What follows belongs to an exercise in optimizing a design on an open flow for a short achievable clock period and few clock cycles; a production flow would make more cautious choices. Only simulation tests tie the RTL to the original design; equivalence was not proved. The series may have gaps, and a smaller design here may also do less where the tests do not look.

==> run_1/met3.png <==
The bar under the picture is 100 um long.
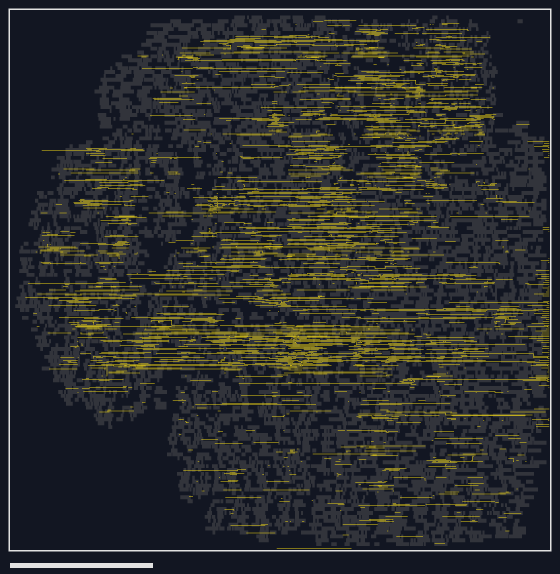
==> run_1/metal_stack.png <==
The bar under the picture is 100 um long.
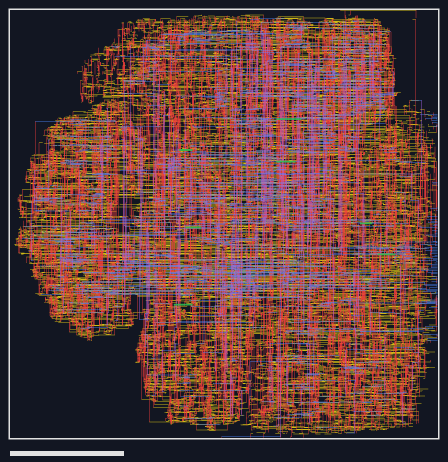
==> run_1/final_ir_drop.png <==
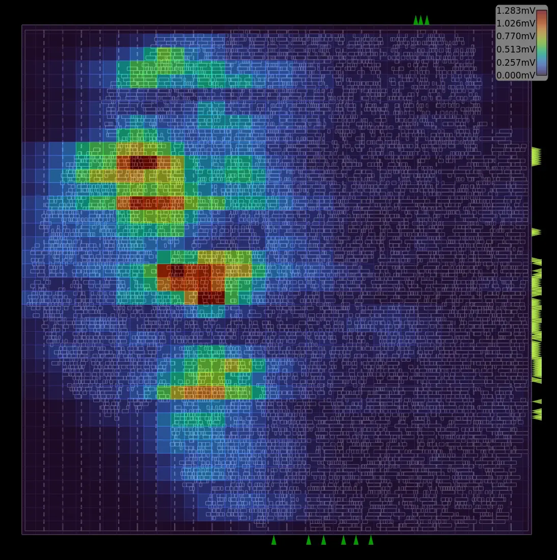
===== run.sh =====
#!/bin/bash
# synth_recipe.tcl (not shown) runs the flow's synth.tcl, then flattens the netlist and writes it again
# the make line also repeats each setting of config.mk as NAME=value (left out here)
make -C /OpenROAD-flow-scripts/flow DESIGN_CONFIG=/design/flow/config.mk WORK_HOME=/design/flow/orfs CLKGATE_MAP_FILE= SYNTH_SCRIPT=/design/flow/synth_recipe.tcl finish

===== config.mk =====
export PLATFORM = sky130hd
export DESIGN_NAME = CPU
export DESIGN_NICKNAME = CPU
export VERILOG_FILES = /design/flow/design.v
export SDC_FILE = /design/flow/constraint.sdc
export NUM_CORES = 4
export LEC_CHECK = 0
export CAP_MARGIN = 20
export CORE_MARGIN = 2
export CORE_UTILIZATION = 40
export SLEW_MARGIN = 20

===== constraint.sdc =====
create_clock -name core_clock -period 35.0 [get_ports {clk}]
set_input_delay 7.0000 -clock core_clock [delete_from_list [all_inputs] [get_ports {clk}]]
set_output_delay 7.0000 -clock core_clock [all_outputs]
set_load 0.01 [all_outputs]

===== design.v =====
`timescale 1ns / 1ps
module ALU(
    input  [15:0] A,
    input  [15:0] B,
    input  [6:0]  op,    
    output reg [15:0] result,
    output reg [15:0] hi,
    output reg [15:0] lo,
    output reg        zero_flag,
    output reg        sign_flag
);
    wire [3:0] opcode = op[6:3];
    wire [2:0] funct  = op[2:0];
    function automatic [15:0] ror16(input [15:0] value, input [3:0] shamt);
        ror16 = (shamt == 0) ? value : ((value >> shamt) | (value << (16 - shamt)));
    endfunction
    function automatic [15:0] rol16(input [15:0] value, input [3:0] shamt);
        rol16 = (shamt == 0) ? value : ((value << shamt) | (value >> (16 - shamt)));
    endfunction
    always @(*) begin
        hi = 16'b0;
        lo = 16'b0;
        result = 16'b0;
        case (opcode)
            4'b0000: begin   
                case (funct)
                    3'b000: result = A + B;                          
                    3'b001: result = A - B;                          
                    3'b010: {hi, lo} = A * B;                        
                    3'b011: if (B != 0) begin                        
                                 lo = A / B;
                                 hi = A % B;
                             end
                    3'b100: result = A & B;                          
                    3'b101: result = A | B;                          
                    3'b110: result = ~(A | B);                       
                    3'b111: result = A ^ B;                          
                endcase
            end
            4'b0001: begin   
                case (funct)
                    3'b000: result = $signed(A) + $signed(B);         
                    3'b001: result = $signed(A) - $signed(B);         
                    3'b010: {hi, lo} = $signed(A) * $signed(B);       
                    3'b011: if (B != 0) begin                         
                                 lo = $signed(A) / $signed(B);
                                 hi = $signed(A) % $signed(B);
                             end
                    3'b100: result = ($signed(A) < $signed(B));       
                    3'b101: result = (A == B);                        
                    3'b110: result = (A < B);                         
                    3'b111: result = A;                               
                endcase
            end
            4'b0010: begin   
                case (funct)
                    3'b000: result = B >> A[3:0];                     
                    3'b001: result = B << A[3:0];                     
                    3'b010: result = ror16(B, A[3:0]);                
                    3'b011: result = rol16(B, A[3:0]);                
                    default: result = 16'b0;
                endcase
            end
            4'b0011: result = $signed(A) + $signed(B);                
            4'b0100: result = ($signed(A) < $signed(B));              
            4'b0101: result = (A != B) ? 16'h0001 : 16'h0000;         
            4'b0110: result = ($signed(A) > 0) ? 16'h0001 : 16'h0000; 
            4'b1000,
            4'b1001: result = A + B;                                  
            default: result = A + B;
        endcase
        zero_flag = (result == 16'b0);
        sign_flag = result[15];
    end
endmodule
`timescale 1ns / 1ps
module ControlUnit(
    input  [15:0] instruction,
    output reg [6:0] alu_op,
    output reg       reg_write,
    output reg       mem_read,
    output reg       mem_write,
    output reg       branch_bneq,
    output reg       branch_bgtz,
    output reg       jump_abs,
    output reg       jump_reg,
    output reg [1:0] alu_src,
    output reg       mem_to_reg,
    output reg       mtsr_write,
    output reg [2:0] special_sel,
    output reg       mfsr_read,
    output reg       rd_is_dest,
    output reg       halt
);
    wire [3:0] opcode = instruction[15:12];
    wire [2:0] funct  = instruction[2:0];
    always @(*) begin
        alu_op       = 7'b0;
        reg_write    = 1'b0;
        mem_read     = 1'b0;
        mem_write    = 1'b0;
        branch_bneq  = 1'b0;
        branch_bgtz  = 1'b0;
        jump_abs     = 1'b0;
        jump_reg     = 1'b0;
        alu_src      = 2'b00;   
        mem_to_reg   = 1'b0;
        mtsr_write   = 1'b0;
        special_sel  = 3'b000;
        mfsr_read    = 1'b0;
        rd_is_dest   = 1'b1;
        halt         = 1'b0;
        case (opcode)
            4'b0000,
            4'b0001,
            4'b0010: begin
                alu_op     = {opcode, funct};
                reg_write  = (opcode != 4'b0001 || funct != 3'b111);   
                rd_is_dest = 1'b1;
                jump_reg   = (opcode == 4'b0001 && funct == 3'b111);
            end
            4'b0011,
            4'b0100: begin
                alu_op     = {opcode, 3'b000};
                reg_write  = 1'b1;
                rd_is_dest = 1'b0;      
                alu_src    = 2'b01;
            end
            4'b0101: begin
                alu_op      = {opcode, 3'b000};
                branch_bneq = 1'b1;
                rd_is_dest  = 1'b0;
            end
            4'b0110: begin
                alu_op      = {opcode, 3'b000};
                branch_bgtz = 1'b1;
                alu_src     = 2'b10;  
                rd_is_dest  = 1'b0;
            end
            4'b0111: begin
                jump_abs = 1'b1;
                rd_is_dest = 1'b0;
            end
            4'b1000: begin
                alu_op     = {opcode, 3'b000};
                mem_read   = 1'b1;
                mem_to_reg = 1'b1;
                reg_write  = 1'b1;
                rd_is_dest = 1'b0;    
                alu_src    = 2'b01;
            end
            4'b1001: begin
                alu_op     = {opcode, 3'b000};
                mem_write  = 1'b1;
                rd_is_dest = 1'b0;
                alu_src    = 2'b01;
            end
            4'b1010: begin
                reg_write   = 1'b1;
                rd_is_dest  = 1'b1;
                mfsr_read   = 1'b1;
                special_sel = funct;
            end
            4'b1011: begin
                mtsr_write  = 1'b1;
                rd_is_dest  = 1'b0;
                special_sel = funct;
            end
            4'b1111: begin
                halt = 1'b1;
            end
        endcase
    end
endmodule
`timescale 1ns / 1ps
module RegisterFile(
    input        clk,
    input        reset,
    input  [2:0] rs_addr,
    input  [2:0] rt_addr,
    input  [2:0] rd_addr,
    input        rd_write_en,
    input  [15:0] rd_write_data,
    input        mtsr_write_en,
    input  [2:0] mtsr_sel,
    input  [15:0] mtsr_data,
    input        hi_we,
    input        lo_we,
    input  [15:0] hi_data,
    input  [15:0] lo_data,
    input  [2:0]  special_sel,
    input  [15:0] pc_value,
    output [15:0] rs_data,
    output [15:0] rt_data,
    output reg [15:0] special_read_data
);
    reg [15:0] gpr [0:7];
    reg [15:0] ra_reg;
    reg [15:0] at_reg;
    reg [15:0] hi_reg;
    reg [15:0] lo_reg;
    integer i;
    always @(posedge clk or posedge reset) begin
        if (reset) begin
            for (i = 0; i < 8; i = i + 1) begin
                gpr[i] <= 16'h0000;
            end
            ra_reg <= 16'h0000;
            at_reg <= 16'h0000;
            hi_reg <= 16'h0000;
            lo_reg <= 16'h0000;
        end else begin
            if (rd_write_en && (rd_addr != 3'b000)) begin
                gpr[rd_addr] <= rd_write_data;
            end
            if (mtsr_write_en) begin
                case (mtsr_sel)
                    3'b010: ra_reg <= mtsr_data;
                    3'b011: at_reg <= mtsr_data;
                    3'b100: hi_reg <= mtsr_data;
                    3'b101: lo_reg <= mtsr_data;
                    default: ;
                endcase
            end
            if (hi_we) begin
                hi_reg <= hi_data;
            end
            if (lo_we) begin
                lo_reg <= lo_data;
            end
        end
    end
    assign rs_data = (rs_addr == 3'b000) ? 16'h0000 :
                     (rd_write_en && rd_addr == rs_addr) ? rd_write_data : gpr[rs_addr];
    assign rt_data = (rt_addr == 3'b000) ? 16'h0000 :
                     (rd_write_en && rd_addr == rt_addr) ? rd_write_data : gpr[rt_addr];
    always @(*) begin
        case (special_sel)
            3'b000: special_read_data = 16'h0000;      
            3'b001: special_read_data = pc_value;      
            3'b010: special_read_data = ra_reg;
            3'b011: special_read_data = at_reg;
            3'b100: special_read_data = hi_reg;
            3'b101: special_read_data = lo_reg;
            default: special_read_data = 16'h0000;
        endcase
    end
endmodule
`timescale 1ns / 1ps
module Datapath(
    input         clk,
    input         reset,
    input  [15:0] instruction,
    input  [6:0]  alu_op,
    input         reg_write,
    input         mem_read,
    input         mem_write,
    input         branch_bneq,
    input         branch_bgtz,
    input         jump_abs,
    input         jump_reg,
    input  [1:0]  alu_src,
    input         mem_to_reg,
    input         mtsr_write,
    input         mfsr_read,
    input  [2:0]  special_sel,
    input         rd_is_dest,
    input         halt_decode,
    output [15:0] dmem_addr,
    output [15:0] dmem_wdata,
    output        dmem_we,
    output        dmem_re,
    input  [15:0] dmem_rdata,
    output [15:0] id_instruction,
    output [15:0] pc_out,
    output        halt
);
    reg [15:0] pc_q;
    reg [15:0] IF_ID_instr;
    reg [15:0] IF_ID_pc_plus2;
    wire [15:0] pc_plus2 = pc_q + 16'd2;
    reg [3:0]  ID_EX_opcode;
    reg [2:0]  ID_EX_funct;
    reg [2:0]  ID_EX_rs_addr;
    reg [2:0]  ID_EX_rt_addr;
    reg [2:0]  ID_EX_rd_addr;
    reg [2:0]  ID_EX_dest_addr;
    reg [5:0]  ID_EX_imm6;
    reg [11:0] ID_EX_jump_addr;
    reg [15:0] ID_EX_rs_data;
    reg [15:0] ID_EX_rt_data;
    reg [6:0]  ID_EX_alu_op;
    reg [1:0]  ID_EX_alu_src;
    reg        ID_EX_reg_write;
    reg        ID_EX_mem_read;
    reg        ID_EX_mem_write;
    reg        ID_EX_branch_bneq;
    reg        ID_EX_branch_bgtz;
    reg        ID_EX_jump_abs;
    reg        ID_EX_jump_reg;
    reg        ID_EX_mem_to_reg;
    reg        ID_EX_mtsr_write;
    reg        ID_EX_mfsr_read;
    reg [2:0]  ID_EX_special_sel;
    reg [15:0] ID_EX_pc_plus2;
    reg        ID_EX_halt;
    reg [15:0] EX_MEM_result;
    reg [15:0] EX_MEM_rt_data;
    reg [2:0]  EX_MEM_dest_addr;
    reg        EX_MEM_reg_write;
    reg        EX_MEM_mem_read;
    reg        EX_MEM_mem_write;
    reg        EX_MEM_mem_to_reg;
    reg        EX_MEM_mtsr_write;
    reg [2:0]  EX_MEM_special_sel;
    reg [15:0] EX_MEM_special_bus;
    reg [15:0] MEM_WB_result;
    reg [15:0] MEM_WB_mem_data;
    reg [2:0]  MEM_WB_dest_addr;
    reg        MEM_WB_reg_write;
    reg        MEM_WB_mem_to_reg;
    reg        MEM_WB_mtsr_write;
    reg [2:0]  MEM_WB_special_sel;
    reg [15:0] MEM_WB_special_bus;
    wire [3:0] opcode_if = IF_ID_instr[15:12];
    wire [2:0] rs_if     = IF_ID_instr[11:9];
    wire [2:0] rt_if     = IF_ID_instr[8:6];
    wire [2:0] rd_if     = IF_ID_instr[5:3];
    wire [2:0] funct_if  = IF_ID_instr[2:0];
    wire [5:0] imm6_if   = IF_ID_instr[5:0];
    wire [11:0] jump_addr_if = IF_ID_instr[11:0];
    wire [15:0] rs_data;
    wire [15:0] rt_data;
    wire [15:0] special_read_data;
    wire [15:0] data_mem_rdata = dmem_rdata;
    wire [15:0] wb_data = MEM_WB_mem_to_reg ? MEM_WB_mem_data : MEM_WB_result;
    wire [15:0] forward_from_ex = EX_MEM_result;
    wire [15:0] forward_from_wb = wb_data;
    wire hit_ex_a = EX_MEM_reg_write && (EX_MEM_dest_addr == ID_EX_rs_addr) && (EX_MEM_dest_addr != 3'b000);
    wire hit_wb_a = MEM_WB_reg_write && (MEM_WB_dest_addr == ID_EX_rs_addr) && (MEM_WB_dest_addr != 3'b000);
    wire hit_ex_b = EX_MEM_reg_write && (EX_MEM_dest_addr == ID_EX_rt_addr) && (EX_MEM_dest_addr != 3'b000);
    wire hit_wb_b = MEM_WB_reg_write && (MEM_WB_dest_addr == ID_EX_rt_addr) && (MEM_WB_dest_addr != 3'b000);
    wire [15:0] alu_a =
        hit_ex_a ? forward_from_ex :
        hit_wb_a ? forward_from_wb :
        ID_EX_rs_data;
    wire [15:0] rt_forward =
        hit_ex_b ? forward_from_ex :
        hit_wb_b ? forward_from_wb :
        ID_EX_rt_data;
    wire [15:0] imm_ext = {{10{ID_EX_imm6[5]}}, ID_EX_imm6};
    wire [15:0] alu_b =
        (ID_EX_alu_src == 2'b00) ? rt_forward :
        (ID_EX_alu_src == 2'b01) ? imm_ext :
                                   16'h0000;   
    wire [15:0] alu_result;
    wire [15:0] alu_hi;
    wire [15:0] alu_lo;
    wire        zero_flag;
    wire        sign_flag;
    ALU alu_inst(
        .A(alu_a),
        .B(alu_b),
        .op(ID_EX_alu_op),
        .result(alu_result),
        .hi(alu_hi),
        .lo(alu_lo),
        .zero_flag(zero_flag),
        .sign_flag(sign_flag)
    );
    wire branch_taken = (ID_EX_branch_bneq && alu_result[0]) ||
                        (ID_EX_branch_bgtz && alu_result[0]);
    wire jump_taken   = ID_EX_jump_abs;
    wire jr_taken     = ID_EX_jump_reg;
    wire flush_pipe   = branch_taken || jump_taken || jr_taken || ID_EX_halt;
    wire [15:0] branch_target = ID_EX_pc_plus2 + {{9{ID_EX_imm6[5]}}, ID_EX_imm6, 1'b0};
    wire [15:0] jump_target   = {ID_EX_pc_plus2[15:13], ID_EX_jump_addr, 1'b0};
    wire [15:0] jr_target     = alu_a;
    wire [15:0] next_pc_seq = pc_plus2;
    wire [15:0] pc_next =
        jr_taken     ? jr_target   :
        jump_taken   ? jump_target :
        branch_taken ? branch_target :
                       next_pc_seq;
    wire load_stall = ID_EX_mem_read &&
                      ((ID_EX_dest_addr == rs_if) ||
                       (ID_EX_dest_addr == rt_if));
    reg halt_latched;
    always @(posedge clk or posedge reset) begin
        if (reset) begin
            pc_q              <= 16'h0000;
            IF_ID_instr       <= 16'h0000;
            IF_ID_pc_plus2    <= 16'h0000;
            ID_EX_opcode      <= 4'b0000;
            ID_EX_funct       <= 3'b000;
            ID_EX_rs_addr     <= 3'b000;
            ID_EX_rt_addr     <= 3'b000;
            ID_EX_rd_addr     <= 3'b000;
            ID_EX_dest_addr   <= 3'b000;
            ID_EX_imm6        <= 6'b000000;
            ID_EX_jump_addr   <= 12'h000;
            ID_EX_rs_data     <= 16'h0000;
            ID_EX_rt_data     <= 16'h0000;
            ID_EX_alu_op      <= 6'b000000;
            ID_EX_alu_src     <= 2'b00;
            ID_EX_reg_write   <= 1'b0;
            ID_EX_mem_read    <= 1'b0;
            ID_EX_mem_write   <= 1'b0;
            ID_EX_branch_bneq <= 1'b0;
            ID_EX_branch_bgtz <= 1'b0;
            ID_EX_jump_abs    <= 1'b0;
            ID_EX_jump_reg    <= 1'b0;
            ID_EX_mem_to_reg  <= 1'b0;
            ID_EX_mtsr_write  <= 1'b0;
            ID_EX_mfsr_read   <= 1'b0;
            ID_EX_special_sel <= 3'b000;
            ID_EX_pc_plus2    <= 16'h0000;
            ID_EX_halt        <= 1'b0;
            EX_MEM_result     <= 16'h0000;
            EX_MEM_rt_data    <= 16'h0000;
            EX_MEM_dest_addr  <= 3'b000;
            EX_MEM_reg_write  <= 1'b0;
            EX_MEM_mem_read   <= 1'b0;
            EX_MEM_mem_write  <= 1'b0;
            EX_MEM_mem_to_reg <= 1'b0;
            EX_MEM_mtsr_write <= 1'b0;
            EX_MEM_special_sel<= 3'b000;
            EX_MEM_special_bus<= 16'h0000;
            MEM_WB_result     <= 16'h0000;
            MEM_WB_mem_data   <= 16'h0000;
            MEM_WB_dest_addr  <= 3'b000;
            MEM_WB_reg_write  <= 1'b0;
            MEM_WB_mem_to_reg <= 1'b0;
            MEM_WB_mtsr_write <= 1'b0;
            MEM_WB_special_sel<= 3'b000;
            MEM_WB_special_bus<= 16'h0000;
            halt_latched      <= 1'b0;
        end else begin
            if (!halt_latched && !load_stall) begin
                pc_q <= pc_next;
            end
            if (!load_stall && !halt_latched) begin
                IF_ID_instr    <= flush_pipe ? 16'h0000 : instruction;
                IF_ID_pc_plus2 <= pc_plus2;
            end
            if (load_stall || flush_pipe || halt_latched) begin
                ID_EX_opcode      <= 4'b0000;
                ID_EX_funct       <= 3'b000;
                ID_EX_reg_write   <= 1'b0;
                ID_EX_mem_read    <= 1'b0;
                ID_EX_mem_write   <= 1'b0;
                ID_EX_branch_bneq <= 1'b0;
                ID_EX_branch_bgtz <= 1'b0;
                ID_EX_jump_abs    <= 1'b0;
                ID_EX_jump_reg    <= 1'b0;
                ID_EX_mem_to_reg  <= 1'b0;
                ID_EX_mtsr_write  <= 1'b0;
                ID_EX_mfsr_read   <= 1'b0;
                ID_EX_halt        <= 1'b0;
            end else begin
                ID_EX_opcode      <= opcode_if;
                ID_EX_funct       <= funct_if;
                ID_EX_rs_addr     <= rs_if;
                ID_EX_rt_addr     <= rt_if;
                ID_EX_rd_addr     <= rd_if;
                ID_EX_dest_addr   <= rd_is_dest ? rd_if : rt_if;
                ID_EX_rs_data     <= rs_data;
                ID_EX_rt_data     <= rt_data;
                ID_EX_imm6        <= imm6_if;
                ID_EX_jump_addr   <= jump_addr_if;
                ID_EX_alu_op      <= alu_op;
                ID_EX_alu_src     <= alu_src;
                ID_EX_reg_write   <= reg_write;
                ID_EX_mem_read    <= mem_read;
                ID_EX_mem_write   <= mem_write;
                ID_EX_branch_bneq <= branch_bneq;
                ID_EX_branch_bgtz <= branch_bgtz;
                ID_EX_jump_abs    <= jump_abs;
                ID_EX_jump_reg    <= jump_reg;
                ID_EX_mem_to_reg  <= mem_to_reg;
                ID_EX_mtsr_write  <= mtsr_write;
                ID_EX_mfsr_read   <= mfsr_read;
                ID_EX_special_sel <= special_sel;
                ID_EX_pc_plus2    <= IF_ID_pc_plus2;
                ID_EX_halt        <= halt_decode;
            end
            EX_MEM_result      <= ID_EX_mfsr_read ? special_read_data : alu_result;
            EX_MEM_rt_data     <= rt_forward;
            EX_MEM_dest_addr   <= ID_EX_dest_addr;
            EX_MEM_reg_write   <= ID_EX_reg_write;
            EX_MEM_mem_read    <= ID_EX_mem_read;
            EX_MEM_mem_write   <= ID_EX_mem_write;
            EX_MEM_mem_to_reg  <= ID_EX_mem_to_reg;
            EX_MEM_mtsr_write  <= ID_EX_mtsr_write;
            EX_MEM_special_sel <= ID_EX_special_sel;
            EX_MEM_special_bus <= rt_forward;
            MEM_WB_result      <= EX_MEM_result;
            MEM_WB_mem_data    <= data_mem_rdata;
            MEM_WB_dest_addr   <= EX_MEM_dest_addr;
            MEM_WB_reg_write   <= EX_MEM_reg_write;
            MEM_WB_mem_to_reg  <= EX_MEM_mem_to_reg;
            MEM_WB_mtsr_write  <= EX_MEM_mtsr_write;
            MEM_WB_special_sel <= EX_MEM_special_sel;
            MEM_WB_special_bus <= EX_MEM_special_bus;
            if (!halt_latched && ID_EX_halt) begin
                halt_latched <= 1'b1;
            end
        end
    end
    assign dmem_addr  = EX_MEM_result;
    assign dmem_wdata = EX_MEM_rt_data;
    assign dmem_we    = EX_MEM_mem_write;
    assign dmem_re    = EX_MEM_mem_read;
    wire ex_is_mul = (ID_EX_opcode == 4'b0000 || ID_EX_opcode == 4'b0001) && (ID_EX_funct == 3'b010);
    wire ex_is_div = (ID_EX_opcode == 4'b0000 || ID_EX_opcode == 4'b0001) && (ID_EX_funct == 3'b011);
    wire hi_lo_we  = ex_is_mul || ex_is_div;
    RegisterFile rf_inst(
        .clk(clk),
        .reset(reset),
        .rs_addr(rs_if),
        .rt_addr(rt_if),
        .rd_addr(MEM_WB_dest_addr),
        .rd_write_en(MEM_WB_reg_write),
        .rd_write_data(wb_data),
        .mtsr_write_en(ID_EX_mtsr_write),
        .mtsr_sel(ID_EX_special_sel),
        .mtsr_data(rt_forward),
        .hi_we(hi_lo_we),
        .lo_we(hi_lo_we),
        .hi_data(alu_hi),
        .lo_data(alu_lo),
        .special_sel(ID_EX_special_sel),
        .pc_value(ID_EX_pc_plus2),
        .rs_data(rs_data),
        .rt_data(rt_data),
        .special_read_data(special_read_data)
    );
    assign id_instruction = IF_ID_instr;
    assign pc_out = pc_q;
    assign halt   = halt_latched;
endmodule
`timescale 1ns / 1ps
module CPU (
    input         clk,
    input         reset,
    output [15:0] imem_addr,
    input  [15:0] imem_data,
    output [15:0] dmem_addr,
    output [15:0] dmem_wdata,
    output        dmem_we,
    output        dmem_re,
    input  [15:0] dmem_rdata,
    output        halt
);
    wire [15:0] pc;
    wire [15:0] id_instruction;
    wire [6:0] alu_op;
    wire       reg_write;
    wire       mem_read;
    wire       mem_write;
    wire       branch_bneq;
    wire       branch_bgtz;
    wire       jump_abs;
    wire       jump_reg;
    wire [1:0] alu_src;
    wire       mem_to_reg;
    wire       mtsr_write;
    wire       mfsr_read;
    wire [2:0] special_sel;
    wire       rd_is_dest;
    wire       halt_decode;
    assign imem_addr = pc;
    ControlUnit cu(
        .instruction(id_instruction),
        .alu_op(alu_op),
        .reg_write(reg_write),
        .mem_read(mem_read),
        .mem_write(mem_write),
        .branch_bneq(branch_bneq),
        .branch_bgtz(branch_bgtz),
        .jump_abs(jump_abs),
        .jump_reg(jump_reg),
        .alu_src(alu_src),
        .mem_to_reg(mem_to_reg),
        .mtsr_write(mtsr_write),
        .special_sel(special_sel),
        .mfsr_read(mfsr_read),
        .rd_is_dest(rd_is_dest),
        .halt(halt_decode)
    );
    Datapath dp(
        .clk(clk),
        .reset(reset),
        .instruction(imem_data),
        .alu_op(alu_op),
        .reg_write(reg_write),
        .mem_read(mem_read),
        .mem_write(mem_write),
        .branch_bneq(branch_bneq),
        .branch_bgtz(branch_bgtz),
        .jump_abs(jump_abs),
        .jump_reg(jump_reg),
        .alu_src(alu_src),
        .mem_to_reg(mem_to_reg),
        .mtsr_write(mtsr_write),
        .mfsr_read(mfsr_read),
        .special_sel(special_sel),
        .rd_is_dest(rd_is_dest),
        .halt_decode(halt_decode),
        .dmem_addr(dmem_addr),
        .dmem_wdata(dmem_wdata),
        .dmem_we(dmem_we),
        .dmem_re(dmem_re),
        .dmem_rdata(dmem_rdata),
        .id_instruction(id_instruction),
        .pc_out(pc),
        .halt(halt)
    );
endmodule

==> impl_results.md, run 1 <==
- Gpl congestion: approximately 1
- Hold Crit Start: dp.ID_EX_reg_write
- Mean post-synth cell area: 8.00 um2
- Post-DP HPWL: 183000 um
- Worst Reg-to-Reg Cells: approximately 180
- Max Fanout on Critical Path: 24
- Clk tree area frac: 2.49%
- # Post-CTS Setup Buffers: 6
- Cts bufs inserted: 46
- Io pins: 85
- Type of the worst setup path: reg2reg
- FP Rows: 136
- Syn Inst Count: 6939
- Cell area after synthesis: 55500 um2
- FF/Latch Area: just under 10000 um2
- Status: timing/DRC/antenna clean
- CTS clk-pin slew, worst paths: 0.06 ns
- Cts repair resizes: 36
- CORE AREA: 137000 um2
- Total GRT Usage: 33.1%
- Synth unique cells: about 110
- Share of the synthesized area in the top cell type: between 10% and 20%
- Total clock sinks: 390
- Post-synth EDFFs: 0
- Max Buffers Root-to-Sink: 3
- CP endpoint: dp.rf_inst.hi_reg[14]
- Vias: 55.9k
- Commonest non-fill, non-tap cell in the layout: nand2_1
- Worst-Margin Slew: between 1 and 1.5 ns
- Layout cells sized above 1: 13.5%
- Logic inverters: around 580
- Ranking of synthesized cells by area: dfrtp_1 (18%), fa_1 (13%), ha_1 (11%)
- HP Class: reg2reg
- Cell with the most instances after synthesis: nand2_1
- Die area: between 100000 and 150000 um2
- Reg2Reg Capture Point: dp.rf_inst.hi_reg[14]
- First-pass GRT wire length: 355000 um
- Non-Filler Instances: 8967
Testbench counts for the RTL of run 1, summed over its fixed seeds: cycles 214,151.
## Picture notes: met3.png
- share of all routed wire: 10%
- main direction: horizontal
- longest straight run: 139 um

## Picture notes: metal_stack.png
- red: met2 (wire length 103 mm)
- blue: met3 (wire length 24.1 mm)
- yellow: met1 (wire length 96.8 mm)
- purple: met4 (wire length 15600 um)
- green: met5 (wire length 94.8 um)

## Picture notes: final_ir_drop.png

[run 1: kinds of logic after synthesis]
| family | after synthesis |
|---|---|
| AO/OA/AOI/OAI | 2007 |
| multiplexers | 259 |
| flip-flops | 390 |
| adder cells (fa/ha/maj) | 869 |
| AND/OR/NAND/NOR | 2151 |
| XOR/XNOR | 295 |
| buffers and inverters | 968 |
[run 1: metal layers]
metal  up-vias  GRT usage [%]  wire length, um
li1      24900              -                -
met1     27200           44.4            96800
met2      3028           50.6           103000
met3       737           6.29            24100
met4        14           17.2            15600
met5         -              0               94
[run 1: worst reg2reg max path, delay by kind of cell (launching register included)]
| family | cells | cell delay (ns) |
|---|---|---|
| buf+inv | 17 | 2.64 |
| fa+ha+maj | 15 | 4.29 |
| compound gates | 84 | 15.77 |
| flops | 1 | 0.45 |
| mux | 5 | 1.40 |
| simple gates | 55 | 8.77 |
| xor+xnor | 1 | 0.17 |
## Run 2: files that changed since run 1, shown whole
==> design.v <==
`timescale 1ns / 1ps
module CPU (
    input         clk,
    input         reset,
    output [15:0] imem_addr,
    input  [15:0] imem_data,
    output [15:0] dmem_addr,
    output [15:0] dmem_wdata,
    output        dmem_we,
    output        dmem_re,
    input  [15:0] dmem_rdata,
    output        halt
);
    reg [15:0] pc_q;
    reg [15:0] ir;
    reg        ir_v;
    reg [15:0] ir_pc2;
    reg [15:0] gpr [1:7];
    reg [15:0] ra_q, at_q, hi_q, lo_q;
    reg [15:0] m_addr, m_wdata;
    reg        m_we, m_re;
    reg [2:0]  m_ld_rt;
    reg        halt_q;
    reg        dv_busy;
    reg [1:0]  dv_cnt;
    reg        dv_qneg, dv_rneg, dv_bz;
    reg [15:0] dv_rem, dv_quo, dv_dvs;
    wire [3:0] op   = ir[15:12];
    wire [2:0] rs   = ir[11:9];
    wire [2:0] rt   = ir[8:6];
    wire [2:0] rd   = ir[5:3];
    wire [2:0] fn   = ir[2:0];
    wire [15:0] imm = {{10{ir[5]}}, ir[5:0]};
    wire [15:0] A = (rs == 3'd0) ? 16'h0000 : gpr[rs];
    wire [15:0] B = (rt == 3'd0) ? 16'h0000 : gpr[rt];
    wire is_r0   = (op == 4'h0);
    wire is_r1   = (op == 4'h1);
    wire is_sh_o = (op == 4'h2);
    wire is_addi = (op == 4'h3);
    wire is_slti = (op == 4'h4);
    wire is_bneq = (op == 4'h5);
    wire is_bgtz = (op == 4'h6);
    wire is_j    = (op == 4'h7);
    wire is_lh   = (op == 4'h8);
    wire is_sh   = (op == 4'h9);
    wire is_mfsr = (op == 4'hA);
    wire is_mtsr = (op == 4'hB);
    wire is_halt = (op == 4'hF);
    wire is_rr   = is_r0 | is_r1;
    wire is_mul  = is_rr & (fn == 3'd2);
    wire is_div  = is_rr & (fn == 3'd3);
    wire is_jr   = is_r1 & (fn == 3'd7);
    wire uses_rs = is_rr | is_sh_o | is_addi | is_slti | is_bneq | is_bgtz | is_lh | is_sh;
    wire uses_rt = (is_rr & ~is_jr) | is_sh_o | is_bneq | is_sh | is_mtsr;
    wire hilo_use = is_mul | is_div |
                    ((is_mfsr | is_mtsr) & (fn == 3'd4 || fn == 3'd5));
    wire ld_hazard = (m_ld_rt != 3'd0) &&
                     ((uses_rs && rs == m_ld_rt) || (uses_rt && rt == m_ld_rt));
    wire dv_hazard = dv_busy & hilo_use;
    wire x_stall   = ir_v & (ld_hazard | dv_hazard);
    wire x_go      = ir_v & ~ld_hazard & ~dv_hazard & ~halt_q;
    wire x_halt    = x_go & is_halt;
    wire [15:0] sum   = A + B;
    wire [15:0] diff  = A - B;
    wire [15:0] sumi  = A + imm;
    wire        slt_s = ($signed(A) < $signed(B));
    wire        slt_u = (A < B);
    wire        sltis = ($signed(A) < $signed(imm));
    reg [15:0] shres;
    always @(*) begin
        case (fn)
            3'd0: shres = B >> A[3:0];
            3'd1: shres = B << A[3:0];
            3'd2: shres = (B >> A[3:0]) | (B << (5'd16 - {1'b0, A[3:0]}));
            3'd3: shres = (B << A[3:0]) | (B >> (5'd16 - {1'b0, A[3:0]}));
            default: shres = 16'h0000;
        endcase
    end
    reg [15:0] special;
    always @(*) begin
        case (fn)
            3'd1: special = ir_pc2;
            3'd2: special = ra_q;
            3'd3: special = at_q;
            3'd4: special = hi_q;
            3'd5: special = lo_q;
            default: special = 16'h0000;
        endcase
    end
    reg [15:0] xres;
    always @(*) begin
        xres = 16'h0000;
        if (is_r0) begin
            case (fn)
                3'd0: xres = sum;
                3'd1: xres = diff;
                3'd4: xres = A & B;
                3'd5: xres = A | B;
                3'd6: xres = ~(A | B);
                3'd7: xres = A ^ B;
                default: xres = 16'h0000;
            endcase
        end else if (is_r1) begin
            case (fn)
                3'd0: xres = sum;
                3'd1: xres = diff;
                3'd4: xres = {15'h0, slt_s};
                3'd5: xres = {15'h0, A == B};
                3'd6: xres = {15'h0, slt_u};
                default: xres = 16'h0000;
            endcase
        end else if (is_sh_o) begin
            xres = shres;
        end else if (is_addi) begin
            xres = sumi;
        end else if (is_slti) begin
            xres = {15'h0, sltis};
        end else if (is_mfsr) begin
            xres = special;
        end
    end
    wire       x_wr   = is_r0 | (is_r1 & ~is_jr) | is_sh_o | is_addi | is_slti | is_mfsr;
    wire [2:0] x_dst  = (is_addi | is_slti) ? rt : rd;
    wire       x_wen  = x_go & x_wr & (x_dst != 3'd0);
    wire        msg = is_r1;
    wire [33:0] prod = $signed({msg & A[15], A}) * $signed({msg & B[15], B});
    wire        b_ne    = (A != B);
    wire        b_gt    = ~A[15] & (A != 16'h0000);
    wire [15:0] b_tgt   = ir_pc2 + {imm[14:0], 1'b0};
    wire [15:0] j_tgt   = {ir_pc2[15:13], ir[11:0], 1'b0};
    wire        b_take  = (is_bneq & b_ne) | (is_bgtz & b_gt);
    wire [15:0] x_next  = is_jr  ? A :
                          is_j   ? j_tgt :
                          b_take ? b_tgt : ir_pc2;
    wire        redirect = x_go & ~is_halt & (x_next != pc_q);
    wire [15:0] seq   = pc_q + 16'd2;
    wire [3:0]  f_op  = imem_data[15:12];
    wire        f_j   = (f_op == 4'h7);
    wire        f_br  = ((f_op == 4'h5) | (f_op == 4'h6)) & imem_data[5];
    wire [15:0] f_btg = seq + {{9{imem_data[5]}}, imem_data[5:0], 1'b0};
    wire [15:0] f_jtg = {seq[15:13], imem_data[11:0], 1'b0};
    wire [15:0] f_next = f_j ? f_jtg : f_br ? f_btg : seq;
    wire f_hold = halt_q | x_halt;
    wire        dsg   = is_r1;
    wire        a_neg = dsg & A[15];
    wire        b_neg = dsg & B[15];
    wire [15:0] a_abs = a_neg ? (16'h0000 - A) : A;
    wire [15:0] b_abs = b_neg ? (16'h0000 - B) : B;
    reg [15:0] st_rem, st_quo;
    reg [16:0] st_t;
    integer k;
    always @(*) begin
        st_rem = dv_rem;
        st_quo = dv_quo;
        for (k = 0; k < 4; k = k + 1) begin
            st_t   = {st_rem, st_quo[15]};
            st_quo = {st_quo[14:0], 1'b0};
            if (st_t >= {1'b0, dv_dvs}) begin
                st_t      = st_t - {1'b0, dv_dvs};
                st_quo[0] = 1'b1;
            end
            st_rem = st_t[15:0];
        end
    end
    wire dv_last = dv_busy & (dv_cnt == 2'd3);
    wire [15:0] dv_hi = dv_bz ? 16'h0000 : dv_rneg ? (16'h0000 - st_rem) : st_rem;
    wire [15:0] dv_lo = dv_bz ? 16'h0000 : dv_qneg ? (16'h0000 - st_quo) : st_quo;
    wire ld_wen = m_re & (m_ld_rt != 3'd0);
    integer i;
    always @(posedge clk or posedge reset) begin
        if (reset) begin
            pc_q    <= 16'h0000;
            ir      <= 16'h0000;
            ir_v    <= 1'b0;
            ir_pc2  <= 16'h0000;
            for (i = 1; i < 8; i = i + 1) gpr[i] <= 16'h0000;
            ra_q    <= 16'h0000;
            at_q    <= 16'h0000;
            hi_q    <= 16'h0000;
            lo_q    <= 16'h0000;
            m_addr  <= 16'h0000;
            m_wdata <= 16'h0000;
            m_we    <= 1'b0;
            m_re    <= 1'b0;
            m_ld_rt <= 3'd0;
            halt_q  <= 1'b0;
            dv_busy <= 1'b0;
            dv_cnt  <= 2'd0;
            dv_qneg <= 1'b0;
            dv_rneg <= 1'b0;
            dv_bz   <= 1'b0;
            dv_rem  <= 16'h0000;
            dv_quo  <= 16'h0000;
            dv_dvs  <= 16'h0000;
        end else begin
            if (f_hold) begin
                ir_v <= 1'b0;
            end else if (redirect) begin
                pc_q <= x_next;
                ir_v <= 1'b0;
            end else if (!x_stall) begin
                pc_q   <= f_next;
                ir     <= imem_data;
                ir_v   <= 1'b1;
                ir_pc2 <= seq;
            end
            for (i = 1; i < 8; i = i + 1) begin
                if (x_wen && x_dst == i)
                    gpr[i] <= xres;
                else if (ld_wen && m_ld_rt == i)
                    gpr[i] <= dmem_rdata;
            end
            m_we    <= x_go & is_sh;
            m_re    <= x_go & is_lh;
            m_ld_rt <= (x_go & is_lh) ? rt : 3'd0;
            if (x_go & (is_lh | is_sh)) begin
                m_addr  <= sumi;
                m_wdata <= B;
            end
            if (x_halt) halt_q <= 1'b1;
            if (x_go & is_mtsr) begin
                case (fn)
                    3'd2: ra_q <= B;
                    3'd3: at_q <= B;
                    3'd4: hi_q <= B;
                    3'd5: lo_q <= B;
                    default: ;
                endcase
            end
            if (x_go & is_mul) begin
                hi_q <= prod[31:16];
                lo_q <= prod[15:0];
            end
            if (x_go & is_div) begin
                dv_busy <= 1'b1;
                dv_cnt  <= 2'd0;
                dv_qneg <= a_neg ^ b_neg;
                dv_rneg <= a_neg;
                dv_bz   <= (B == 16'h0000);
                dv_rem  <= 16'h0000;
                dv_quo  <= a_abs;
                dv_dvs  <= b_abs;
            end else if (dv_busy) begin
                dv_cnt <= dv_cnt + 2'd1;
                dv_rem <= st_rem;
                dv_quo <= st_quo;
                if (dv_last) begin
                    dv_busy <= 1'b0;
                    hi_q    <= dv_hi;
                    lo_q    <= dv_lo;
                end
            end
        end
    end
    assign imem_addr  = pc_q;
    assign dmem_addr  = m_addr;
    assign dmem_wdata = m_wdata;
    assign dmem_we    = m_we;
    assign dmem_re    = m_re;
    assign halt       = halt_q;
endmodule
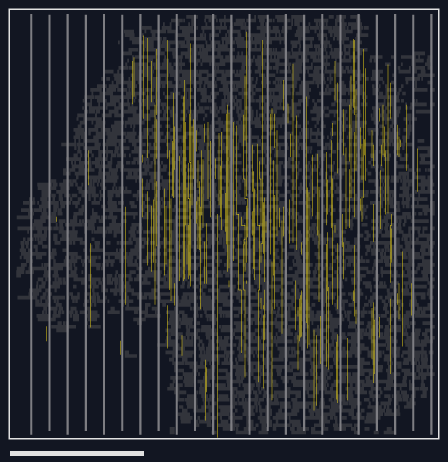
(run_2/met4.png)
The bar under the picture is 100 um long. Supply wires on this layer in grey.
- share of all routed wire: 6.1%
- nets with wire on the layer: 135
- longest straight run: 169 um

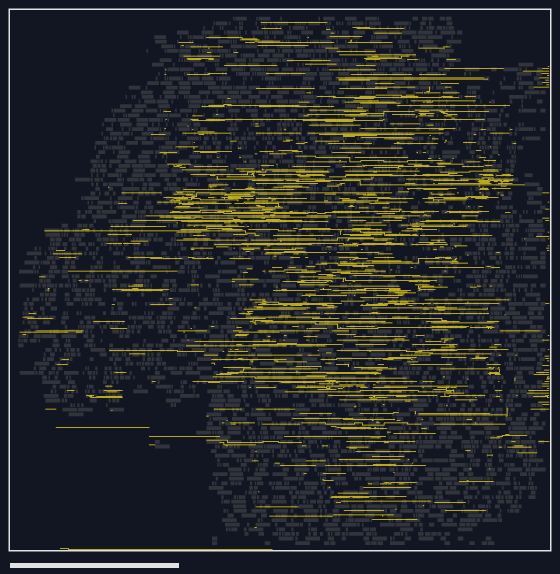
(run_2/met3.png)
The bar under the picture is 100 um long.
- share of all routed wire: 9.0%
- main direction: horizontal
- nets with wire on the layer: 500
- longest straight run: 121 um

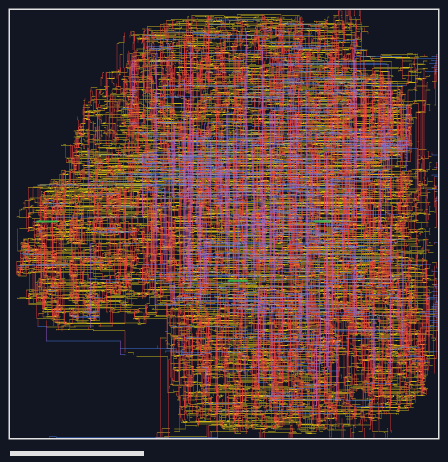
(run_2/metal_stack.png)
The bar under the picture is 100 um long.
- green: met5 (wire length 36.8 um)
- yellow: met1 (wire length 64.8 mm)
- red: met2 (wire length 69.1 mm)
- purple: met4 (wire length 9680 um)
- blue: met3 (wire length 14300 um)

==> run 2 against run 1 <==
Against the previous run:
- synthesized cell count is 31% lower
- via count is 34% lower
- count of clock-buffer cells in the layout is 6 lower
- sequential share of layout area is 2.9 points higher
- non-clock buffer count is 327 lower
- still clean
==> impl_results.md, run 2 <==
- Syn Inst Count: 4797 (was 6939)
- Worst Reg-to-Reg Cells: 47 (was 177)
- Reg2Reg Capture Point: lo_q[13] (was dp.rf_inst.hi_reg[14])
- Max Fanout on Critical Path: 25 (was 24)
- Fillcell total: 9809 (was 13.6k)
- Hold Crit Start: m_addr[15] (was dp.ID_EX_reg_write)
- Die area: 102000 um2 (was 142000 um2)
- Cell taking the most area after synthesis: dfrtp_1 (unchanged)
- Post-synth EDFFs: 0 (unchanged)
- Type of the worst setup path: reg2reg (unchanged)
- # Post-CTS Setup Buffers: 0 (was 6)
- Status: timing/DRC/antenna clean (unchanged)
- Max Buffers Root-to-Sink: 3 (unchanged)
- Cell area after synthesis: 39800 um2 (was 55500 um2)
- Io pins: 85 (unchanged)
- CORE AREA: 98400 um2 (was 137000 um2)
- Cts bufs inserted: 41 (was 46)
- Ranking of synthesized cells by area: dfrtp_1 (20%), fa_1 (15%), ha_1 (8.3%) (was dfrtp_1 (18%), fa_1 (13%), ha_1 (11%))
- Worst-Skew Late Latency: 0.63 ns (was 0.61 ns)
- HP Class: reg2reg (unchanged)
- Vias: 37.1k (was 55.9k)
- Async set-reset flop share out of synthesis: 100% (unchanged)
- Non-Filler Instances: 6075 (was 8967)
- Total GRT Usage: 30.7% (was 33.1%)
- CP endpoint: lo_q[13] (was dp.rf_inst.hi_reg[14])
- Pre-CTS setup slack: 23.09 ns (was -1.13 ns)
- Layout cells sized above 1: 10.1% (was 13.5%)
- Cell with the most instances after synthesis: nand2_1 (unchanged)
- Mean post-synth cell area: 8.29 um2 (was 8.00 um2)
- Commonest non-fill, non-tap cell in the layout: nand2_1 (unchanged)
- First-pass GRT wire length: 236000 um (was 355000 um)
- Worst-Margin Slew: 1.18 ns (was 1.19 ns)
- Cts repair resizes: 0 (was 36)
- Largest family of logic cells by synthesized area: adder cells (unchanged)
- Worst path arrival time: 12.67 ns (was 34.12 ns)
- Synth unique cells: 101 (was 108)
- Synth Area in Simple Gates: 15.6% (was 17.3%)
- Post-DP HPWL: 115000 um (was 183000 um)
- Final period utilization: 34.8% (was 96.2%)
- Syn nets: 5386 (was 7842)
- CTS clk-pin slew, worst paths: 0.06 ns (about the same)
- FP Rows: 115 (was 136)
- Total clock sinks: 317 (was 390)
- Gpl congestion: 0.998 (was 1.02)
- Final instance area: 43500 um2 (was 63600 um2)
Testbench counts for the RTL of run 2, summed over its fixed seeds: cycles 191,309.
## run 2: cell count changes in the layout (fill, tap and decap cells not counted), sizes merged, moves of 157 or more
cell / previous run / this run
buf: 453 / 127
nand2: 825 / 551
ha: 498 / 264
nor2: 652 / 463
inv: 572 / 412
o21ai: 521 / 364
## run 2: worst max-delay path, delay by kind of cell, from the launching register on
family | cells | cell delay, ns
buffers and inverters | 8 | 1.69
AO/OA/AOI/OAI | 22 | 5.21
multiplexers | 2 | 0.58
flip-flops | 1 | 0.34
XOR/XNOR | 1 | 0.10
adder cells (fa/ha/maj) | 4 | 1.40
AND/OR/NAND/NOR | 10 | 2.70
## run 2: metal layers
layer / vias up / track usage (%) / share of wire [%]
met3: 407 / 5.39 / 9.0
met2: 1808 / 47.4 / 44
met4: 6 / 15.8 / 6.1
li1: 16600 / - / -
met1: 18300 / 41.3 / 41
met5: - / 0 / 0.023
## run 2: layout make-up
class,instances,area [um2],share of cell area [%]
Antenna cell,2,5.00,0.0115
Clock buffer,61,1230,2.83
Clock inverter,13,183,0.420
Inverter,419,1580,3.64
Multi-Input combinational cell,3765,29200,67.0
Sequential cell,317,7940,18.2
Tap cell,1287,1610,3.70
Timing Repair Buffer,211,1810,4.15
==> run 3: a larger rewrite; changed files in full <==
removed: run.sh
==> design.v <==
`timescale 1ns / 1ps
module CPU (
    input         clk,
    input         reset,
    output [15:0] imem_addr,
    input  [15:0] imem_data,
    output [15:0] dmem_addr,
    output [15:0] dmem_wdata,
    output        dmem_we,
    output        dmem_re,
    input  [15:0] dmem_rdata,
    output        halt
);
    function automatic [17:0] ks17(input [16:0] a, input [16:0] b, input cin);
        reg [16:0] g, p, gn_, pn_;
        integer s, j;
        begin
            g = a & b;
            p = a ^ b;
            g[0] = g[0] | (p[0] & cin);
            gn_ = g;
            pn_ = p;
            for (s = 1; s < 17; s = s * 2) begin
                for (j = 16; j >= 0; j = j - 1) begin
                    if (j >= s) begin
                        gn_[j] = gn_[j] | (pn_[j] & gn_[j - s]);
                        pn_[j] = pn_[j] & pn_[j - s];
                    end
                end
            end
            ks17[0] = p[0] ^ cin;
            for (j = 1; j < 17; j = j + 1)
                ks17[j] = p[j] ^ gn_[j - 1];
            ks17[17] = gn_[16];
        end
    endfunction
    reg [15:0] pc_q;
    reg [15:0] ir;
    reg        ir_v;
    reg [15:0] ir_pc2;
    reg [15:0] gpr [1:7];
    reg [7:1]  gv;
    reg [15:0] ra_q, at_q, hi_q, lo_q;
    reg        ra_v, at_v, hi_v, lo_v;
    reg        hi_ng, lo_ng;       
    reg [15:0] m_addr, m_wdata;
    reg        m_we, m_re;
    reg [2:0]  m_ld_rt;
    reg        halt_q;
    reg        dv_busy;
    reg [2:0]  dv_cnt;
    reg        dv_qneg, dv_rneg;
    reg [15:0] dv_rem, dv_quo, dv_dvs;
    wire [3:0] op   = ir[15:12];
    wire [2:0] rs   = ir[11:9];
    wire [2:0] rt   = ir[8:6];
    wire [2:0] rd   = ir[5:3];
    wire [2:0] fn   = ir[2:0];
    wire [15:0] imm = {{10{ir[5]}}, ir[5:0]};
    wire [15:0] A = (rs != 3'd0 && gv[rs]) ? gpr[rs] : 16'h0000;
    wire [15:0] B = (rt != 3'd0 && gv[rt]) ? gpr[rt] : 16'h0000;
    wire is_r0   = (op == 4'h0);
    wire is_r1   = (op == 4'h1);
    wire is_sh_o = (op == 4'h2);
    wire is_addi = (op == 4'h3);
    wire is_slti = (op == 4'h4);
    wire is_bneq = (op == 4'h5);
    wire is_bgtz = (op == 4'h6);
    wire is_lh   = (op == 4'h8);
    wire is_sh   = (op == 4'h9);
    wire is_mfsr = (op == 4'hA);
    wire is_mtsr = (op == 4'hB);
    wire is_halt = (op == 4'hF);
    wire is_rr   = is_r0 | is_r1;
    wire is_mul  = is_rr & (fn == 3'd2);
    wire is_div  = is_rr & (fn == 3'd3);
    wire is_jr   = is_r1 & (fn == 3'd7);
    wire uses_rs = is_rr | is_sh_o | is_addi | is_slti | is_bneq | is_bgtz | is_lh | is_sh;
    wire uses_rt = (is_rr & ~is_jr) | is_sh_o | is_bneq | is_sh | is_mtsr;
    wire hilo_use = is_mul | is_div |
                    ((is_mfsr | is_mtsr) & (fn == 3'd4 || fn == 3'd5));
    wire ld_hazard = (m_ld_rt != 3'd0) &&
                     ((uses_rs && rs == m_ld_rt) || (uses_rt && rt == m_ld_rt));
    wire dv_hazard = dv_busy & hilo_use;
    wire x_stall   = ir_v & (ld_hazard | dv_hazard);
    wire x_go      = ir_v & ~ld_hazard & ~dv_hazard & ~halt_q;
    wire x_halt    = x_go & is_halt;
    wire [17:0] add_ab = ks17({1'b0, A}, {1'b0, B}, 1'b0);
    wire [17:0] sub_ab = ks17({1'b0, A}, {1'b1, ~B}, 1'b1);
    wire [17:0] add_ai = ks17({1'b0, A}, {1'b0, imm}, 1'b0);
    wire [17:0] sub_ai = ks17({1'b0, A}, {1'b1, ~imm}, 1'b1);
    wire [15:0] sum   = add_ab[15:0];
    wire [15:0] diff  = sub_ab[15:0];
    wire [15:0] sumi  = add_ai[15:0];
    wire        slt_u = sub_ab[16];
    wire        slt_s = (A[15] ^ B[15]) ? A[15] : sub_ab[15];
    wire        sltis = (A[15] ^ imm[15]) ? A[15] : sub_ai[15];
    reg [15:0] shres;
    always @(*) begin
        case (fn)
            3'd0: shres = B >> A[3:0];
            3'd1: shres = B << A[3:0];
            3'd2: shres = (B >> A[3:0]) | (B << (5'd16 - {1'b0, A[3:0]}));
            3'd3: shres = (B << A[3:0]) | (B >> (5'd16 - {1'b0, A[3:0]}));
            default: shres = 16'h0000;
        endcase
    end
    wire [17:0] hi_neg = ks17(17'h00000, {1'b1, ~hi_q}, 1'b1);
    wire [17:0] lo_neg = ks17(17'h00000, {1'b1, ~lo_q}, 1'b1);
    wire [15:0] hi_val = ~hi_v ? 16'h0000 : hi_ng ? hi_neg[15:0] : hi_q;
    wire [15:0] lo_val = ~lo_v ? 16'h0000 : lo_ng ? lo_neg[15:0] : lo_q;
    reg [15:0] special;
    always @(*) begin
        case (fn)
            3'd1: special = ir_pc2;
            3'd2: special = ra_v ? ra_q : 16'h0000;
            3'd3: special = at_v ? at_q : 16'h0000;
            3'd4: special = hi_val;
            3'd5: special = lo_val;
            default: special = 16'h0000;
        endcase
    end
    reg [15:0] xres;
    always @(*) begin
        xres = 16'h0000;
        if (is_r0) begin
            case (fn)
                3'd0: xres = sum;
                3'd1: xres = diff;
                3'd4: xres = A & B;
                3'd5: xres = A | B;
                3'd6: xres = ~(A | B);
                3'd7: xres = A ^ B;
                default: xres = 16'h0000;
            endcase
        end else if (is_r1) begin
            case (fn)
                3'd0: xres = sum;
                3'd1: xres = diff;
                3'd4: xres = {15'h0, slt_s};
                3'd5: xres = {15'h0, A == B};
                3'd6: xres = {15'h0, slt_u};
                default: xres = 16'h0000;
            endcase
        end else if (is_sh_o) begin
            xres = shres;
        end else if (is_addi) begin
            xres = sumi;
        end else if (is_slti) begin
            xres = {15'h0, sltis};
        end else if (is_mfsr) begin
            xres = special;
        end
    end
    wire       x_wr   = is_r0 | (is_r1 & ~is_jr) | is_sh_o | is_addi | is_slti | is_mfsr;
    wire [2:0] x_dst  = (is_addi | is_slti) ? rt : rd;
    wire       x_wen  = x_go & x_wr & (x_dst != 3'd0);
    wire        msg = is_r1;
    wire [33:0] prod = $signed({msg & A[15], A}) * $signed({msg & B[15], B});
    wire        b_ne     = (A != B);
    wire        b_gt     = ~A[15] & (A != 16'h0000);
    wire [17:0] b_sum    = ks17({1'b0, ir_pc2}, {1'b0, imm[14:0], 1'b0}, 1'b0);
    wire        b_take   = ((is_bneq & b_ne) | (is_bgtz & b_gt)) & (ir[5:0] != 6'd0);
    wire        jr_take  = is_jr & (A != ir_pc2);
    wire        redirect = x_go & (b_take | jr_take);
    wire [15:0] x_next   = is_jr ? A : b_sum[15:0];
    wire [15:0] seq    = pc_q + 16'd2;
    wire        f_isj  = (imem_data[15:12] == 4'h7);
    wire [15:0] f_next = f_isj ? {seq[15:13], imem_data[11:0], 1'b0} : seq;
    wire f_hold = halt_q | x_halt;
    wire f_adv  = ~f_hold & ~x_stall & ~redirect;
    wire ld_wen = m_re & (m_ld_rt != 3'd0);
    wire        dsg   = is_r1;
    wire        a_neg = dsg & A[15];
    wire        b_neg = dsg & B[15];
    wire [17:0] a_ng  = ks17(17'h00000, {1'b1, ~A}, 1'b1);
    wire [17:0] b_ng  = ks17(17'h00000, {1'b1, ~B}, 1'b1);
    wire [15:0] a_abs = a_neg ? a_ng[15:0] : A;
    wire [15:0] b_abs = b_neg ? b_ng[15:0] : B;
    wire        b_z   = (B == 16'h0000);
    reg  [7:0]  lt;
    reg  [17:0] cm;
    integer m;
    always @(*) begin
        for (m = 0; m < 8; m = m + 1) begin
            cm    = ks17({1'b0, a_abs >> (2 * m)}, {1'b1, ~b_abs}, 1'b1);
            lt[m] = cm[16];
        end
    end
    wire        dv_x  = b_z | lt[0];                 
    reg  [2:0]  dv_n;            
    reg  [15:0] dv_r0, dv_q0;
    always @(*) begin
        dv_n  = 3'd7;
        dv_r0 = 16'h0000;
        dv_q0 = a_abs;
        for (m = 7; m >= 1; m = m - 1) begin
            if (lt[m]) begin
                dv_n  = m - 1;
                dv_r0 = a_abs >> (2 * m);
                dv_q0 = a_abs << (16 - 2 * m);
            end
        end
    end
    reg [15:0] st_rem, st_quo;
    reg [16:0] st_t;
    reg [17:0] st_d;
    integer k;
    always @(*) begin
        st_rem = dv_rem;
        st_quo = dv_quo;
        for (k = 0; k < 2; k = k + 1) begin
            st_t   = {st_rem, st_quo[15]};
            st_quo = {st_quo[14:0], 1'b0};
            st_d   = ks17(st_t, {1'b1, ~dv_dvs}, 1'b1);
            if (st_d[17]) begin
                st_t      = st_d[16:0];
                st_quo[0] = 1'b1;
            end
            st_rem = st_t[15:0];
        end
    end
    wire dv_last = dv_busy & (dv_cnt == 3'd0);
    integer i;
    always @(posedge clk or posedge reset) begin
        if (reset) begin
            pc_q    <= 16'h0000;
            ir_v    <= 1'b0;
            gv      <= 7'h00;
            ra_v    <= 1'b0;
            at_v    <= 1'b0;
            hi_v    <= 1'b0;
            lo_v    <= 1'b0;
            m_we    <= 1'b0;
            m_re    <= 1'b0;
            m_ld_rt <= 3'd0;
            halt_q  <= 1'b0;
            dv_busy <= 1'b0;
        end else begin
            if (f_hold) begin
                ir_v <= 1'b0;
            end else if (redirect) begin
                ir_v <= 1'b0;
                pc_q <= x_next;
            end else if (!x_stall) begin
                ir_v <= 1'b1;
                pc_q <= f_next;
            end
            for (i = 1; i < 8; i = i + 1)
                if ((x_wen && x_dst == i) || (ld_wen && m_ld_rt == i))
                    gv[i] <= 1'b1;
            m_we    <= x_go & is_sh;
            m_re    <= x_go & is_lh;
            m_ld_rt <= (x_go & is_lh) ? rt : 3'd0;
            if (x_halt) halt_q <= 1'b1;
            if (x_go & is_mtsr) begin
                case (fn)
                    3'd2: ra_v <= 1'b1;
                    3'd3: at_v <= 1'b1;
                    3'd4: hi_v <= 1'b1;
                    3'd5: lo_v <= 1'b1;
                    default: ;
                endcase
            end
            if (x_go & (is_mul | is_div)) begin
                hi_v <= 1'b1;
                lo_v <= 1'b1;
            end
            if (x_go & is_div & ~dv_x)
                dv_busy <= 1'b1;
            else if (dv_last)
                dv_busy <= 1'b0;
        end
    end
    always @(posedge clk) begin
        if (f_adv) begin
            ir     <= imem_data;
            ir_pc2 <= seq;
        end
        for (i = 1; i < 8; i = i + 1) begin
            if (x_wen && x_dst == i)
                gpr[i] <= xres;
            else if (ld_wen && m_ld_rt == i)
                gpr[i] <= dmem_rdata;
        end
        m_addr  <= sumi;
        m_wdata <= B;
        if (x_go & is_mtsr) begin
            case (fn)
                3'd2: ra_q <= B;
                3'd3: at_q <= B;
                3'd4: begin hi_q <= B; hi_ng <= 1'b0; end
                3'd5: begin lo_q <= B; lo_ng <= 1'b0; end
                default: ;
            endcase
        end
        if (x_go & is_mul) begin
            hi_q  <= prod[31:16];
            lo_q  <= prod[15:0];
            hi_ng <= 1'b0;
            lo_ng <= 1'b0;
        end
        if (x_go & is_div) begin
            dv_qneg <= a_neg ^ b_neg;
            dv_rneg <= a_neg;
            dv_dvs  <= b_abs;
            if (dv_x) begin
                hi_q  <= b_z ? 16'h0000 : A;
                lo_q  <= 16'h0000;
                hi_ng <= 1'b0;
                lo_ng <= 1'b0;
            end else begin
                dv_cnt <= dv_n;
                dv_rem <= dv_r0;
                dv_quo <= dv_q0;
            end
        end else if (dv_busy) begin
            dv_cnt <= dv_cnt - 3'd1;
            dv_rem <= st_rem;
            dv_quo <= st_quo;
            if (dv_last) begin
                hi_q  <= st_rem;
                lo_q  <= st_quo;
                hi_ng <= dv_rneg;
                lo_ng <= dv_qneg;
            end
        end
    end
    assign imem_addr  = pc_q;
    assign dmem_addr  = m_addr;
    assign dmem_wdata = m_wdata;
    assign dmem_we    = m_we;
    assign dmem_re    = m_re;
    assign halt       = halt_q;
endmodule
==> flow/run.sh <==
#!/bin/bash
# Standard ORFS layout (standard.sh, standard synthesis unchanged) with
# setup repair pushed further: the repair steps aim for this much setup
# slack at the design's clock period and constraints (SDC unchanged).
set -euo pipefail
export SETUP_SLACK_MARGIN=${SETUP_SLACK_MARGIN_OVERRIDE:-27}
bash standard.sh > standard.log 2>&1
==> standard.sh <==
#!/bin/bash
# synth_recipe.tcl (not shown) runs the flow's synth.tcl, then flattens the netlist and writes it again
# the make line also repeats each setting of config.mk as NAME=value (left out here)
make -C /OpenROAD-flow-scripts/flow DESIGN_CONFIG=/design/flow/config.mk WORK_HOME=/design/flow/orfs CLKGATE_MAP_FILE= SYNTH_SCRIPT=/design/flow/synth_recipe.tcl "${@:-finish}"
==> config.mk <==
export PLATFORM = sky130hd
export DESIGN_NAME = CPU
export DESIGN_NICKNAME = CPU
export VERILOG_FILES = /design/flow/design.v
export SDC_FILE = /design/flow/constraint.sdc
export NUM_CORES = 4
export LEC_CHECK = 0
export CAP_MARGIN = 20
export CORE_MARGIN = 2
export CORE_UTILIZATION = 30
export SLEW_MARGIN = 20
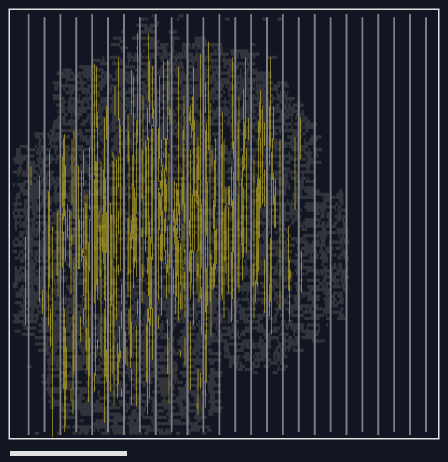
(run_3/met4.png)
The bar under the picture is 100 um long. Supply wires on this layer in grey.
- longest straight run: 208 um
- nets with wire on the layer: 201
- main direction: vertical
- wire length on this layer: 16500 um
- share of all routed wire: 9.4%

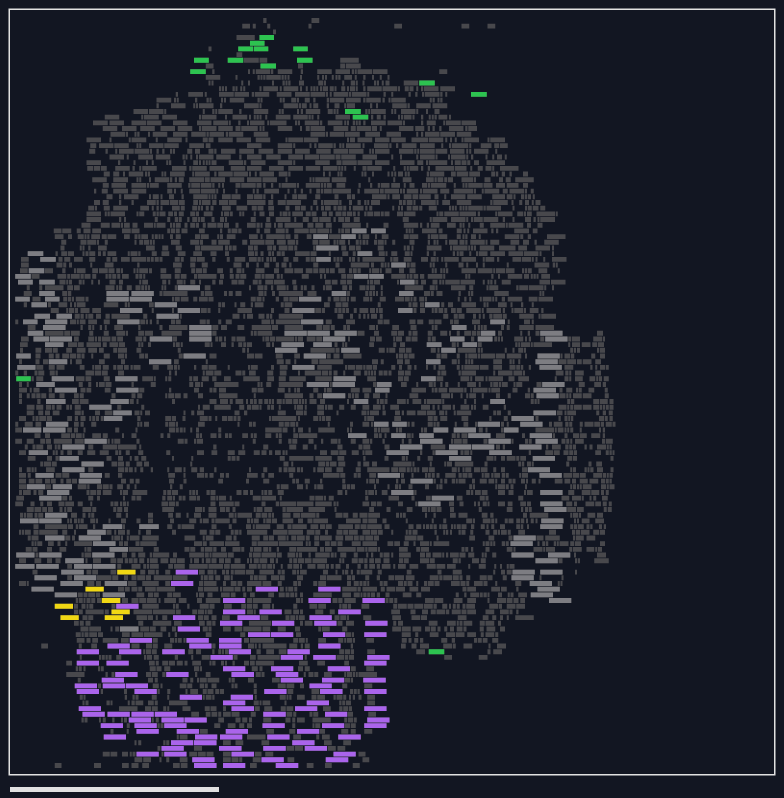
(run_3/registers.png)
The bar under the picture is 100 um long. Other sequential cells in the stronger grey, the rest of the logic in the fainter grey.
- green: m_wdata (flops 16)
- purple: gpr (flops 112)
- yellow: gv (flops 7; where south-west)
- not coloured: 195

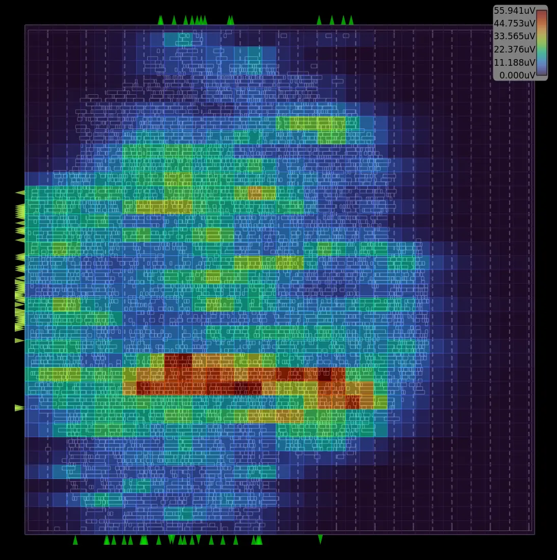
(run_3/final_ir_drop.png)

==> run 3 against run 2 <==
Against the previous run:
- final area grew 7.9%
- die area rose by 31%
- worst setup slack gained 3.8 ns
- utilization shrank 8.0 points
- largest cell class unchanged
- via count increased by 1.8%
- critical path type unchanged
- register-to-register slack better by 3.8 ns
- non-clock buffer count is 193 higher
- critical path depth decreased by 17
==> impl_results.md, run 3 <==
- Fillcell total: 13.0k (was 9809)
- Synth unique cells: 108 (was 101)
- Adder-cell share of the synthesized area: 24.0% (was 23.0%)
- Die area: 134000 um2 (was 102000 um2)
- Initial antenna violation count: 3 (was 6)
- Worst path arrival time: 8.90 ns (was 12.67 ns)
- Crit-path most repeated cell: fa_1 (was o21ai_0)
- Max Buffers Root-to-Sink: 3 (unchanged)
- First-pass GRT wire length: 253000 um (was 236000 um)
- Worst-Skew Late Latency: 0.65 ns (was 0.63 ns)
- Clock buffer cells: 45 (was 61)
- Pre-CTS setup slack: 25.57 ns (was 23.09 ns)
- Reg2Reg Capture Point: hi_q[15] (was lo_q[13])
- Cell area after synthesis: 39200 um2 (was 39800 um2)
- Final period utilization: 24.0% (was 34.8%)
- Clock Skew: 0.0527 ns (was 0.0280 ns)
- Multi-input combinational area share: 60.2% (was 67.0%)
- Well Taps: 1742 (was 1287)
- Initial DRC count: 4973 (was 4151)
- CORE AREA: 130000 um2 (was 98400 um2)
- Largest family of logic cells by synthesized area: adder cells (unchanged)
- FF/Latch Area: 9110 um2 (was 7940 um2)
- Layout cells sized above 1: 18.3% (was 10.1%)
- CP Depth: 30 (was 47)
- Number of signal-net buffers in the layout: 404 (was 211)
- Multi-input logic area: 28300 um2 (was 29200 um2)
- Type of the worst setup path: reg2reg (unchanged)
- Ranking of synthesized cells by area: edfxtp_1 (18%), fa_1 (15%), ha_1 (9.2%) (was dfrtp_1 (20%), fa_1 (15%), ha_1 (8.3%))
- Seq/total area: 19.4% (was 18.2%)
- Syn Inst Count: 4475 (was 4797)
- Cts bufs inserted: 38 (was 41)
- Post-DP HPWL: 119000 um (was 115000 um)
- Post-synth EDFFs: 229 (was 0)
- Vias: 37.8k (was 37.1k)
- Setup TNS: 0 ns (unchanged)
- Antenna cell count: 1 (was 2)
- Hold Crit Start: at_v (was m_addr[15])
- Logic inverters: 463 (was 419)
- Gpl congestion: 0.996 (was 0.998)
- Async set-reset flop share out of synthesis: 10.6% (was 100%)
- Status: timing/DRC/antenna clean (unchanged)
- Total clock sinks: 330 (was 317)
- Mean post-synth cell area: 8.76 um2 (was 8.29 um2)
- Max Fanout on Critical Path: 12 (was 25)
- Seq_cells: 330 (was 317)
- Synth Area in Simple Gates: 14.5% (was 15.6%)
- Worst-Margin Slew: 1.20 ns (was 1.18 ns)
- Total GRT Usage: 25.7% (was 30.7%)
- Commonest non-fill, non-tap cell in the layout: nor2_1 (was nand2_1)
- FP Rows: 132 (was 115)
- Delay-heaviest family, CP: adder cells (was compound AO/OA/AOI/OAI gates)
- CP endpoint: hi_q[15] (was lo_q[13])
- Largest cell class by area: multi-input gates (unchanged)
- WP buf/inv: 8 (unchanged)
- Cell with the most instances after synthesis: nor2_1 (was nand2_1)
- #MultiIn Comb: 3425 (was 3765)
- Syn nets: 5087 (was 5386)
- Share of the synthesized area in the top cell type: 17.5% (was 19.9%)
- CTS clk-pin slew, worst paths: 0.07 ns (was 0.06 ns)
- Cell taking the most area after synthesis: edfxtp_1 (was dfrtp_1)
- Io pins: 85 (unchanged)
- Buffering overhead: 8.91% (was 4.15%)
- HP Class: reg2reg (unchanged)
- WP data required: 35.50 ns (was 35.51 ns)
- Worst Reg-to-Reg Cells: 30 (was 47)
- Clk tree area frac: 2.75% (was 3.25%)
Testbench counts for the RTL of run 3, summed over its fixed seeds: cycles 196,437.
[run 3: cell count changes in the layout (fill, tap and decap cells not counted), moves of 49 or more]
cell,before,now
buf_6,0,51
a21oi_1,334,251
o21ai_0,348,178
a22oi_1,28,95
mux2_2,165,116
nand2_1,551,377
buf_4,126,237
dfrtp_1,311,27
edfxtp_1,0,229
clkdlybuf4s50_1,84,32
[run 3: metal layers]
metal	GRT usage, %	vias up	share of wire, %	wire, um
met1	32.1	18600	38	66000
met5	0	-	0.015	27
met2	38.2	2400	42	73500
met3	6.26	600	11	19500
met4	19.9	4	9.4	16500
li1	-	16200	-	-
[run 3: per-stage QoR]
stage / std cells / area (um2) / util (%)
CTS: 6397 / 46300 / 35.7
finish: 6435 / 47000 / 36.2
global route: 6434 / 47000 / 36.2
global placement: 6147 / 42400 / 32.7
detailed placement: 6147 / 42400 / 32.7
floorplan: 4475 / 39900 / -
[run 3: repair_timing]
action	4_1_cts	5_1_grt
buffers inserted	161	34
resized for setup	473	97
pin swaps	76	40
setup endpoints to repair	144	157
gates cloned	19	2
## Run 4: what changed since run 3
--- a/design.v
+++ b/design.v
@@ -40,2 +40,11 @@
     reg [15:0] ir_pc2;
+    reg [15:0] ir_pc;
+    reg        ir_pred;            
+    reg [1:0]  bt_v;
+    reg        bt_rr;
+    reg [15:0] bt_pc [0:1];
+    reg [15:0] bt_tg [0:1];
+    reg [2:0]  bt_rs [0:1];
+    reg [2:0]  bt_rt [0:1];
+    reg [1:0]  bt_bg;
     reg [15:0] gpr [1:7];
@@ -162,12 +171,42 @@
     wire [17:0] b_sum    = ks17({1'b0, ir_pc2}, {1'b0, imm[14:0], 1'b0}, 1'b0);
-    wire        b_take   = ((is_bneq & b_ne) | (is_bgtz & b_gt)) & (ir[5:0] != 6'd0);
+    wire        b_take   = (is_bneq & b_ne) | (is_bgtz & b_gt);
+    wire        b_fix    = (is_bneq | is_bgtz) & (b_take != ir_pred) & (ir[5:0] != 6'd0);
     wire        jr_take  = is_jr & (A != ir_pc2);
-    wire        redirect = x_go & (b_take | jr_take);
-    wire [15:0] x_next   = is_jr ? A : b_sum[15:0];
+    wire        redirect = x_go & (b_fix | jr_take);
+    wire [15:0] x_next   = is_jr ? A : b_take ? b_sum[15:0] : ir_pc2;
+    wire        bt_new   = x_go & (is_bneq | is_bgtz) & b_take & ~ir_pred & ir[5];
+    wire ld_wen = m_re & (m_ld_rt != 3'd0);
+    reg [15:0] gn [0:7];
+    reg [7:0]  gk;                  
+    integer p;
+    always @(*) begin
+        gn[0] = 16'h0000;
+        gk[0] = 1'b1;
+        for (p = 1; p < 8; p = p + 1) begin
+            if (x_wen && x_dst == p) begin
+                gn[p] = xres;
+                gk[p] = 1'b1;
+            end else begin
+                gn[p] = gv[p] ? gpr[p] : 16'h0000;
+                gk[p] = ~(ld_wen && m_ld_rt == p) & ~(x_go && is_lh && rt == p);
+            end
+        end
+    end
+    wire        bh0   = bt_v[0] & (bt_pc[0] == pc_q);
+    wire        bh1   = bt_v[1] & (bt_pc[1] == pc_q);
+    wire [2:0]  e_rs  = bh1 ? bt_rs[1] : bt_rs[0];
+    wire [2:0]  e_rt  = bh1 ? bt_rt[1] : bt_rt[0];
+    wire        e_bg  = bh1 ? bt_bg[1] : bt_bg[0];
+    wire [15:0] e_tg  = bh1 ? bt_tg[1] : bt_tg[0];
+    wire [15:0] e_a   = gn[e_rs];
+    wire [15:0] e_b   = gn[e_rt];
+    wire        e_tk  = e_bg ? (~e_a[15] & (e_a != 16'h0000)) : (e_a != e_b);
+    wire        e_kn  = gk[e_rs] & (e_bg | gk[e_rt]);
+    wire        f_pred = (bh0 | bh1) & e_kn & e_tk;
     wire [15:0] seq    = pc_q + 16'd2;
     wire        f_isj  = (imem_data[15:12] == 4'h7);
-    wire [15:0] f_next = f_isj ? {seq[15:13], imem_data[11:0], 1'b0} : seq;
+    wire [15:0] f_seq  = f_pred ? e_tg : seq;
+    wire [15:0] f_next = f_isj ? {seq[15:13], imem_data[11:0], 1'b0} : f_seq;
     wire f_hold = halt_q | x_halt;
     wire f_adv  = ~f_hold & ~x_stall & ~redirect;
-    wire ld_wen = m_re & (m_ld_rt != 3'd0);
     wire        dsg   = is_r1;
@@ -238,3 +277,9 @@
             dv_busy <= 1'b0;
+            bt_v    <= 2'b00;
+            bt_rr   <= 1'b0;
         end else begin
+            if (bt_new) begin
+                bt_v[bt_rr] <= 1'b1;
+                bt_rr       <= ~bt_rr;
+            end
             if (f_hold) begin
@@ -278,2 +323,4 @@
             ir_pc2 <= seq;
+            ir_pc  <= pc_q;
+            ir_pred <= f_pred;
         end
@@ -285,2 +332,9 @@
         end
+        if (bt_new) begin
+            bt_pc[bt_rr] <= ir_pc;
+            bt_tg[bt_rr] <= b_sum[15:0];
+            bt_rs[bt_rr] <= rs;
+            bt_rt[bt_rr] <= rt;
+            bt_bg[bt_rr] <= is_bgtz;
+        end
         m_addr  <= sumi;
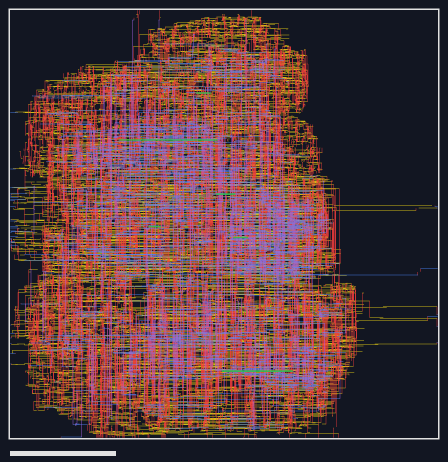
(run_4/metal_stack.png)
The bar under the picture is 100 um long.
- green: met5 (wire length 207 um)
- yellow: met1 (wire length 93.8 mm)
- blue: met3 (wire length 30.4 mm)
- red: met2 (wire length 102 mm)
- purple: met4 (wire length 19200 um)

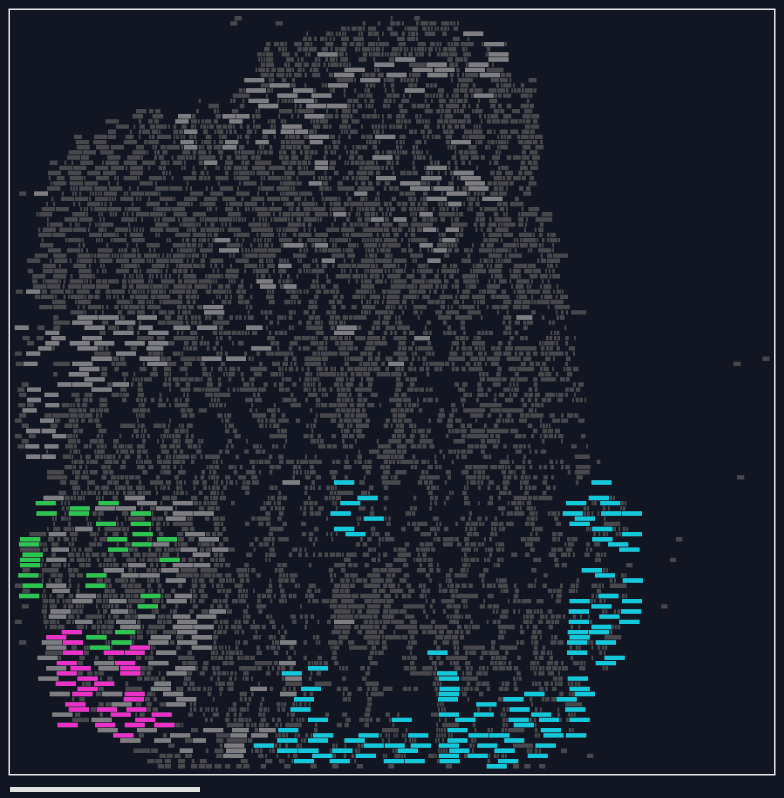
(run_4/registers.png)
The bar under the picture is 100 um long. Other sequential cells in the stronger grey, the rest of the logic in the fainter grey.
- magenta: bt_pc (flops 32; where south-west)
- green: bt_tg (flops 30)
- cyan: gpr (flops 112)
- not coloured: 251

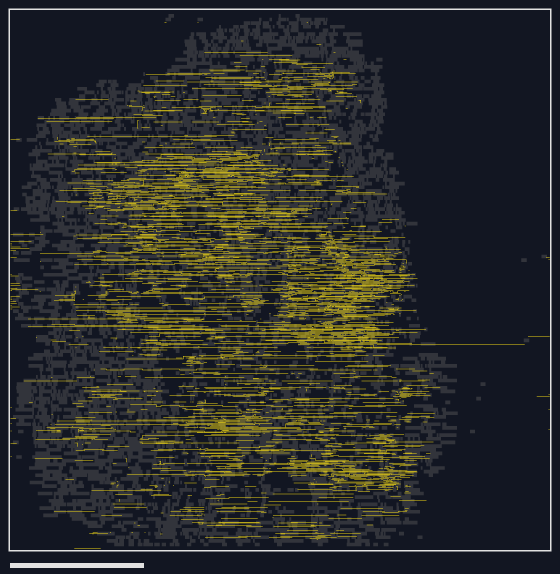
(run_4/met3.png)
The bar under the picture is 100 um long.
- nets with wire on the layer: 1020
- longest straight run: 150 um
- share of all routed wire: 12%

==> run 4 against run 3 <==
Against the previous run:
- utilization rose by 0.48 points
- register-to-register slack improved by 0.12 ns
- worst setup slack improved by 0.034 ns
- synthesized cell count rose by 26%
- critical path depth fell by 29
==> impl_results.md, run 4 <==
- Type of the worst setup path: reg2out (was reg2reg)
- Share of the synthesized area in the top cell type: 20.2% (was 17.5%)
- Die area: 162000 um2 (was 134000 um2)
- Clock Skew: 0.0891 ns (was 0.0527 ns)
- CORE AREA: 158000 um2 (was 130000 um2)
- Syn Inst Count: 5624 (was 4475)
- GRT busiest layer: met2 (unchanged)
- Cell taking the most area after synthesis: edfxtp_1 (unchanged)
- Hold Crit Start: ir_pc[11] (was at_v)
- Initial antenna violation count: 10 (was 3)
- WP data required: 28.00 ns (was 35.50 ns)
- Synth Area in Simple Gates: 17.4% (was 14.5%)
- Status: timing/DRC/antenna clean (unchanged)
- Ranking of synthesized cells by area: edfxtp_1 (20%), fa_1 (12%), ha_1 (7.6%) (was edfxtp_1 (18%), fa_1 (15%), ha_1 (9.2%))
- Commonest non-fill, non-tap cell in the layout: nand2_1 (was nor2_1)
- Final period utilization: 23.9% (was 24.0%)
- Mean post-synth cell area: 8.49 um2 (was 8.76 um2)
- Met2 Resource Use GR: 42.9% (was 38.2%)
- Worst-Skew Late Latency: 0.71 ns (was 0.65 ns)
- # Post-CTS Setup Buffers: 175 (was 161)
- Cts repair resizes: 652 (was 473)
- Placed cell count: 7612 (was 6147)
- Post-synth EDFFs: 321 (was 229)
- Non-Filler Instances: 7977 (was 6435)
- Cts bufs inserted: 51 (was 38)
- Delay-heaviest family, CP: flip-flops (was adder cells)
- Gpl congestion: 1.02 (was 0.996)
- HP Class: reg2reg (unchanged)
- Total GRT Usage: 29.1% (was 25.7%)
- Reg2Reg Capture Point: pc_q[5] (was hi_q[15])
- Worst-Margin Slew: 1.28 ns (was 1.20 ns)
- Layout cells sized above 1: 19.1% (was 18.3%)
- Syn nets: 6238 (was 5087)
- Cell area after synthesis: 47700 um2 (was 39200 um2)
- Final instance area: 58100 um2 (was 47000 um2)
Testbench counts for the RTL of run 4, summed over its fixed seeds: cycles 188,084.
==> run 4: cell types whose count changed after synthesis, sizes merged, moves of 46 or more <==
cell,delta
buf,+46
nand3,+75
nand2,+265
edfxtp,+92
nor2,+55
a21oi,+49
inv,+65
o21ai,+155
mux2,-68
==> run 4: worst max-delay path by stage <==
stage | end | slack, ns | cells past startpoint
after floorplan | hi_q[14] | 26.92 | 40
after global placement | pc_q[5] | 24.48 | 33
after detailed placement | pc_q[6] | 24.36 | 33
after CTS | dmem_we | 26.63 | 1
after global routing | hi_q[14] | 26.57 | 43
final | dmem_we | 26.63 | 1
==> run 4: layout make-up <==
cell class / count / area (um2)
clock inverter: 37 / 445
multi-input combinational: 4337 / 34200
fill: 16100 / 100000
sequential: 425 / 12000
antenna: 3 / 7.51
inverter: 523 / 2180
clock buffer: 59 / 1340
timing repair buffer: 521 / 5400
tap: 2072 / 2590
## Run 5: what changed since run 4
--- a/config.mk
+++ b/config.mk
@@ -9,3 +9,3 @@
 export CORE_MARGIN = 2
-export CORE_UTILIZATION = 30
+export CORE_UTILIZATION = 50
 export SLEW_MARGIN = 20
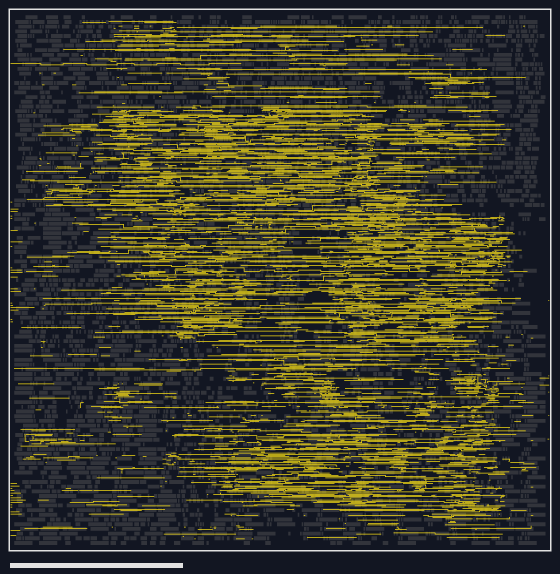
(run_5/met3.png)
The bar under the picture is 100 um long.
- share of all routed wire: 16%
- nets with wire on the layer: 1083
- main direction: horizontal
- longest straight run: 177 um

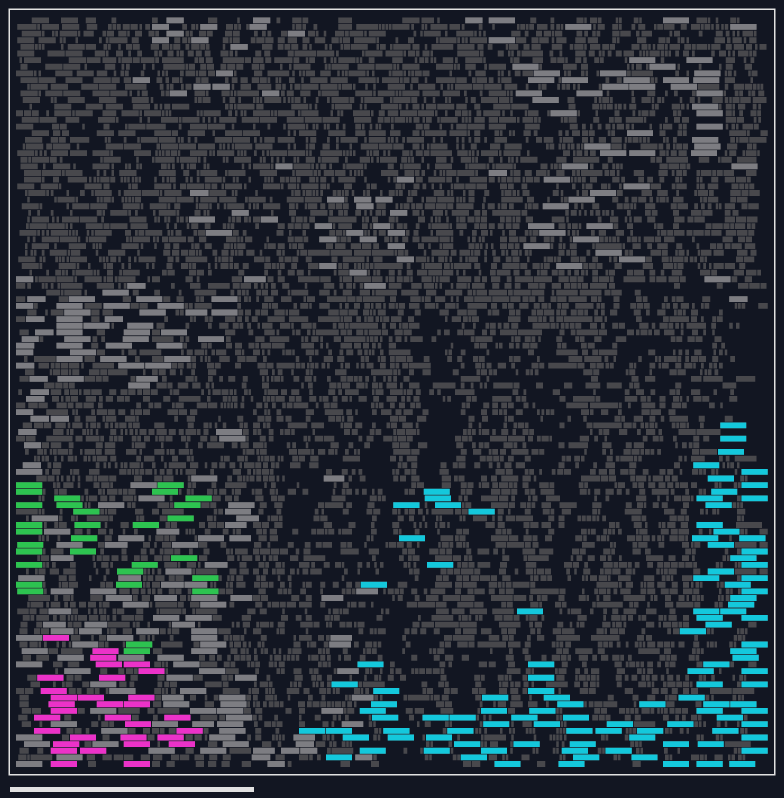
(run_5/registers.png)
The bar under the picture is 100 um long. Other sequential cells in the stronger grey, the rest of the logic in the fainter grey.
- green: bt_tg (flops 30)
- cyan: gpr (flops 112)
- magenta: bt_pc (flops 32; where south-west)
- not coloured: 251

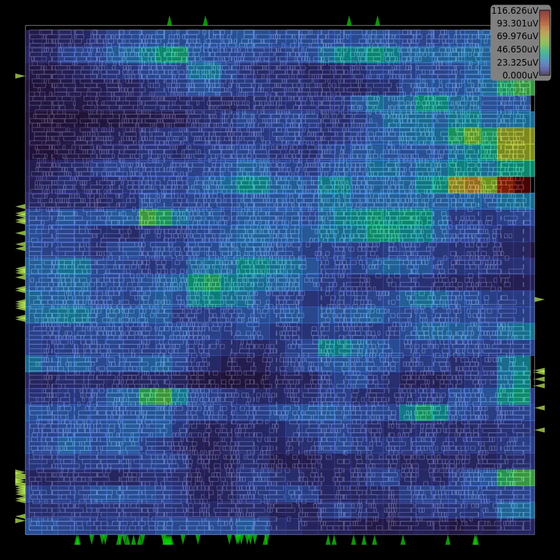
(run_5/final_ir_drop.png)

==> run 5 against run 4 <==
Against the previous run:
- still clean on timing, DRC and antenna
- critical path depth did not move
- fmax rose by 0.81%
- via count rose by 0.47%
- final area fell by 2.1%
- hold slack improved by 0.0056 ns
- count of clock-buffer cells in the layout rose by 8
- synthesized cell count did not move
- wire length fell by 6.1%
- critical path type unchanged
- highest routed layer unchanged
==> impl_results.md, run 5 <==
- CORE AREA: 94700 um2 (was 158000 um2)
- First-pass GRT wire length: 322000 um (was 346000 um)
- Fillcell total: 8461 (was 16.1k)
- Max Fanout on Critical Path: 2 (was 1)
- Cell taking the most area after synthesis: edfxtp_1 (unchanged)
- Synth Area in Simple Gates: 17.4% (unchanged)
- HP Class: reg2reg (unchanged)
- Pre-CTS setup slack: 24.48 ns (was 24.36 ns)
- Post-DP HPWL: 157000 um (was 170000 um)
- Non-Filler Instances: 7192 (was 7977)
- GRT busiest layer: met2 (unchanged)
- Met3 WL: 35900 um (was 30400 um)
- Final period utilization: 23.7% (was 23.9%)
- Layout Utilization: 60.0% (was 36.7%)
- Io pins: 85 (unchanged)
- CP Capture Type: primary output (unchanged)
- Cell with the most instances after synthesis: nand2_1 (unchanged)
- Via density: 6.89 (was 6.18)
- Reg2Reg Capture Point: hi_q[14] (was pc_q[5])
- WP buf/inv: 1 (unchanged)
- DP Area: 50300 um2 (was 51400 um2)
- Layout cells sized above 1: 18.7% (was 19.1%)
- Initial antenna violation count: 10 (unchanged)
- Status: timing/DRC/antenna clean (unchanged)
- Hold Crit Start: ir_pc[1] (was ir_pc[11])
- CP Depth: 1 (unchanged)
- Adder-cell share of the synthesized area: 19.8% (unchanged)
- Met2 Resource Use GR: 63.9% (was 42.9%)
- Met1 usage: 60.2% (was 37.3%)
- Total GRT Usage: 44.9% (was 29.1%)
- Starting Density: 50.4% (was 30.2%)
- Commonest non-fill, non-tap cell in the layout: nand2_1 (unchanged)
- Initial DRC count: 8274 (was 7353)
- Worst Reg-to-Reg Cells: 31 (was 28)
- Worst-Skew Late Latency: 0.70 ns (was 0.71 ns)
- Clock Skew: 0.0951 ns (was 0.0891 ns)
- Gpl congestion: 1.09 (was 1.02)
- FP Rows: 113 (was 146)
- Max Buffers Root-to-Sink: 3 (unchanged)
- CTS clk-pin slew, worst paths: 0.07 ns (was 0.06 ns)
- Worst-Margin Slew: 1.19 ns (was 1.28 ns)
- Crit path time final: 8.30 ns (was 8.37 ns)
- Syn nets: 6238 (unchanged)
- Worst path arrival time: 1.30 ns (was 1.37 ns)
- Most frequent cells in the layout: nand2_1 (642), nor2_1 (503), inv_1 (465) (was nand2_1 (639), nor2_1 (494), inv_1 (460))
- WL final: 230000 um (was 245000 um)
- Final instance area: 56900 um2 (was 58100 um2)
- Cell area after synthesis: 47700 um2 (unchanged)
- Met3 Use GR: 15.2% (was 8.63%)
- Placed cell count: 6800 (was 7612)
- DR WL met2: 92500 um (was 102000 um)
- Async set-reset flop share out of synthesis: 8.94% (unchanged)
- Syn Inst Count: 5624 (unchanged)
- WP data required: 28.00 ns (about the same)
- Largest family of logic cells by synthesized area: compound AO/OA/AOI/OAI gates (unchanged)
- Highest Signal Layer: met5 (unchanged)
- M1 WL: 85700 um (was 93800 um)
- Cts bufs inserted: 50 (was 51)
- Share of the synthesized area in the top cell type: 20.2% (unchanged)
- Setup TNS: 0 ns (unchanged)
- Mean post-synth cell area: 8.49 um2 (unchanged)
- Worst Setup Start Kind: register (unchanged)
- Total clock sinks: 425 (unchanged)
- Post-synth EDFFs: 321 (unchanged)
- Die area: 97900 um2 (was 162000 um2)
- Delay-heaviest family, CP: flip-flops (unchanged)
- Synth unique cells: 130 (unchanged)
- Vias: 49.5k (was 49.3k)
run 5: how the worst max path moves through the flow:
stage | start | to | slack (ns)
6_report | pc_q[1] | imem_addr[1] | 26.70
5_1_grt | ir[8] | hi_q[14] | 26.56
4_1_cts | pc_q[1] | imem_addr[1] | 26.67
3_5_place_dp | ir[9] | hi_q[14] | 24.48
3_3_place_gp | ir[9] | hi_q[14] | 24.56
2_1_floorplan | ir[10] | hi_q[14] | 26.92
run 5: what timing repair did:
action                     CTS  global route
pin swaps                   55            95
resized for setup          532           233
buffers inserted           150           110
setup endpoints to repair  215           152
cloned                      18            12
run 5: final cells by class:
class / instances / area [um2] / area share [%]
timing repair inverter: 2 / 16.3 / 0.0286
tap: 1265 / 1580 / 2.78
timing repair buffer: 536 / 5410 / 9.51
multi-input combinational: 4340 / 34000 / 59.8
sequential: 425 / 12000 / 21.0
clock buffer: 67 / 1360 / 2.38
antenna: 7 / 17.5 / 0.0308
clock inverter: 27 / 344 / 0.605
inverter: 523 / 2170 / 3.81
## Run 6: what changed since run 5
--- a/design.v
+++ b/design.v
@@ -58,2 +58,4 @@
     reg        halt_q;
+    reg        mu_busy;
+    reg [16:0] mu_a, mu_b;
     reg        dv_busy;
@@ -92,3 +94,3 @@
                      ((uses_rs && rs == m_ld_rt) || (uses_rt && rt == m_ld_rt));
-    wire dv_hazard = dv_busy & hilo_use;
+    wire dv_hazard = (dv_busy | mu_busy) & hilo_use;
     wire x_stall   = ir_v & (ld_hazard | dv_hazard);
@@ -167,3 +169,3 @@
     wire        msg = is_r1;
-    wire [33:0] prod = $signed({msg & A[15], A}) * $signed({msg & B[15], B});
+    wire [33:0] prod = $signed(mu_a) * $signed(mu_b);
     wire        b_ne     = (A != B);
@@ -277,2 +279,3 @@
             dv_busy <= 1'b0;
+            mu_busy <= 1'b0;
             bt_v    <= 2'b00;
@@ -313,2 +316,3 @@
             end
+            mu_busy <= x_go & is_mul;
             if (x_go & is_div & ~dv_x)
@@ -351,2 +355,6 @@
         if (x_go & is_mul) begin
+            mu_a <= {msg & A[15], A};
+            mu_b <= {msg & B[15], B};
+        end
+        if (mu_busy) begin
             hi_q  <= prod[31:16];
--- a/config.mk
+++ b/config.mk
@@ -9,3 +9,3 @@
 export CORE_MARGIN = 2
-export CORE_UTILIZATION = 50
+export CORE_UTILIZATION = 40
 export SLEW_MARGIN = 20
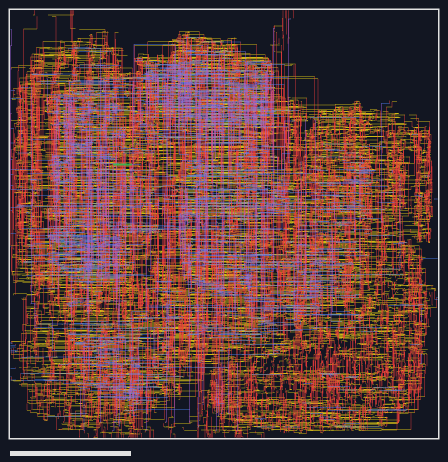
(run_6/metal_stack.png)
The bar under the picture is 100 um long.
- yellow: met1 (wire length 84.0 mm)
- green: met5 (wire length 13.8 um)
- blue: met3 (wire length 23.2 mm)
- red: met2 (wire length 95.1 mm)
- purple: met4 (wire length 14200 um)

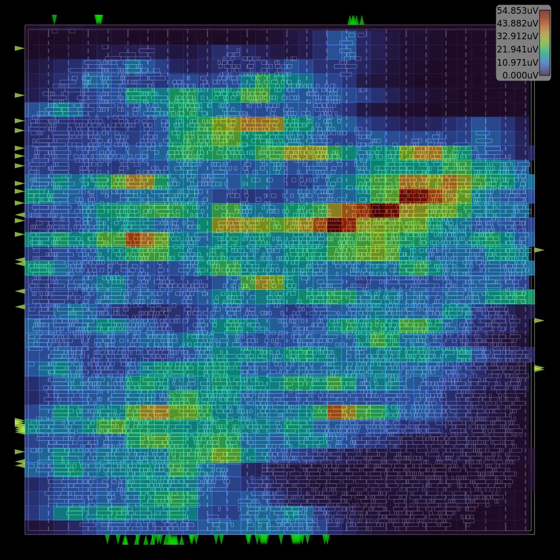
(run_6/final_ir_drop.png)

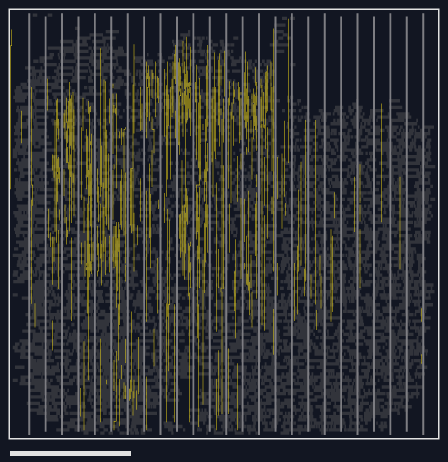
(run_6/met4.png)
The bar under the picture is 100 um long. Supply wires on this layer in grey.
- main direction: vertical
- share of all routed wire: 6.6%
- nets with wire on the layer: 254

==> run 6 against run 5 <==
Against the previous run:
- count of clock-buffer cells in the layout did not move
- wire length decreased by 6.0%
- first-iteration DRC count down 17%
- worst setup slack better by 0.010 ns
- final area shrank 1.8%
- critical endpoint is now halt
- critical path type unchanged
- hold slack worse by 0.0033 ns
- register-to-register slack better by 0.32 ns
- global-route usage is 11 points lower
==> impl_results.md, run 6 <==
- Max FFs per register: 112 (unchanged)
- Worst path arrival time: 1.29 ns (was 1.30 ns)
- FP Rows: 128 (was 113)
- Cts repair resizes: 381 (was 532)
- Cts bufs inserted: 53 (was 50)
- Post-DP HPWL: 157000 um (about the same)
- Mean post-synth cell area: 8.62 um2 (was 8.49 um2)
- Share of the synthesized area in the top cell type: 21.8% (was 20.2%)
- Clock Skew: 0.0301 ns (was 0.0951 ns)
- WL final: 217000 um (was 230000 um)
- Initial DRC count: 6896 (was 8274)
- CTS tree: built (unchanged)
- Ranking of synthesized cells by area: edfxtp_1 (22%), fa_1 (12%), ha_1 (7.5%) (was edfxtp_1 (20%), fa_1 (12%), ha_1 (7.6%))
- Async set-reset flop share out of synthesis: 8.48% (was 8.94%)
- Gr ovfl total: 0 (unchanged)
- Max-slew violations: 0 (unchanged)
- Clk tree area frac: 3.19% (was 2.99%)
- Syn nets: 6300 (was 6238)
- Relative slew margins: 15.8% (was 18.4%)
- Hold buffer count at cts: 0 (unchanged)
- Via density: 6.44 (was 6.89)
- CP Capture Type: primary output (unchanged)
- CTS clk-pin slew, worst paths: 0.06 ns (was 0.07 ns)
- Vias in the first global route: 45.3k (was 46.2k)
- Ys flop type: edfxtp_1 (unchanged)
- Crit path time final: 8.29 ns (was 8.30 ns)
- Number of synthesized register bits: 460 (was 425)
- Yosys warns: 19 (unchanged)
- Final hold violation count: 0 (unchanged)
- Post-synth EDFFs: 355 (was 321)
- Largest Register: gpr (unchanged)
- Gpl congestion: 1.01 (was 1.09)
- Well Taps: 1625 (was 1265)
- Setup-failing EPs final: 0 (unchanged)
- HP Class: reg2reg (unchanged)
- Cell taking the most area after synthesis: edfxtp_1 (unchanged)
- Max Buffers Root-to-Sink: 3 (unchanged)
- RSZ-0062 raised after global routing: yes (unchanged)
- Worst Setup Start Kind: register (unchanged)
- Setup TNS: 0 ns (unchanged)
- FF/Latch Area: 13000 um2 (was 12000 um2)
- Die area: 125000 um2 (was 97900 um2)
- Status: timing/DRC/antenna clean (unchanged)
- Vias: 47.9k (was 49.5k)
- Die W: 354 um (was 313 um)
- Worst-Margin Slew: 1.25 ns (was 1.19 ns)
- Max Fanout on Critical Path: 2 (unchanged)
- Final period utilization: 23.7% (about the same)
- Largest regs: gpr (112), bt_pc (32), bt_tg (30) (unchanged)
- Area growth syn-to-layout: 14.2% (was 19.2%)
- Number of signal-net buffers in the layout: 382 (was 536)
- # DRC: 0 (unchanged)
- DP Area: 51900 um2 (was 50300 um2)
- Die Ht: 354 um (was 313 um)
- Antenna Nets Post-Route: 0 (unchanged)
- PortBufs: 84 (unchanged)
- Synth unique cells: 108 (was 130)
- #MultiIn Comb: 4388 (was 4340)
- Starting Density: 40.3% (was 50.4%)
- CORE AREA: 122000 um2 (was 94700 um2)
- Crit-path slowest cell: dfrtp_2 (unchanged)
- Cell area after synthesis: 48900 um2 (was 47700 um2)
- Buffering overhead: 6.20% (was 9.51%)
- Largest cell class by area: multi-input gates (unchanged)
- Initial antenna violation count: 7 (was 10)
- Pre-CTS setup slack: 24.95 ns (was 24.48 ns)
- F_max: 121 MHz (was 120 MHz)
- Logic inverters: 478 (was 525)
- Seq_cells: 460 (was 425)
- Htree depth: 2 (unchanged)
- Number of max-cap violations: 0 (unchanged)
- Antenna cell count: 3 (was 7)
- Layout cells sized above 1: 13.1% (was 18.7%)
- Seq/total area: 23.3% (was 21.0%)
- Layout Utilization: 46.0% (was 60.0%)
- Worst-Skew Late Latency: 0.69 ns (was 0.70 ns)
- Fin Hold WS: 0.443 ns (was 0.446 ns)
- Setup WS post-layout: 26.71 ns (was 26.70 ns)
- Commonest non-fill, non-tap cell in the layout: nand2_1 (unchanged)
- Delay-heaviest family, CP: flip-flops (unchanged)
- Total clock sinks: 460 (was 425)
- Syn Inst Count: 5681 (was 5624)
- WP buf/inv: 1 (unchanged)
- Clock buffer cells: 67 (unchanged)
- Type of the worst setup path: reg2out (unchanged)
- Cell with the most instances after synthesis: nand2_1 (unchanged)
- Fillcell total: 11.9k (was 8461)
- NumNets Final: 6382 (was 6492)
- # Post-CTS Setup Buffers: 46 (was 150)
- Io pins: 85 (unchanged)
- Final instance area: 55900 um2 (was 56900 um2)
- Wire length per cell: 29.1 um (was 32.0 um)
- First-pass GRT wire length: 313000 um (was 322000 um)
- Total GRT Usage: 33.4% (was 44.9%)
- Placed cell count: 7196 (was 6800)
- Multi-input combinational area share: 60.4% (was 59.8%)
- WP data required: 28.00 ns (about the same)
- Sequential area share after synthesis: 26.5% (was 25.0%)
- Most frequent cells in the layout: nand2_1 (664), inv_1 (456), nor2_1 (400) (was nand2_1 (642), nor2_1 (503), inv_1 (465))
- Multi-input logic area: 33700 um2 (was 34000 um2)
- Non-Filler Instances: 7432 (was 7192)
Testbench counts for the RTL of run 6, summed over its fixed seeds: cycles 188,951.
run 6: changes by cell type after synthesis, moves of 24 or more:
cell,before,now
mux2i_1,87,111
edfxtp_1,321,355
o21ai_0,361,280
a22oi_1,109,151
and2_1,35,151
nor2_1,541,411
nand2_1,653,684
o21a_1,61,37
inv_1,499,470
clkbuf_1,219,249
run 6: final timing paths:
path	cells past startpoint	to	slack (ns)	startpoint
setup / recovery	1	halt	26.71	halt_q
hold / removal	0	bt_pc[0][7]	0.44	ir_pc[7]
setup reg to reg	25	pc_q[3]	27.05	ir[7]
hold reg to reg	0	bt_pc[0][7]	0.44	ir_pc[7]
max in group asynchronous	3	mu_busy	27.60	reset
min in group asynchronous	3	bt_rr	6.85	reset
run 6: kinds of logic after synthesis:
logic type	share of synthesized area [%]
simple gates	18.1
compound gates	22.1
buf+inv	6.67
fa+ha+maj	19.4
flops	26.5
xor+xnor	3.72
mux	3.54
run 6: metal layers:
| layer | global-route usage, % | vias to the layer above | wire length (um) |
|---|---|---|---|
| met4 | 17.0 | 2 | 14200 |
| met3 | 7.51 | 738 | 23200 |
| met1 | 43.7 | 23300 | 84000 |
| met2 | 51.8 | 3133 | 95100 |
| met5 | 0 | - | 13 |
| li1 | - | 20700 | - |
## Run 7: what changed since run 6
--- a/flow/run.sh
+++ b/flow/run.sh
@@ -5,3 +5,3 @@
 set -euo pipefail
-export SETUP_SLACK_MARGIN=${SETUP_SLACK_MARGIN_OVERRIDE:-27}
+export SETUP_SLACK_MARGIN=${SETUP_SLACK_MARGIN_OVERRIDE:-27.5}
 bash standard.sh > standard.log 2>&1
--- a/config.mk
+++ b/config.mk
@@ -9,3 +9,3 @@
 export CORE_MARGIN = 2
-export CORE_UTILIZATION = 40
+export CORE_UTILIZATION = 50
 export SLEW_MARGIN = 20
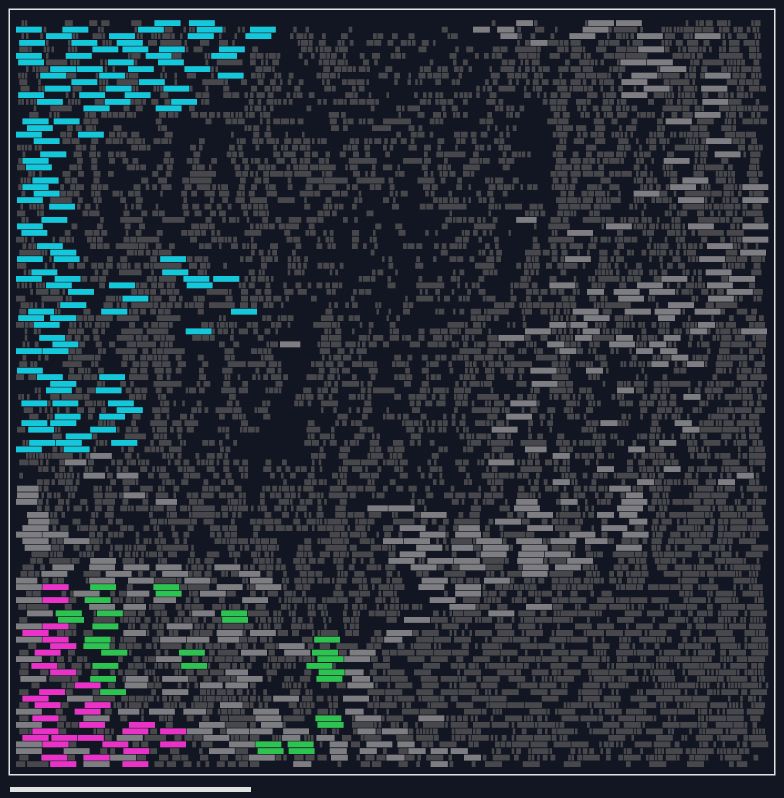
(run_7/registers.png)
The bar under the picture is 100 um long. Other sequential cells in the stronger grey, the rest of the logic in the fainter grey.
- green: bt_tg (flops 30; where south-west)
- cyan: gpr (flops 112)
- magenta: bt_pc (flops 32; where south-west)

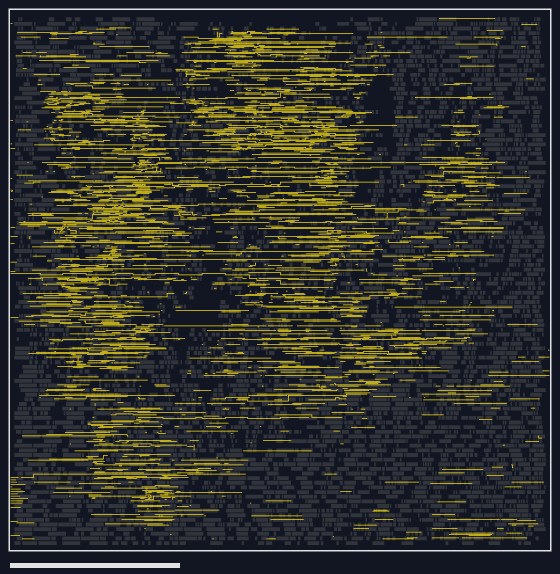
(run_7/met3.png)
The bar under the picture is 100 um long.
- wire length on this layer: 23.4 mm
- main direction: horizontal
- nets with wire on the layer: 918

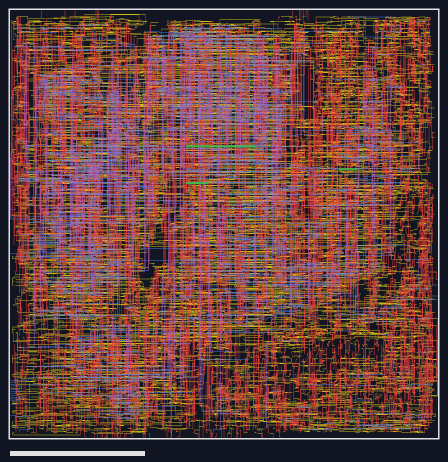
(run_7/metal_stack.png)
The bar under the picture is 100 um long.
- red: met2 (wire length 94.7 mm)
- blue: met3 (wire length 23.4 mm)
- purple: met4 (wire length 16000 um)
- yellow: met1 (wire length 82.3 mm)
- green: met5 (wire length 76.4 um)

==> run 7 against run 6 <==
Against the previous run:
- still clean
- final area increased by 0.44%
- register-to-register slack got worse by 0.04 ns
- non-clock buffer count increased by 24
- clock skew increased by 0.010 ns
==> impl_results.md, run 7 <==
- Status: timing/DRC/antenna clean (unchanged)
- Relative slew margins: 15.7% (was 15.8%)
- Number of synthesized register bits: 460 (unchanged)
- Post-synth EDFFs: 355 (unchanged)
- Via density: 6.80 (was 6.44)
- Commonest non-fill, non-tap cell in the layout: nand2_1 (unchanged)
- Fin Hold WS: 0.449 ns (was 0.443 ns)
- F_max: 120 MHz (was 121 MHz)
- DR WL met2: 94700 um (was 95100 um)
- Reg2reg setup slack: 27.01 ns (was 27.05 ns)
- CTS clk-pin slew, worst paths: 0.06 ns (about the same)
- Max Fanout on Critical Path: 2 (unchanged)
- Worst Setup Start Kind: register (unchanged)
- Seq/total area: 23.2% (was 23.3%)
- Sequential area share after synthesis: 26.5% (unchanged)
- Largest Register: gpr (unchanged)
- WL final: 216000 um (was 217000 um)
- Ys flop type: edfxtp_1 (unchanged)
- Type of the worst setup path: reg2out (unchanged)
- Critical Path Start: pc_q[3] (was halt_q)
- Worst path arrival time: 1.31 ns (was 1.29 ns)
- Adder-cell share of the synthesized area: 19.4% (unchanged)
- Total clock sinks: 460 (unchanged)
- Largest cell class by area: multi-input gates (unchanged)
- RSZ-0062 raised after global routing: yes (unchanged)
- Total GRT Usage: 42.5% (was 33.4%)
- Synth Area in Compound Gates: 22.1% (unchanged)
- Number of signal-net buffers in the layout: 406 (was 382)
- Vias in the first global route: 46.5k (was 45.3k)
- Starting Density: 50.5% (was 40.3%)
- Wire length per cell: 30.4 um (was 29.1 um)
- Number of max-cap violations: 0 (unchanged)
- Async set-reset flop share out of synthesis: 8.48% (unchanged)
- Clock Skew: 0.0402 ns (was 0.0301 ns)
- Cell area after synthesis: 48900 um2 (unchanged)
- Final instance area: 56100 um2 (was 55900 um2)
- Setup TNS: 0 ns (unchanged)
- Antenna cell count: 4 (was 3)
- Antenna Nets Post-Route: 0 (unchanged)
- Largest regs: gpr (112), bt_pc (32), bt_tg (30) (unchanged)
- Highest Signal Layer: met5 (unchanged)
- Well Taps: 1276 (was 1625)
- Die area: 100000 um2 (was 125000 um2)
- Placed cell count: 6843 (was 7196)
- Final period utilization: 23.7% (about the same)
- Max Buffers Root-to-Sink: 3 (unchanged)
- Final hold violation count: 0 (unchanged)
- Synth Area in Simple Gates: 18.1% (unchanged)
- FF-to-FF Start: ir[10] (was ir[7])
- Seq_cells: 460 (unchanged)
- Met2 Resource Use GR: 65.5% (was 51.8%)
- Fillcell total: 8776 (was 11.9k)
- Met1 usage: 54.4% (was 43.7%)
- Gpl congestion: 1.05 (was 1.01)
- Most frequent cells in the layout: nand2_1 (659), inv_1 (457), nor2_1 (400) (was nand2_1 (664), inv_1 (456), nor2_1 (400))
- CTS tree: built (unchanged)
- M1 WL: 82300 um (was 84000 um)
- Layout cells sized above 1: 14.0% (was 13.1%)
- Yosys warns: 19 (unchanged)
- Gr ovfl total: 0 (unchanged)
- Worst-Skew Late Latency: 0.69 ns (about the same)
- Multi-input combinational area share: 60.5% (was 60.4%)
- DP Area: 51500 um2 (was 51900 um2)
- CP endpoint: imem_addr[3] (was halt)
- FP Rows: 114 (was 128)
- Max-slew violations: 0 (unchanged)
- Synth unique cells: 108 (unchanged)
- Share of the synthesized area in the top cell type: 21.8% (unchanged)
- Hold Crit Start: ir_pc[7] (unchanged)
- NumNets Final: 6408 (was 6382)
- CP Capture Type: primary output (unchanged)
- Io pins: 85 (unchanged)
- Buffering overhead: 6.83% (was 6.20%)
- Met3 Use GR: 9.67% (was 7.51%)
- XOR/XNOR Fraction of Synth Area: 3.72% (unchanged)
- Initial antenna violation count: 4 (was 7)
- Multi-input logic area: 34000 um2 (was 33700 um2)
## run 7: cell counts after synthesis
Identical to the previous run, type by type.
## run 7: repair_timing
| item | 4_1_cts | 5_1_grt |
|---|---|---|
| pin swaps | 38 | 35 |
| setup buffers | 109 | 42 |
| endpoints found under the setup margin | 318 | 232 |
| gates cloned | 11 | 3 |
| resized for setup | 501 | 81 |
## run 7: logic make-up after synthesis
logic type / Yosys count
AND/OR/NAND/NOR: 1867
AO/OA/AOI/OAI: 1565
buffers and inverters: 835
adder cells (fa/ha/maj): 585
flip-flops: 460
XOR/XNOR: 208
multiplexers: 161
## run 7: worst max-delay path: cells and delay by family, from the launching register on
kind / cells / cell delay, ns
DFF: 1 / 0.38
buffers and inverters: 2 / 0.24
## Run 8: what changed since run 7
--- a/design.v
+++ b/design.v
@@ -42,2 +42,3 @@
     reg        ir_pred;            
+    reg        ir_hit;             
     reg [1:0]  bt_v;
@@ -178,3 +179,3 @@
     wire [15:0] x_next   = is_jr ? A : b_take ? b_sum[15:0] : ir_pc2;
-    wire        bt_new   = x_go & (is_bneq | is_bgtz) & b_take & ~ir_pred & ir[5];
+    wire        bt_new   = x_go & (is_bneq | is_bgtz) & b_take & ~ir_hit & ir[5];
     wire ld_wen = m_re & (m_ld_rt != 3'd0);
@@ -210,3 +211,10 @@
     wire [15:0] f_seq  = f_pred ? e_tg : seq;
-    wire [15:0] f_next = f_isj ? {seq[15:13], imem_data[11:0], 1'b0} : f_seq;
+    wire        f_hit  = bh0 | bh1;
+    wire        f_bt   = ((imem_data[15:12] == 4'h5) | (imem_data[15:12] == 4'h6)) &
+                         imem_data[5] & ~(f_hit & e_kn);
+    wire [7:0]  f_blo  = {1'b0, seq[6:0]} + {1'b0, imem_data[5:0], 1'b0};
+    wire [8:0]  seq_hm = seq[15:7] - 9'd1;
+    wire [15:0] f_btg  = {f_blo[7] ? seq[15:7] : seq_hm, f_blo[6:0]};
+    wire [15:0] f_next = f_isj ? {seq[15:13], imem_data[11:0], 1'b0} :
+                         f_bt  ? f_btg : f_seq;
     wire f_hold = halt_q | x_halt;
@@ -328,3 +336,4 @@
             ir_pc  <= pc_q;
-            ir_pred <= f_pred;
+            ir_pred <= f_pred | f_bt;
+            ir_hit  <= f_hit;
         end
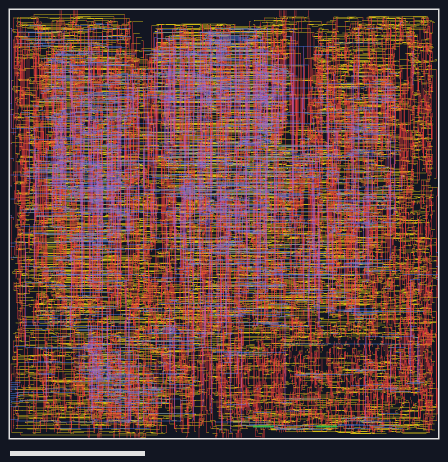
(run_8/metal_stack.png)
The bar under the picture is 100 um long.
- purple: met4 (wire length 15900 um)
- red: met2 (wire length 95.5 mm)
- blue: met3 (wire length 23.2 mm)
- yellow: met1 (wire length 81.3 mm)
- green: met5 (wire length 27.6 um)

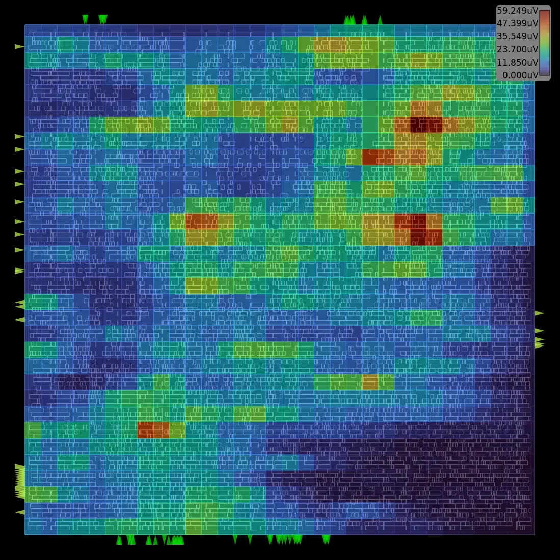
(run_8/final_ir_drop.png)

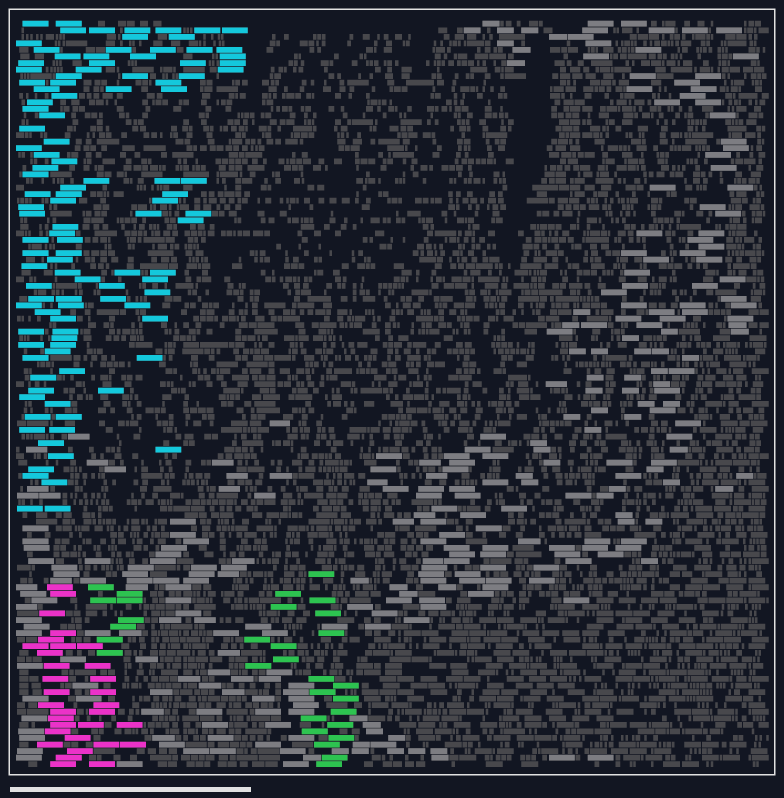
(run_8/registers.png)
The bar under the picture is 100 um long. Other sequential cells in the stronger grey, the rest of the logic in the fainter grey.
- cyan: gpr (flops 112)
- green: bt_tg (flops 30)
- magenta: bt_pc (flops 32; where south-west)
- not coloured: 287

==> run 8 against run 7 <==
Against the previous run:
- still clean on timing, DRC and antenna
- hold slack got worse by 0.0051 ns
- synthesized cell count up 0.19%
- die area rose by 0.16%
- critical path depth is 15 higher
- worst setup slack worse by 0.80 ns
- utilization rose by 0.59 points
- count of clock-buffer cells in the layout up 6
- first-iteration DRC count decreased by 7.4%
- critical path type is now in2reg
==> impl_results.md, run 8 <==
- Clock buffer cells: 68 (was 62)
- Largest regs: gpr (112), bt_pc (32), bt_tg (30) (unchanged)
- Final instance area: 56800 um2 (was 56100 um2)
- Critical Path Start: imem_data[0] (was pc_q[3])
- First-pass GRT wire length: 307000 um (was 314000 um)
- CP endpoint: pc_q[12] (was imem_addr[3])
- Io pins: 85 (unchanged)
- Ranking of synthesized cells by area: edfxtp_1 (22%), fa_1 (12%), ha_1 (7.8%) (was edfxtp_1 (22%), fa_1 (12%), ha_1 (7.5%))
- Number of synthesized register bits: 461 (was 460)
- FF/Latch Area: 13000 um2 (about the same)
- Layout Utilization: 58.5% (was 58.0%)
- NumNets Final: 6521 (was 6408)
- Hold Crit Start: ir_pc[13] (was ir_pc[7])
- Type of the worst setup path: in2reg (was reg2out)
- Pre-CTS setup slack: 24.59 ns (was 25.14 ns)
- FP Rows: 114 (unchanged)
- Htree depth: 2 (unchanged)
- Hold buffer count at cts: 0 (unchanged)
- Syn nets: 6322 (was 6300)
- Status: timing/DRC/antenna clean (unchanged)
- Most frequent cells in the layout: nand2_1 (629), inv_1 (437), nor2_1 (420) (was nand2_1 (659), inv_1 (457), nor2_1 (400))
- Max Buffers Root-to-Sink: 3 (unchanged)
- F_max: 110 MHz (was 120 MHz)
- Gpl congestion: 1.03 (was 1.05)
- Setup WS post-layout: 25.89 ns (was 26.69 ns)
- # DRC: 0 (unchanged)
- Largest cell class by area: multi-input gates (unchanged)
- Vias in the first global route: 46.0k (was 46.5k)
- Post-DP HPWL: 150000 um (was 155000 um)
- Total GRT Usage: 41.4% (was 42.5%)
- Gr ovfl total: 0 (unchanged)
- Async set-reset flop share out of synthesis: 8.46% (was 8.48%)
- Crit path time final: 9.11 ns (was 8.31 ns)
- Well Taps: 1276 (unchanged)
- Logic inverters: 464 (was 478)
- Setup-failing EPs final: 0 (unchanged)
- Fillcell total: 8780 (was 8776)
- Worst-Margin Slew: 1.16 ns (was 1.25 ns)
- Clock Skew: 0.0824 ns (was 0.0402 ns)
- Met3 Use GR: 7.62% (was 9.67%)
- Reg2Reg Capture Point: pc_q[3] (was pc_q[15])
- Max-slew violations: 0 (unchanged)
- Cell area after synthesis: 49000 um2 (was 48900 um2)
- Final period utilization: 26.0% (was 23.7%)
- Number of signal-net buffers in the layout: 485 (was 406)
- Post-synth EDFFs: 356 (was 355)
- Worst Setup Start Kind: input port (was register)
- CP Capture Type: register (was primary output)
- Layout cells sized above 1: 15.5% (was 14.0%)
- WL final: 216000 um (about the same)
- Relative slew margins: 22.1% (was 15.7%)
- Cell with the most instances after synthesis: nand2_1 (unchanged)
- WP data required: 35.64 ns (was 28.00 ns)
- GRT busiest layer: met2 (unchanged)
- Highest Signal Layer: met5 (unchanged)
- Final hold violation count: 0 (unchanged)
- Max FFs per register: 112 (unchanged)
- Synth unique cells: 116 (was 108)
- Vias: 48.6k (was 48.3k)
- PortBufs: 84 (unchanged)
- Antenna cell count: 1 (was 4)
- CTS clk-pin slew, worst paths: 0.07 ns (was 0.06 ns)
- Yosys warns: 19 (unchanged)
- Antenna Nets Post-Route: 0 (unchanged)
- Met3 WL: 23200 um (was 23400 um)
- Non-Filler Instances: 7214 (was 7114)
- Setup TNS: 0 ns (unchanged)
- Seq/total area: 23.0% (was 23.2%)
- Sequential area share after synthesis: 26.5% (about the same)
- Initial DRC count: 6389 (was 6897)
- Multi-input logic area: 34100 um2 (was 34000 um2)
- Seq_cells: 461 (was 460)
- Cts bufs inserted: 54 (was 53)
- Hold EP: bt_pc[0][13] (was bt_pc[1][7])
- Met1 usage: 53.5% (was 54.4%)
- Die Ht: 317 um (about the same)
- Hold Path Depth: 0 (unchanged)
- HP Class: reg2reg (unchanged)
- Met2 Resource Use GR: 65.0% (was 65.5%)
Testbench counts for the RTL of run 8, summed over its fixed seeds: cycles 185,761.
run 8: kinds of logic (layout without fill, tap and decap cells):
group | Yosys count | in the layout | synth area share [%]
adders and majority gates | 596 | 596 | 19.7
AOI/OAI and AO/OA | 1591 | 1591 | 21.8
xor gates and xnor gates | 215 | 215 | 3.86
buffers and inverters | 807 | 1051 | 6.60
DFF | 461 | 461 | 26.5
other | 0 | 1 | 0
and+or+nand+nor | 1858 | 1859 | 18.1
muxes | 164 | 164 | 3.50
run 8: critical path, stage by stage:
cell,delay (ns)
buf_8,0.10
ha_4,0.15
fa_2,0.40
a21oi_2,0.14
nor2_1,0.06
nor2_2,0.13
o21bai_1,0.10
a21oi_2,0.20
buf_4,0.17
nand2_4,0.06
or3_4,0.42
buf_4,0.16
xnor2_1,0.20
nand2_1,0.09
o311ai_1,0.09
o211ai_1,0.14
o211ai_1,0.15
run 8: repair_timing:
action | 4_1_cts | 5_1_grt
gates cloned | 6 | 12
setup endpoints to repair | 300 | 175
pin swaps | 57 | 62
resized for setup | 478 | 177
buffers inserted | 140 | 74
endpoints found under the hold margin | 0 | 0

==> notes/layouts.md <==
Pictures saved along the way, in no particular order.

Signal wires on met4.
The bar under the picture is 100 um long. Supply wires on this layer in grey.
panel A
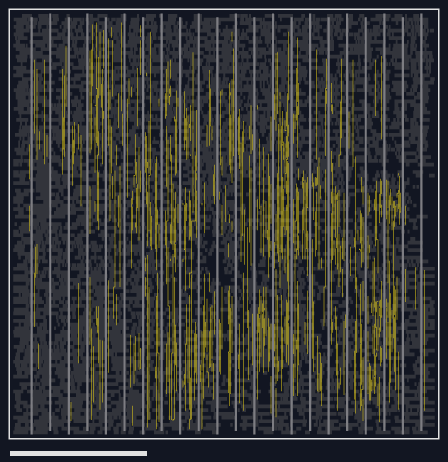
panel B
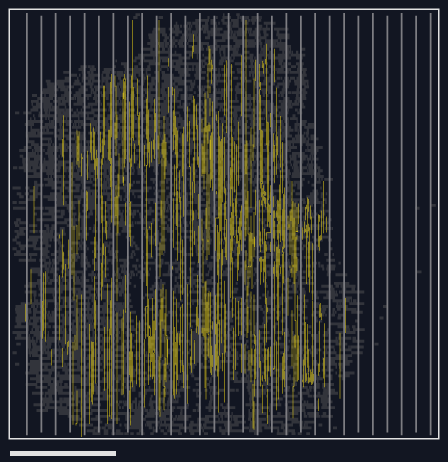
panel C
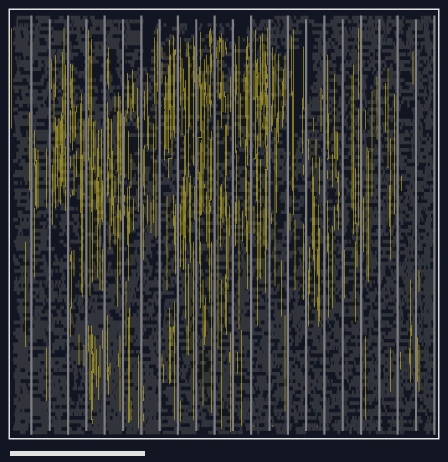
panel D
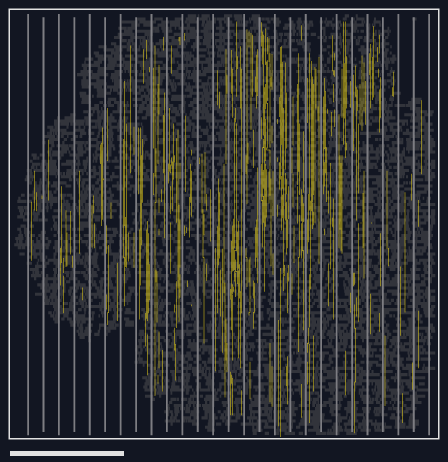
- panel A = run 5
- panel C = run 8
- panel D = run 1
- panel B = run 4


==> screenshots <==
The metal 3 layer.
The bar under the picture is 100 um long.
picture 1
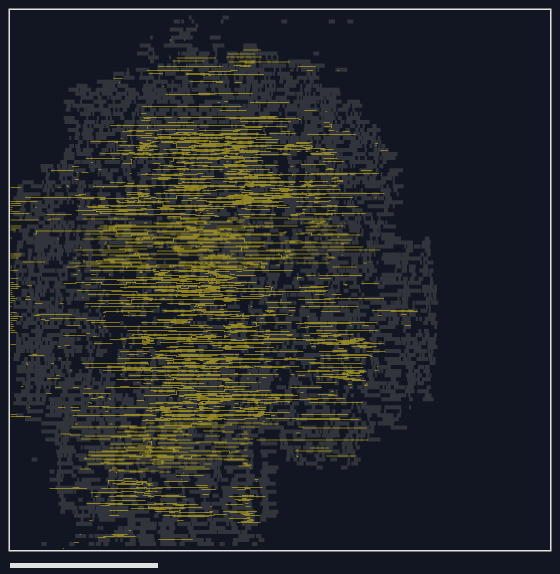
picture 2
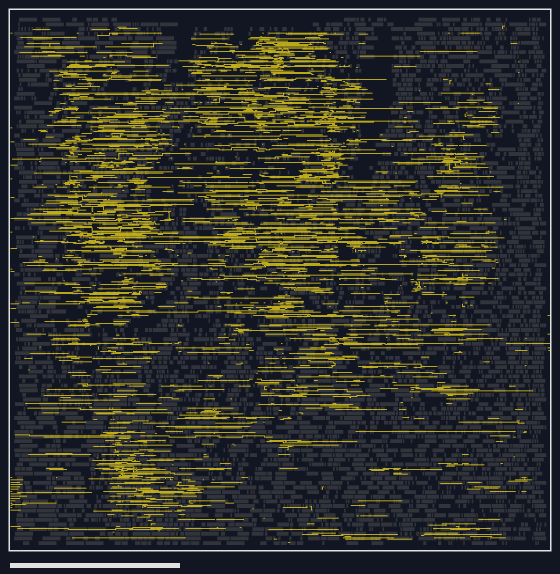
- largest die: picture 1
run 8: picture 2
run 3: picture 1

Key to picture 2:
- longest straight run: 108 um
- share of all routed wire: 11%
- main direction: horizontal

static timing again, ports no longer ideal:
In the flow no input, the clock included, has a driving cell. The finished layouts below were timed again as built, in two steps.
Step 1: set_driving_cell puts a clkbuf_16 on clk and a buf_2 on each other input, an assumption about the parent block.
Step 2 times the ports against the registers' clock, not the clock port: input delays grow and output delays shrink by t, the midpoint of the rising clock arrivals with the driver on.
a / b / c = ideal / step 1 / step 2; a / b = the first two.
run	t, ns	setup slack, ns	latest minus earliest clock arrival (ns)
run 1	0.647	1.347 / 1.347 / 1.347	0.042 / 0.042
run 2	0.686	22.837 / 22.837 / 22.837	0.028 / 0.028
run 3	0.701	26.598 / 26.598 / 26.357	0.053 / 0.053
run 4	0.736	26.631 / 26.557 / 26.389	0.097 / 0.097
run 5	0.726	26.698 / 26.626 / 26.324	0.095 / 0.095
run 6	0.748	26.708 / 26.631 / 26.466	0.031 / 0.031
run 7	0.747	26.694 / 26.618 / 26.637	0.040 / 0.040
run 8	0.766	25.894 / 25.929 / 25.163	0.085 / 0.084
After both steps every run listed still meets setup and hold. The setup slack of run 8, which loses most, moves by +0.035 ns with the drivers and by -0.731 ns with both steps.
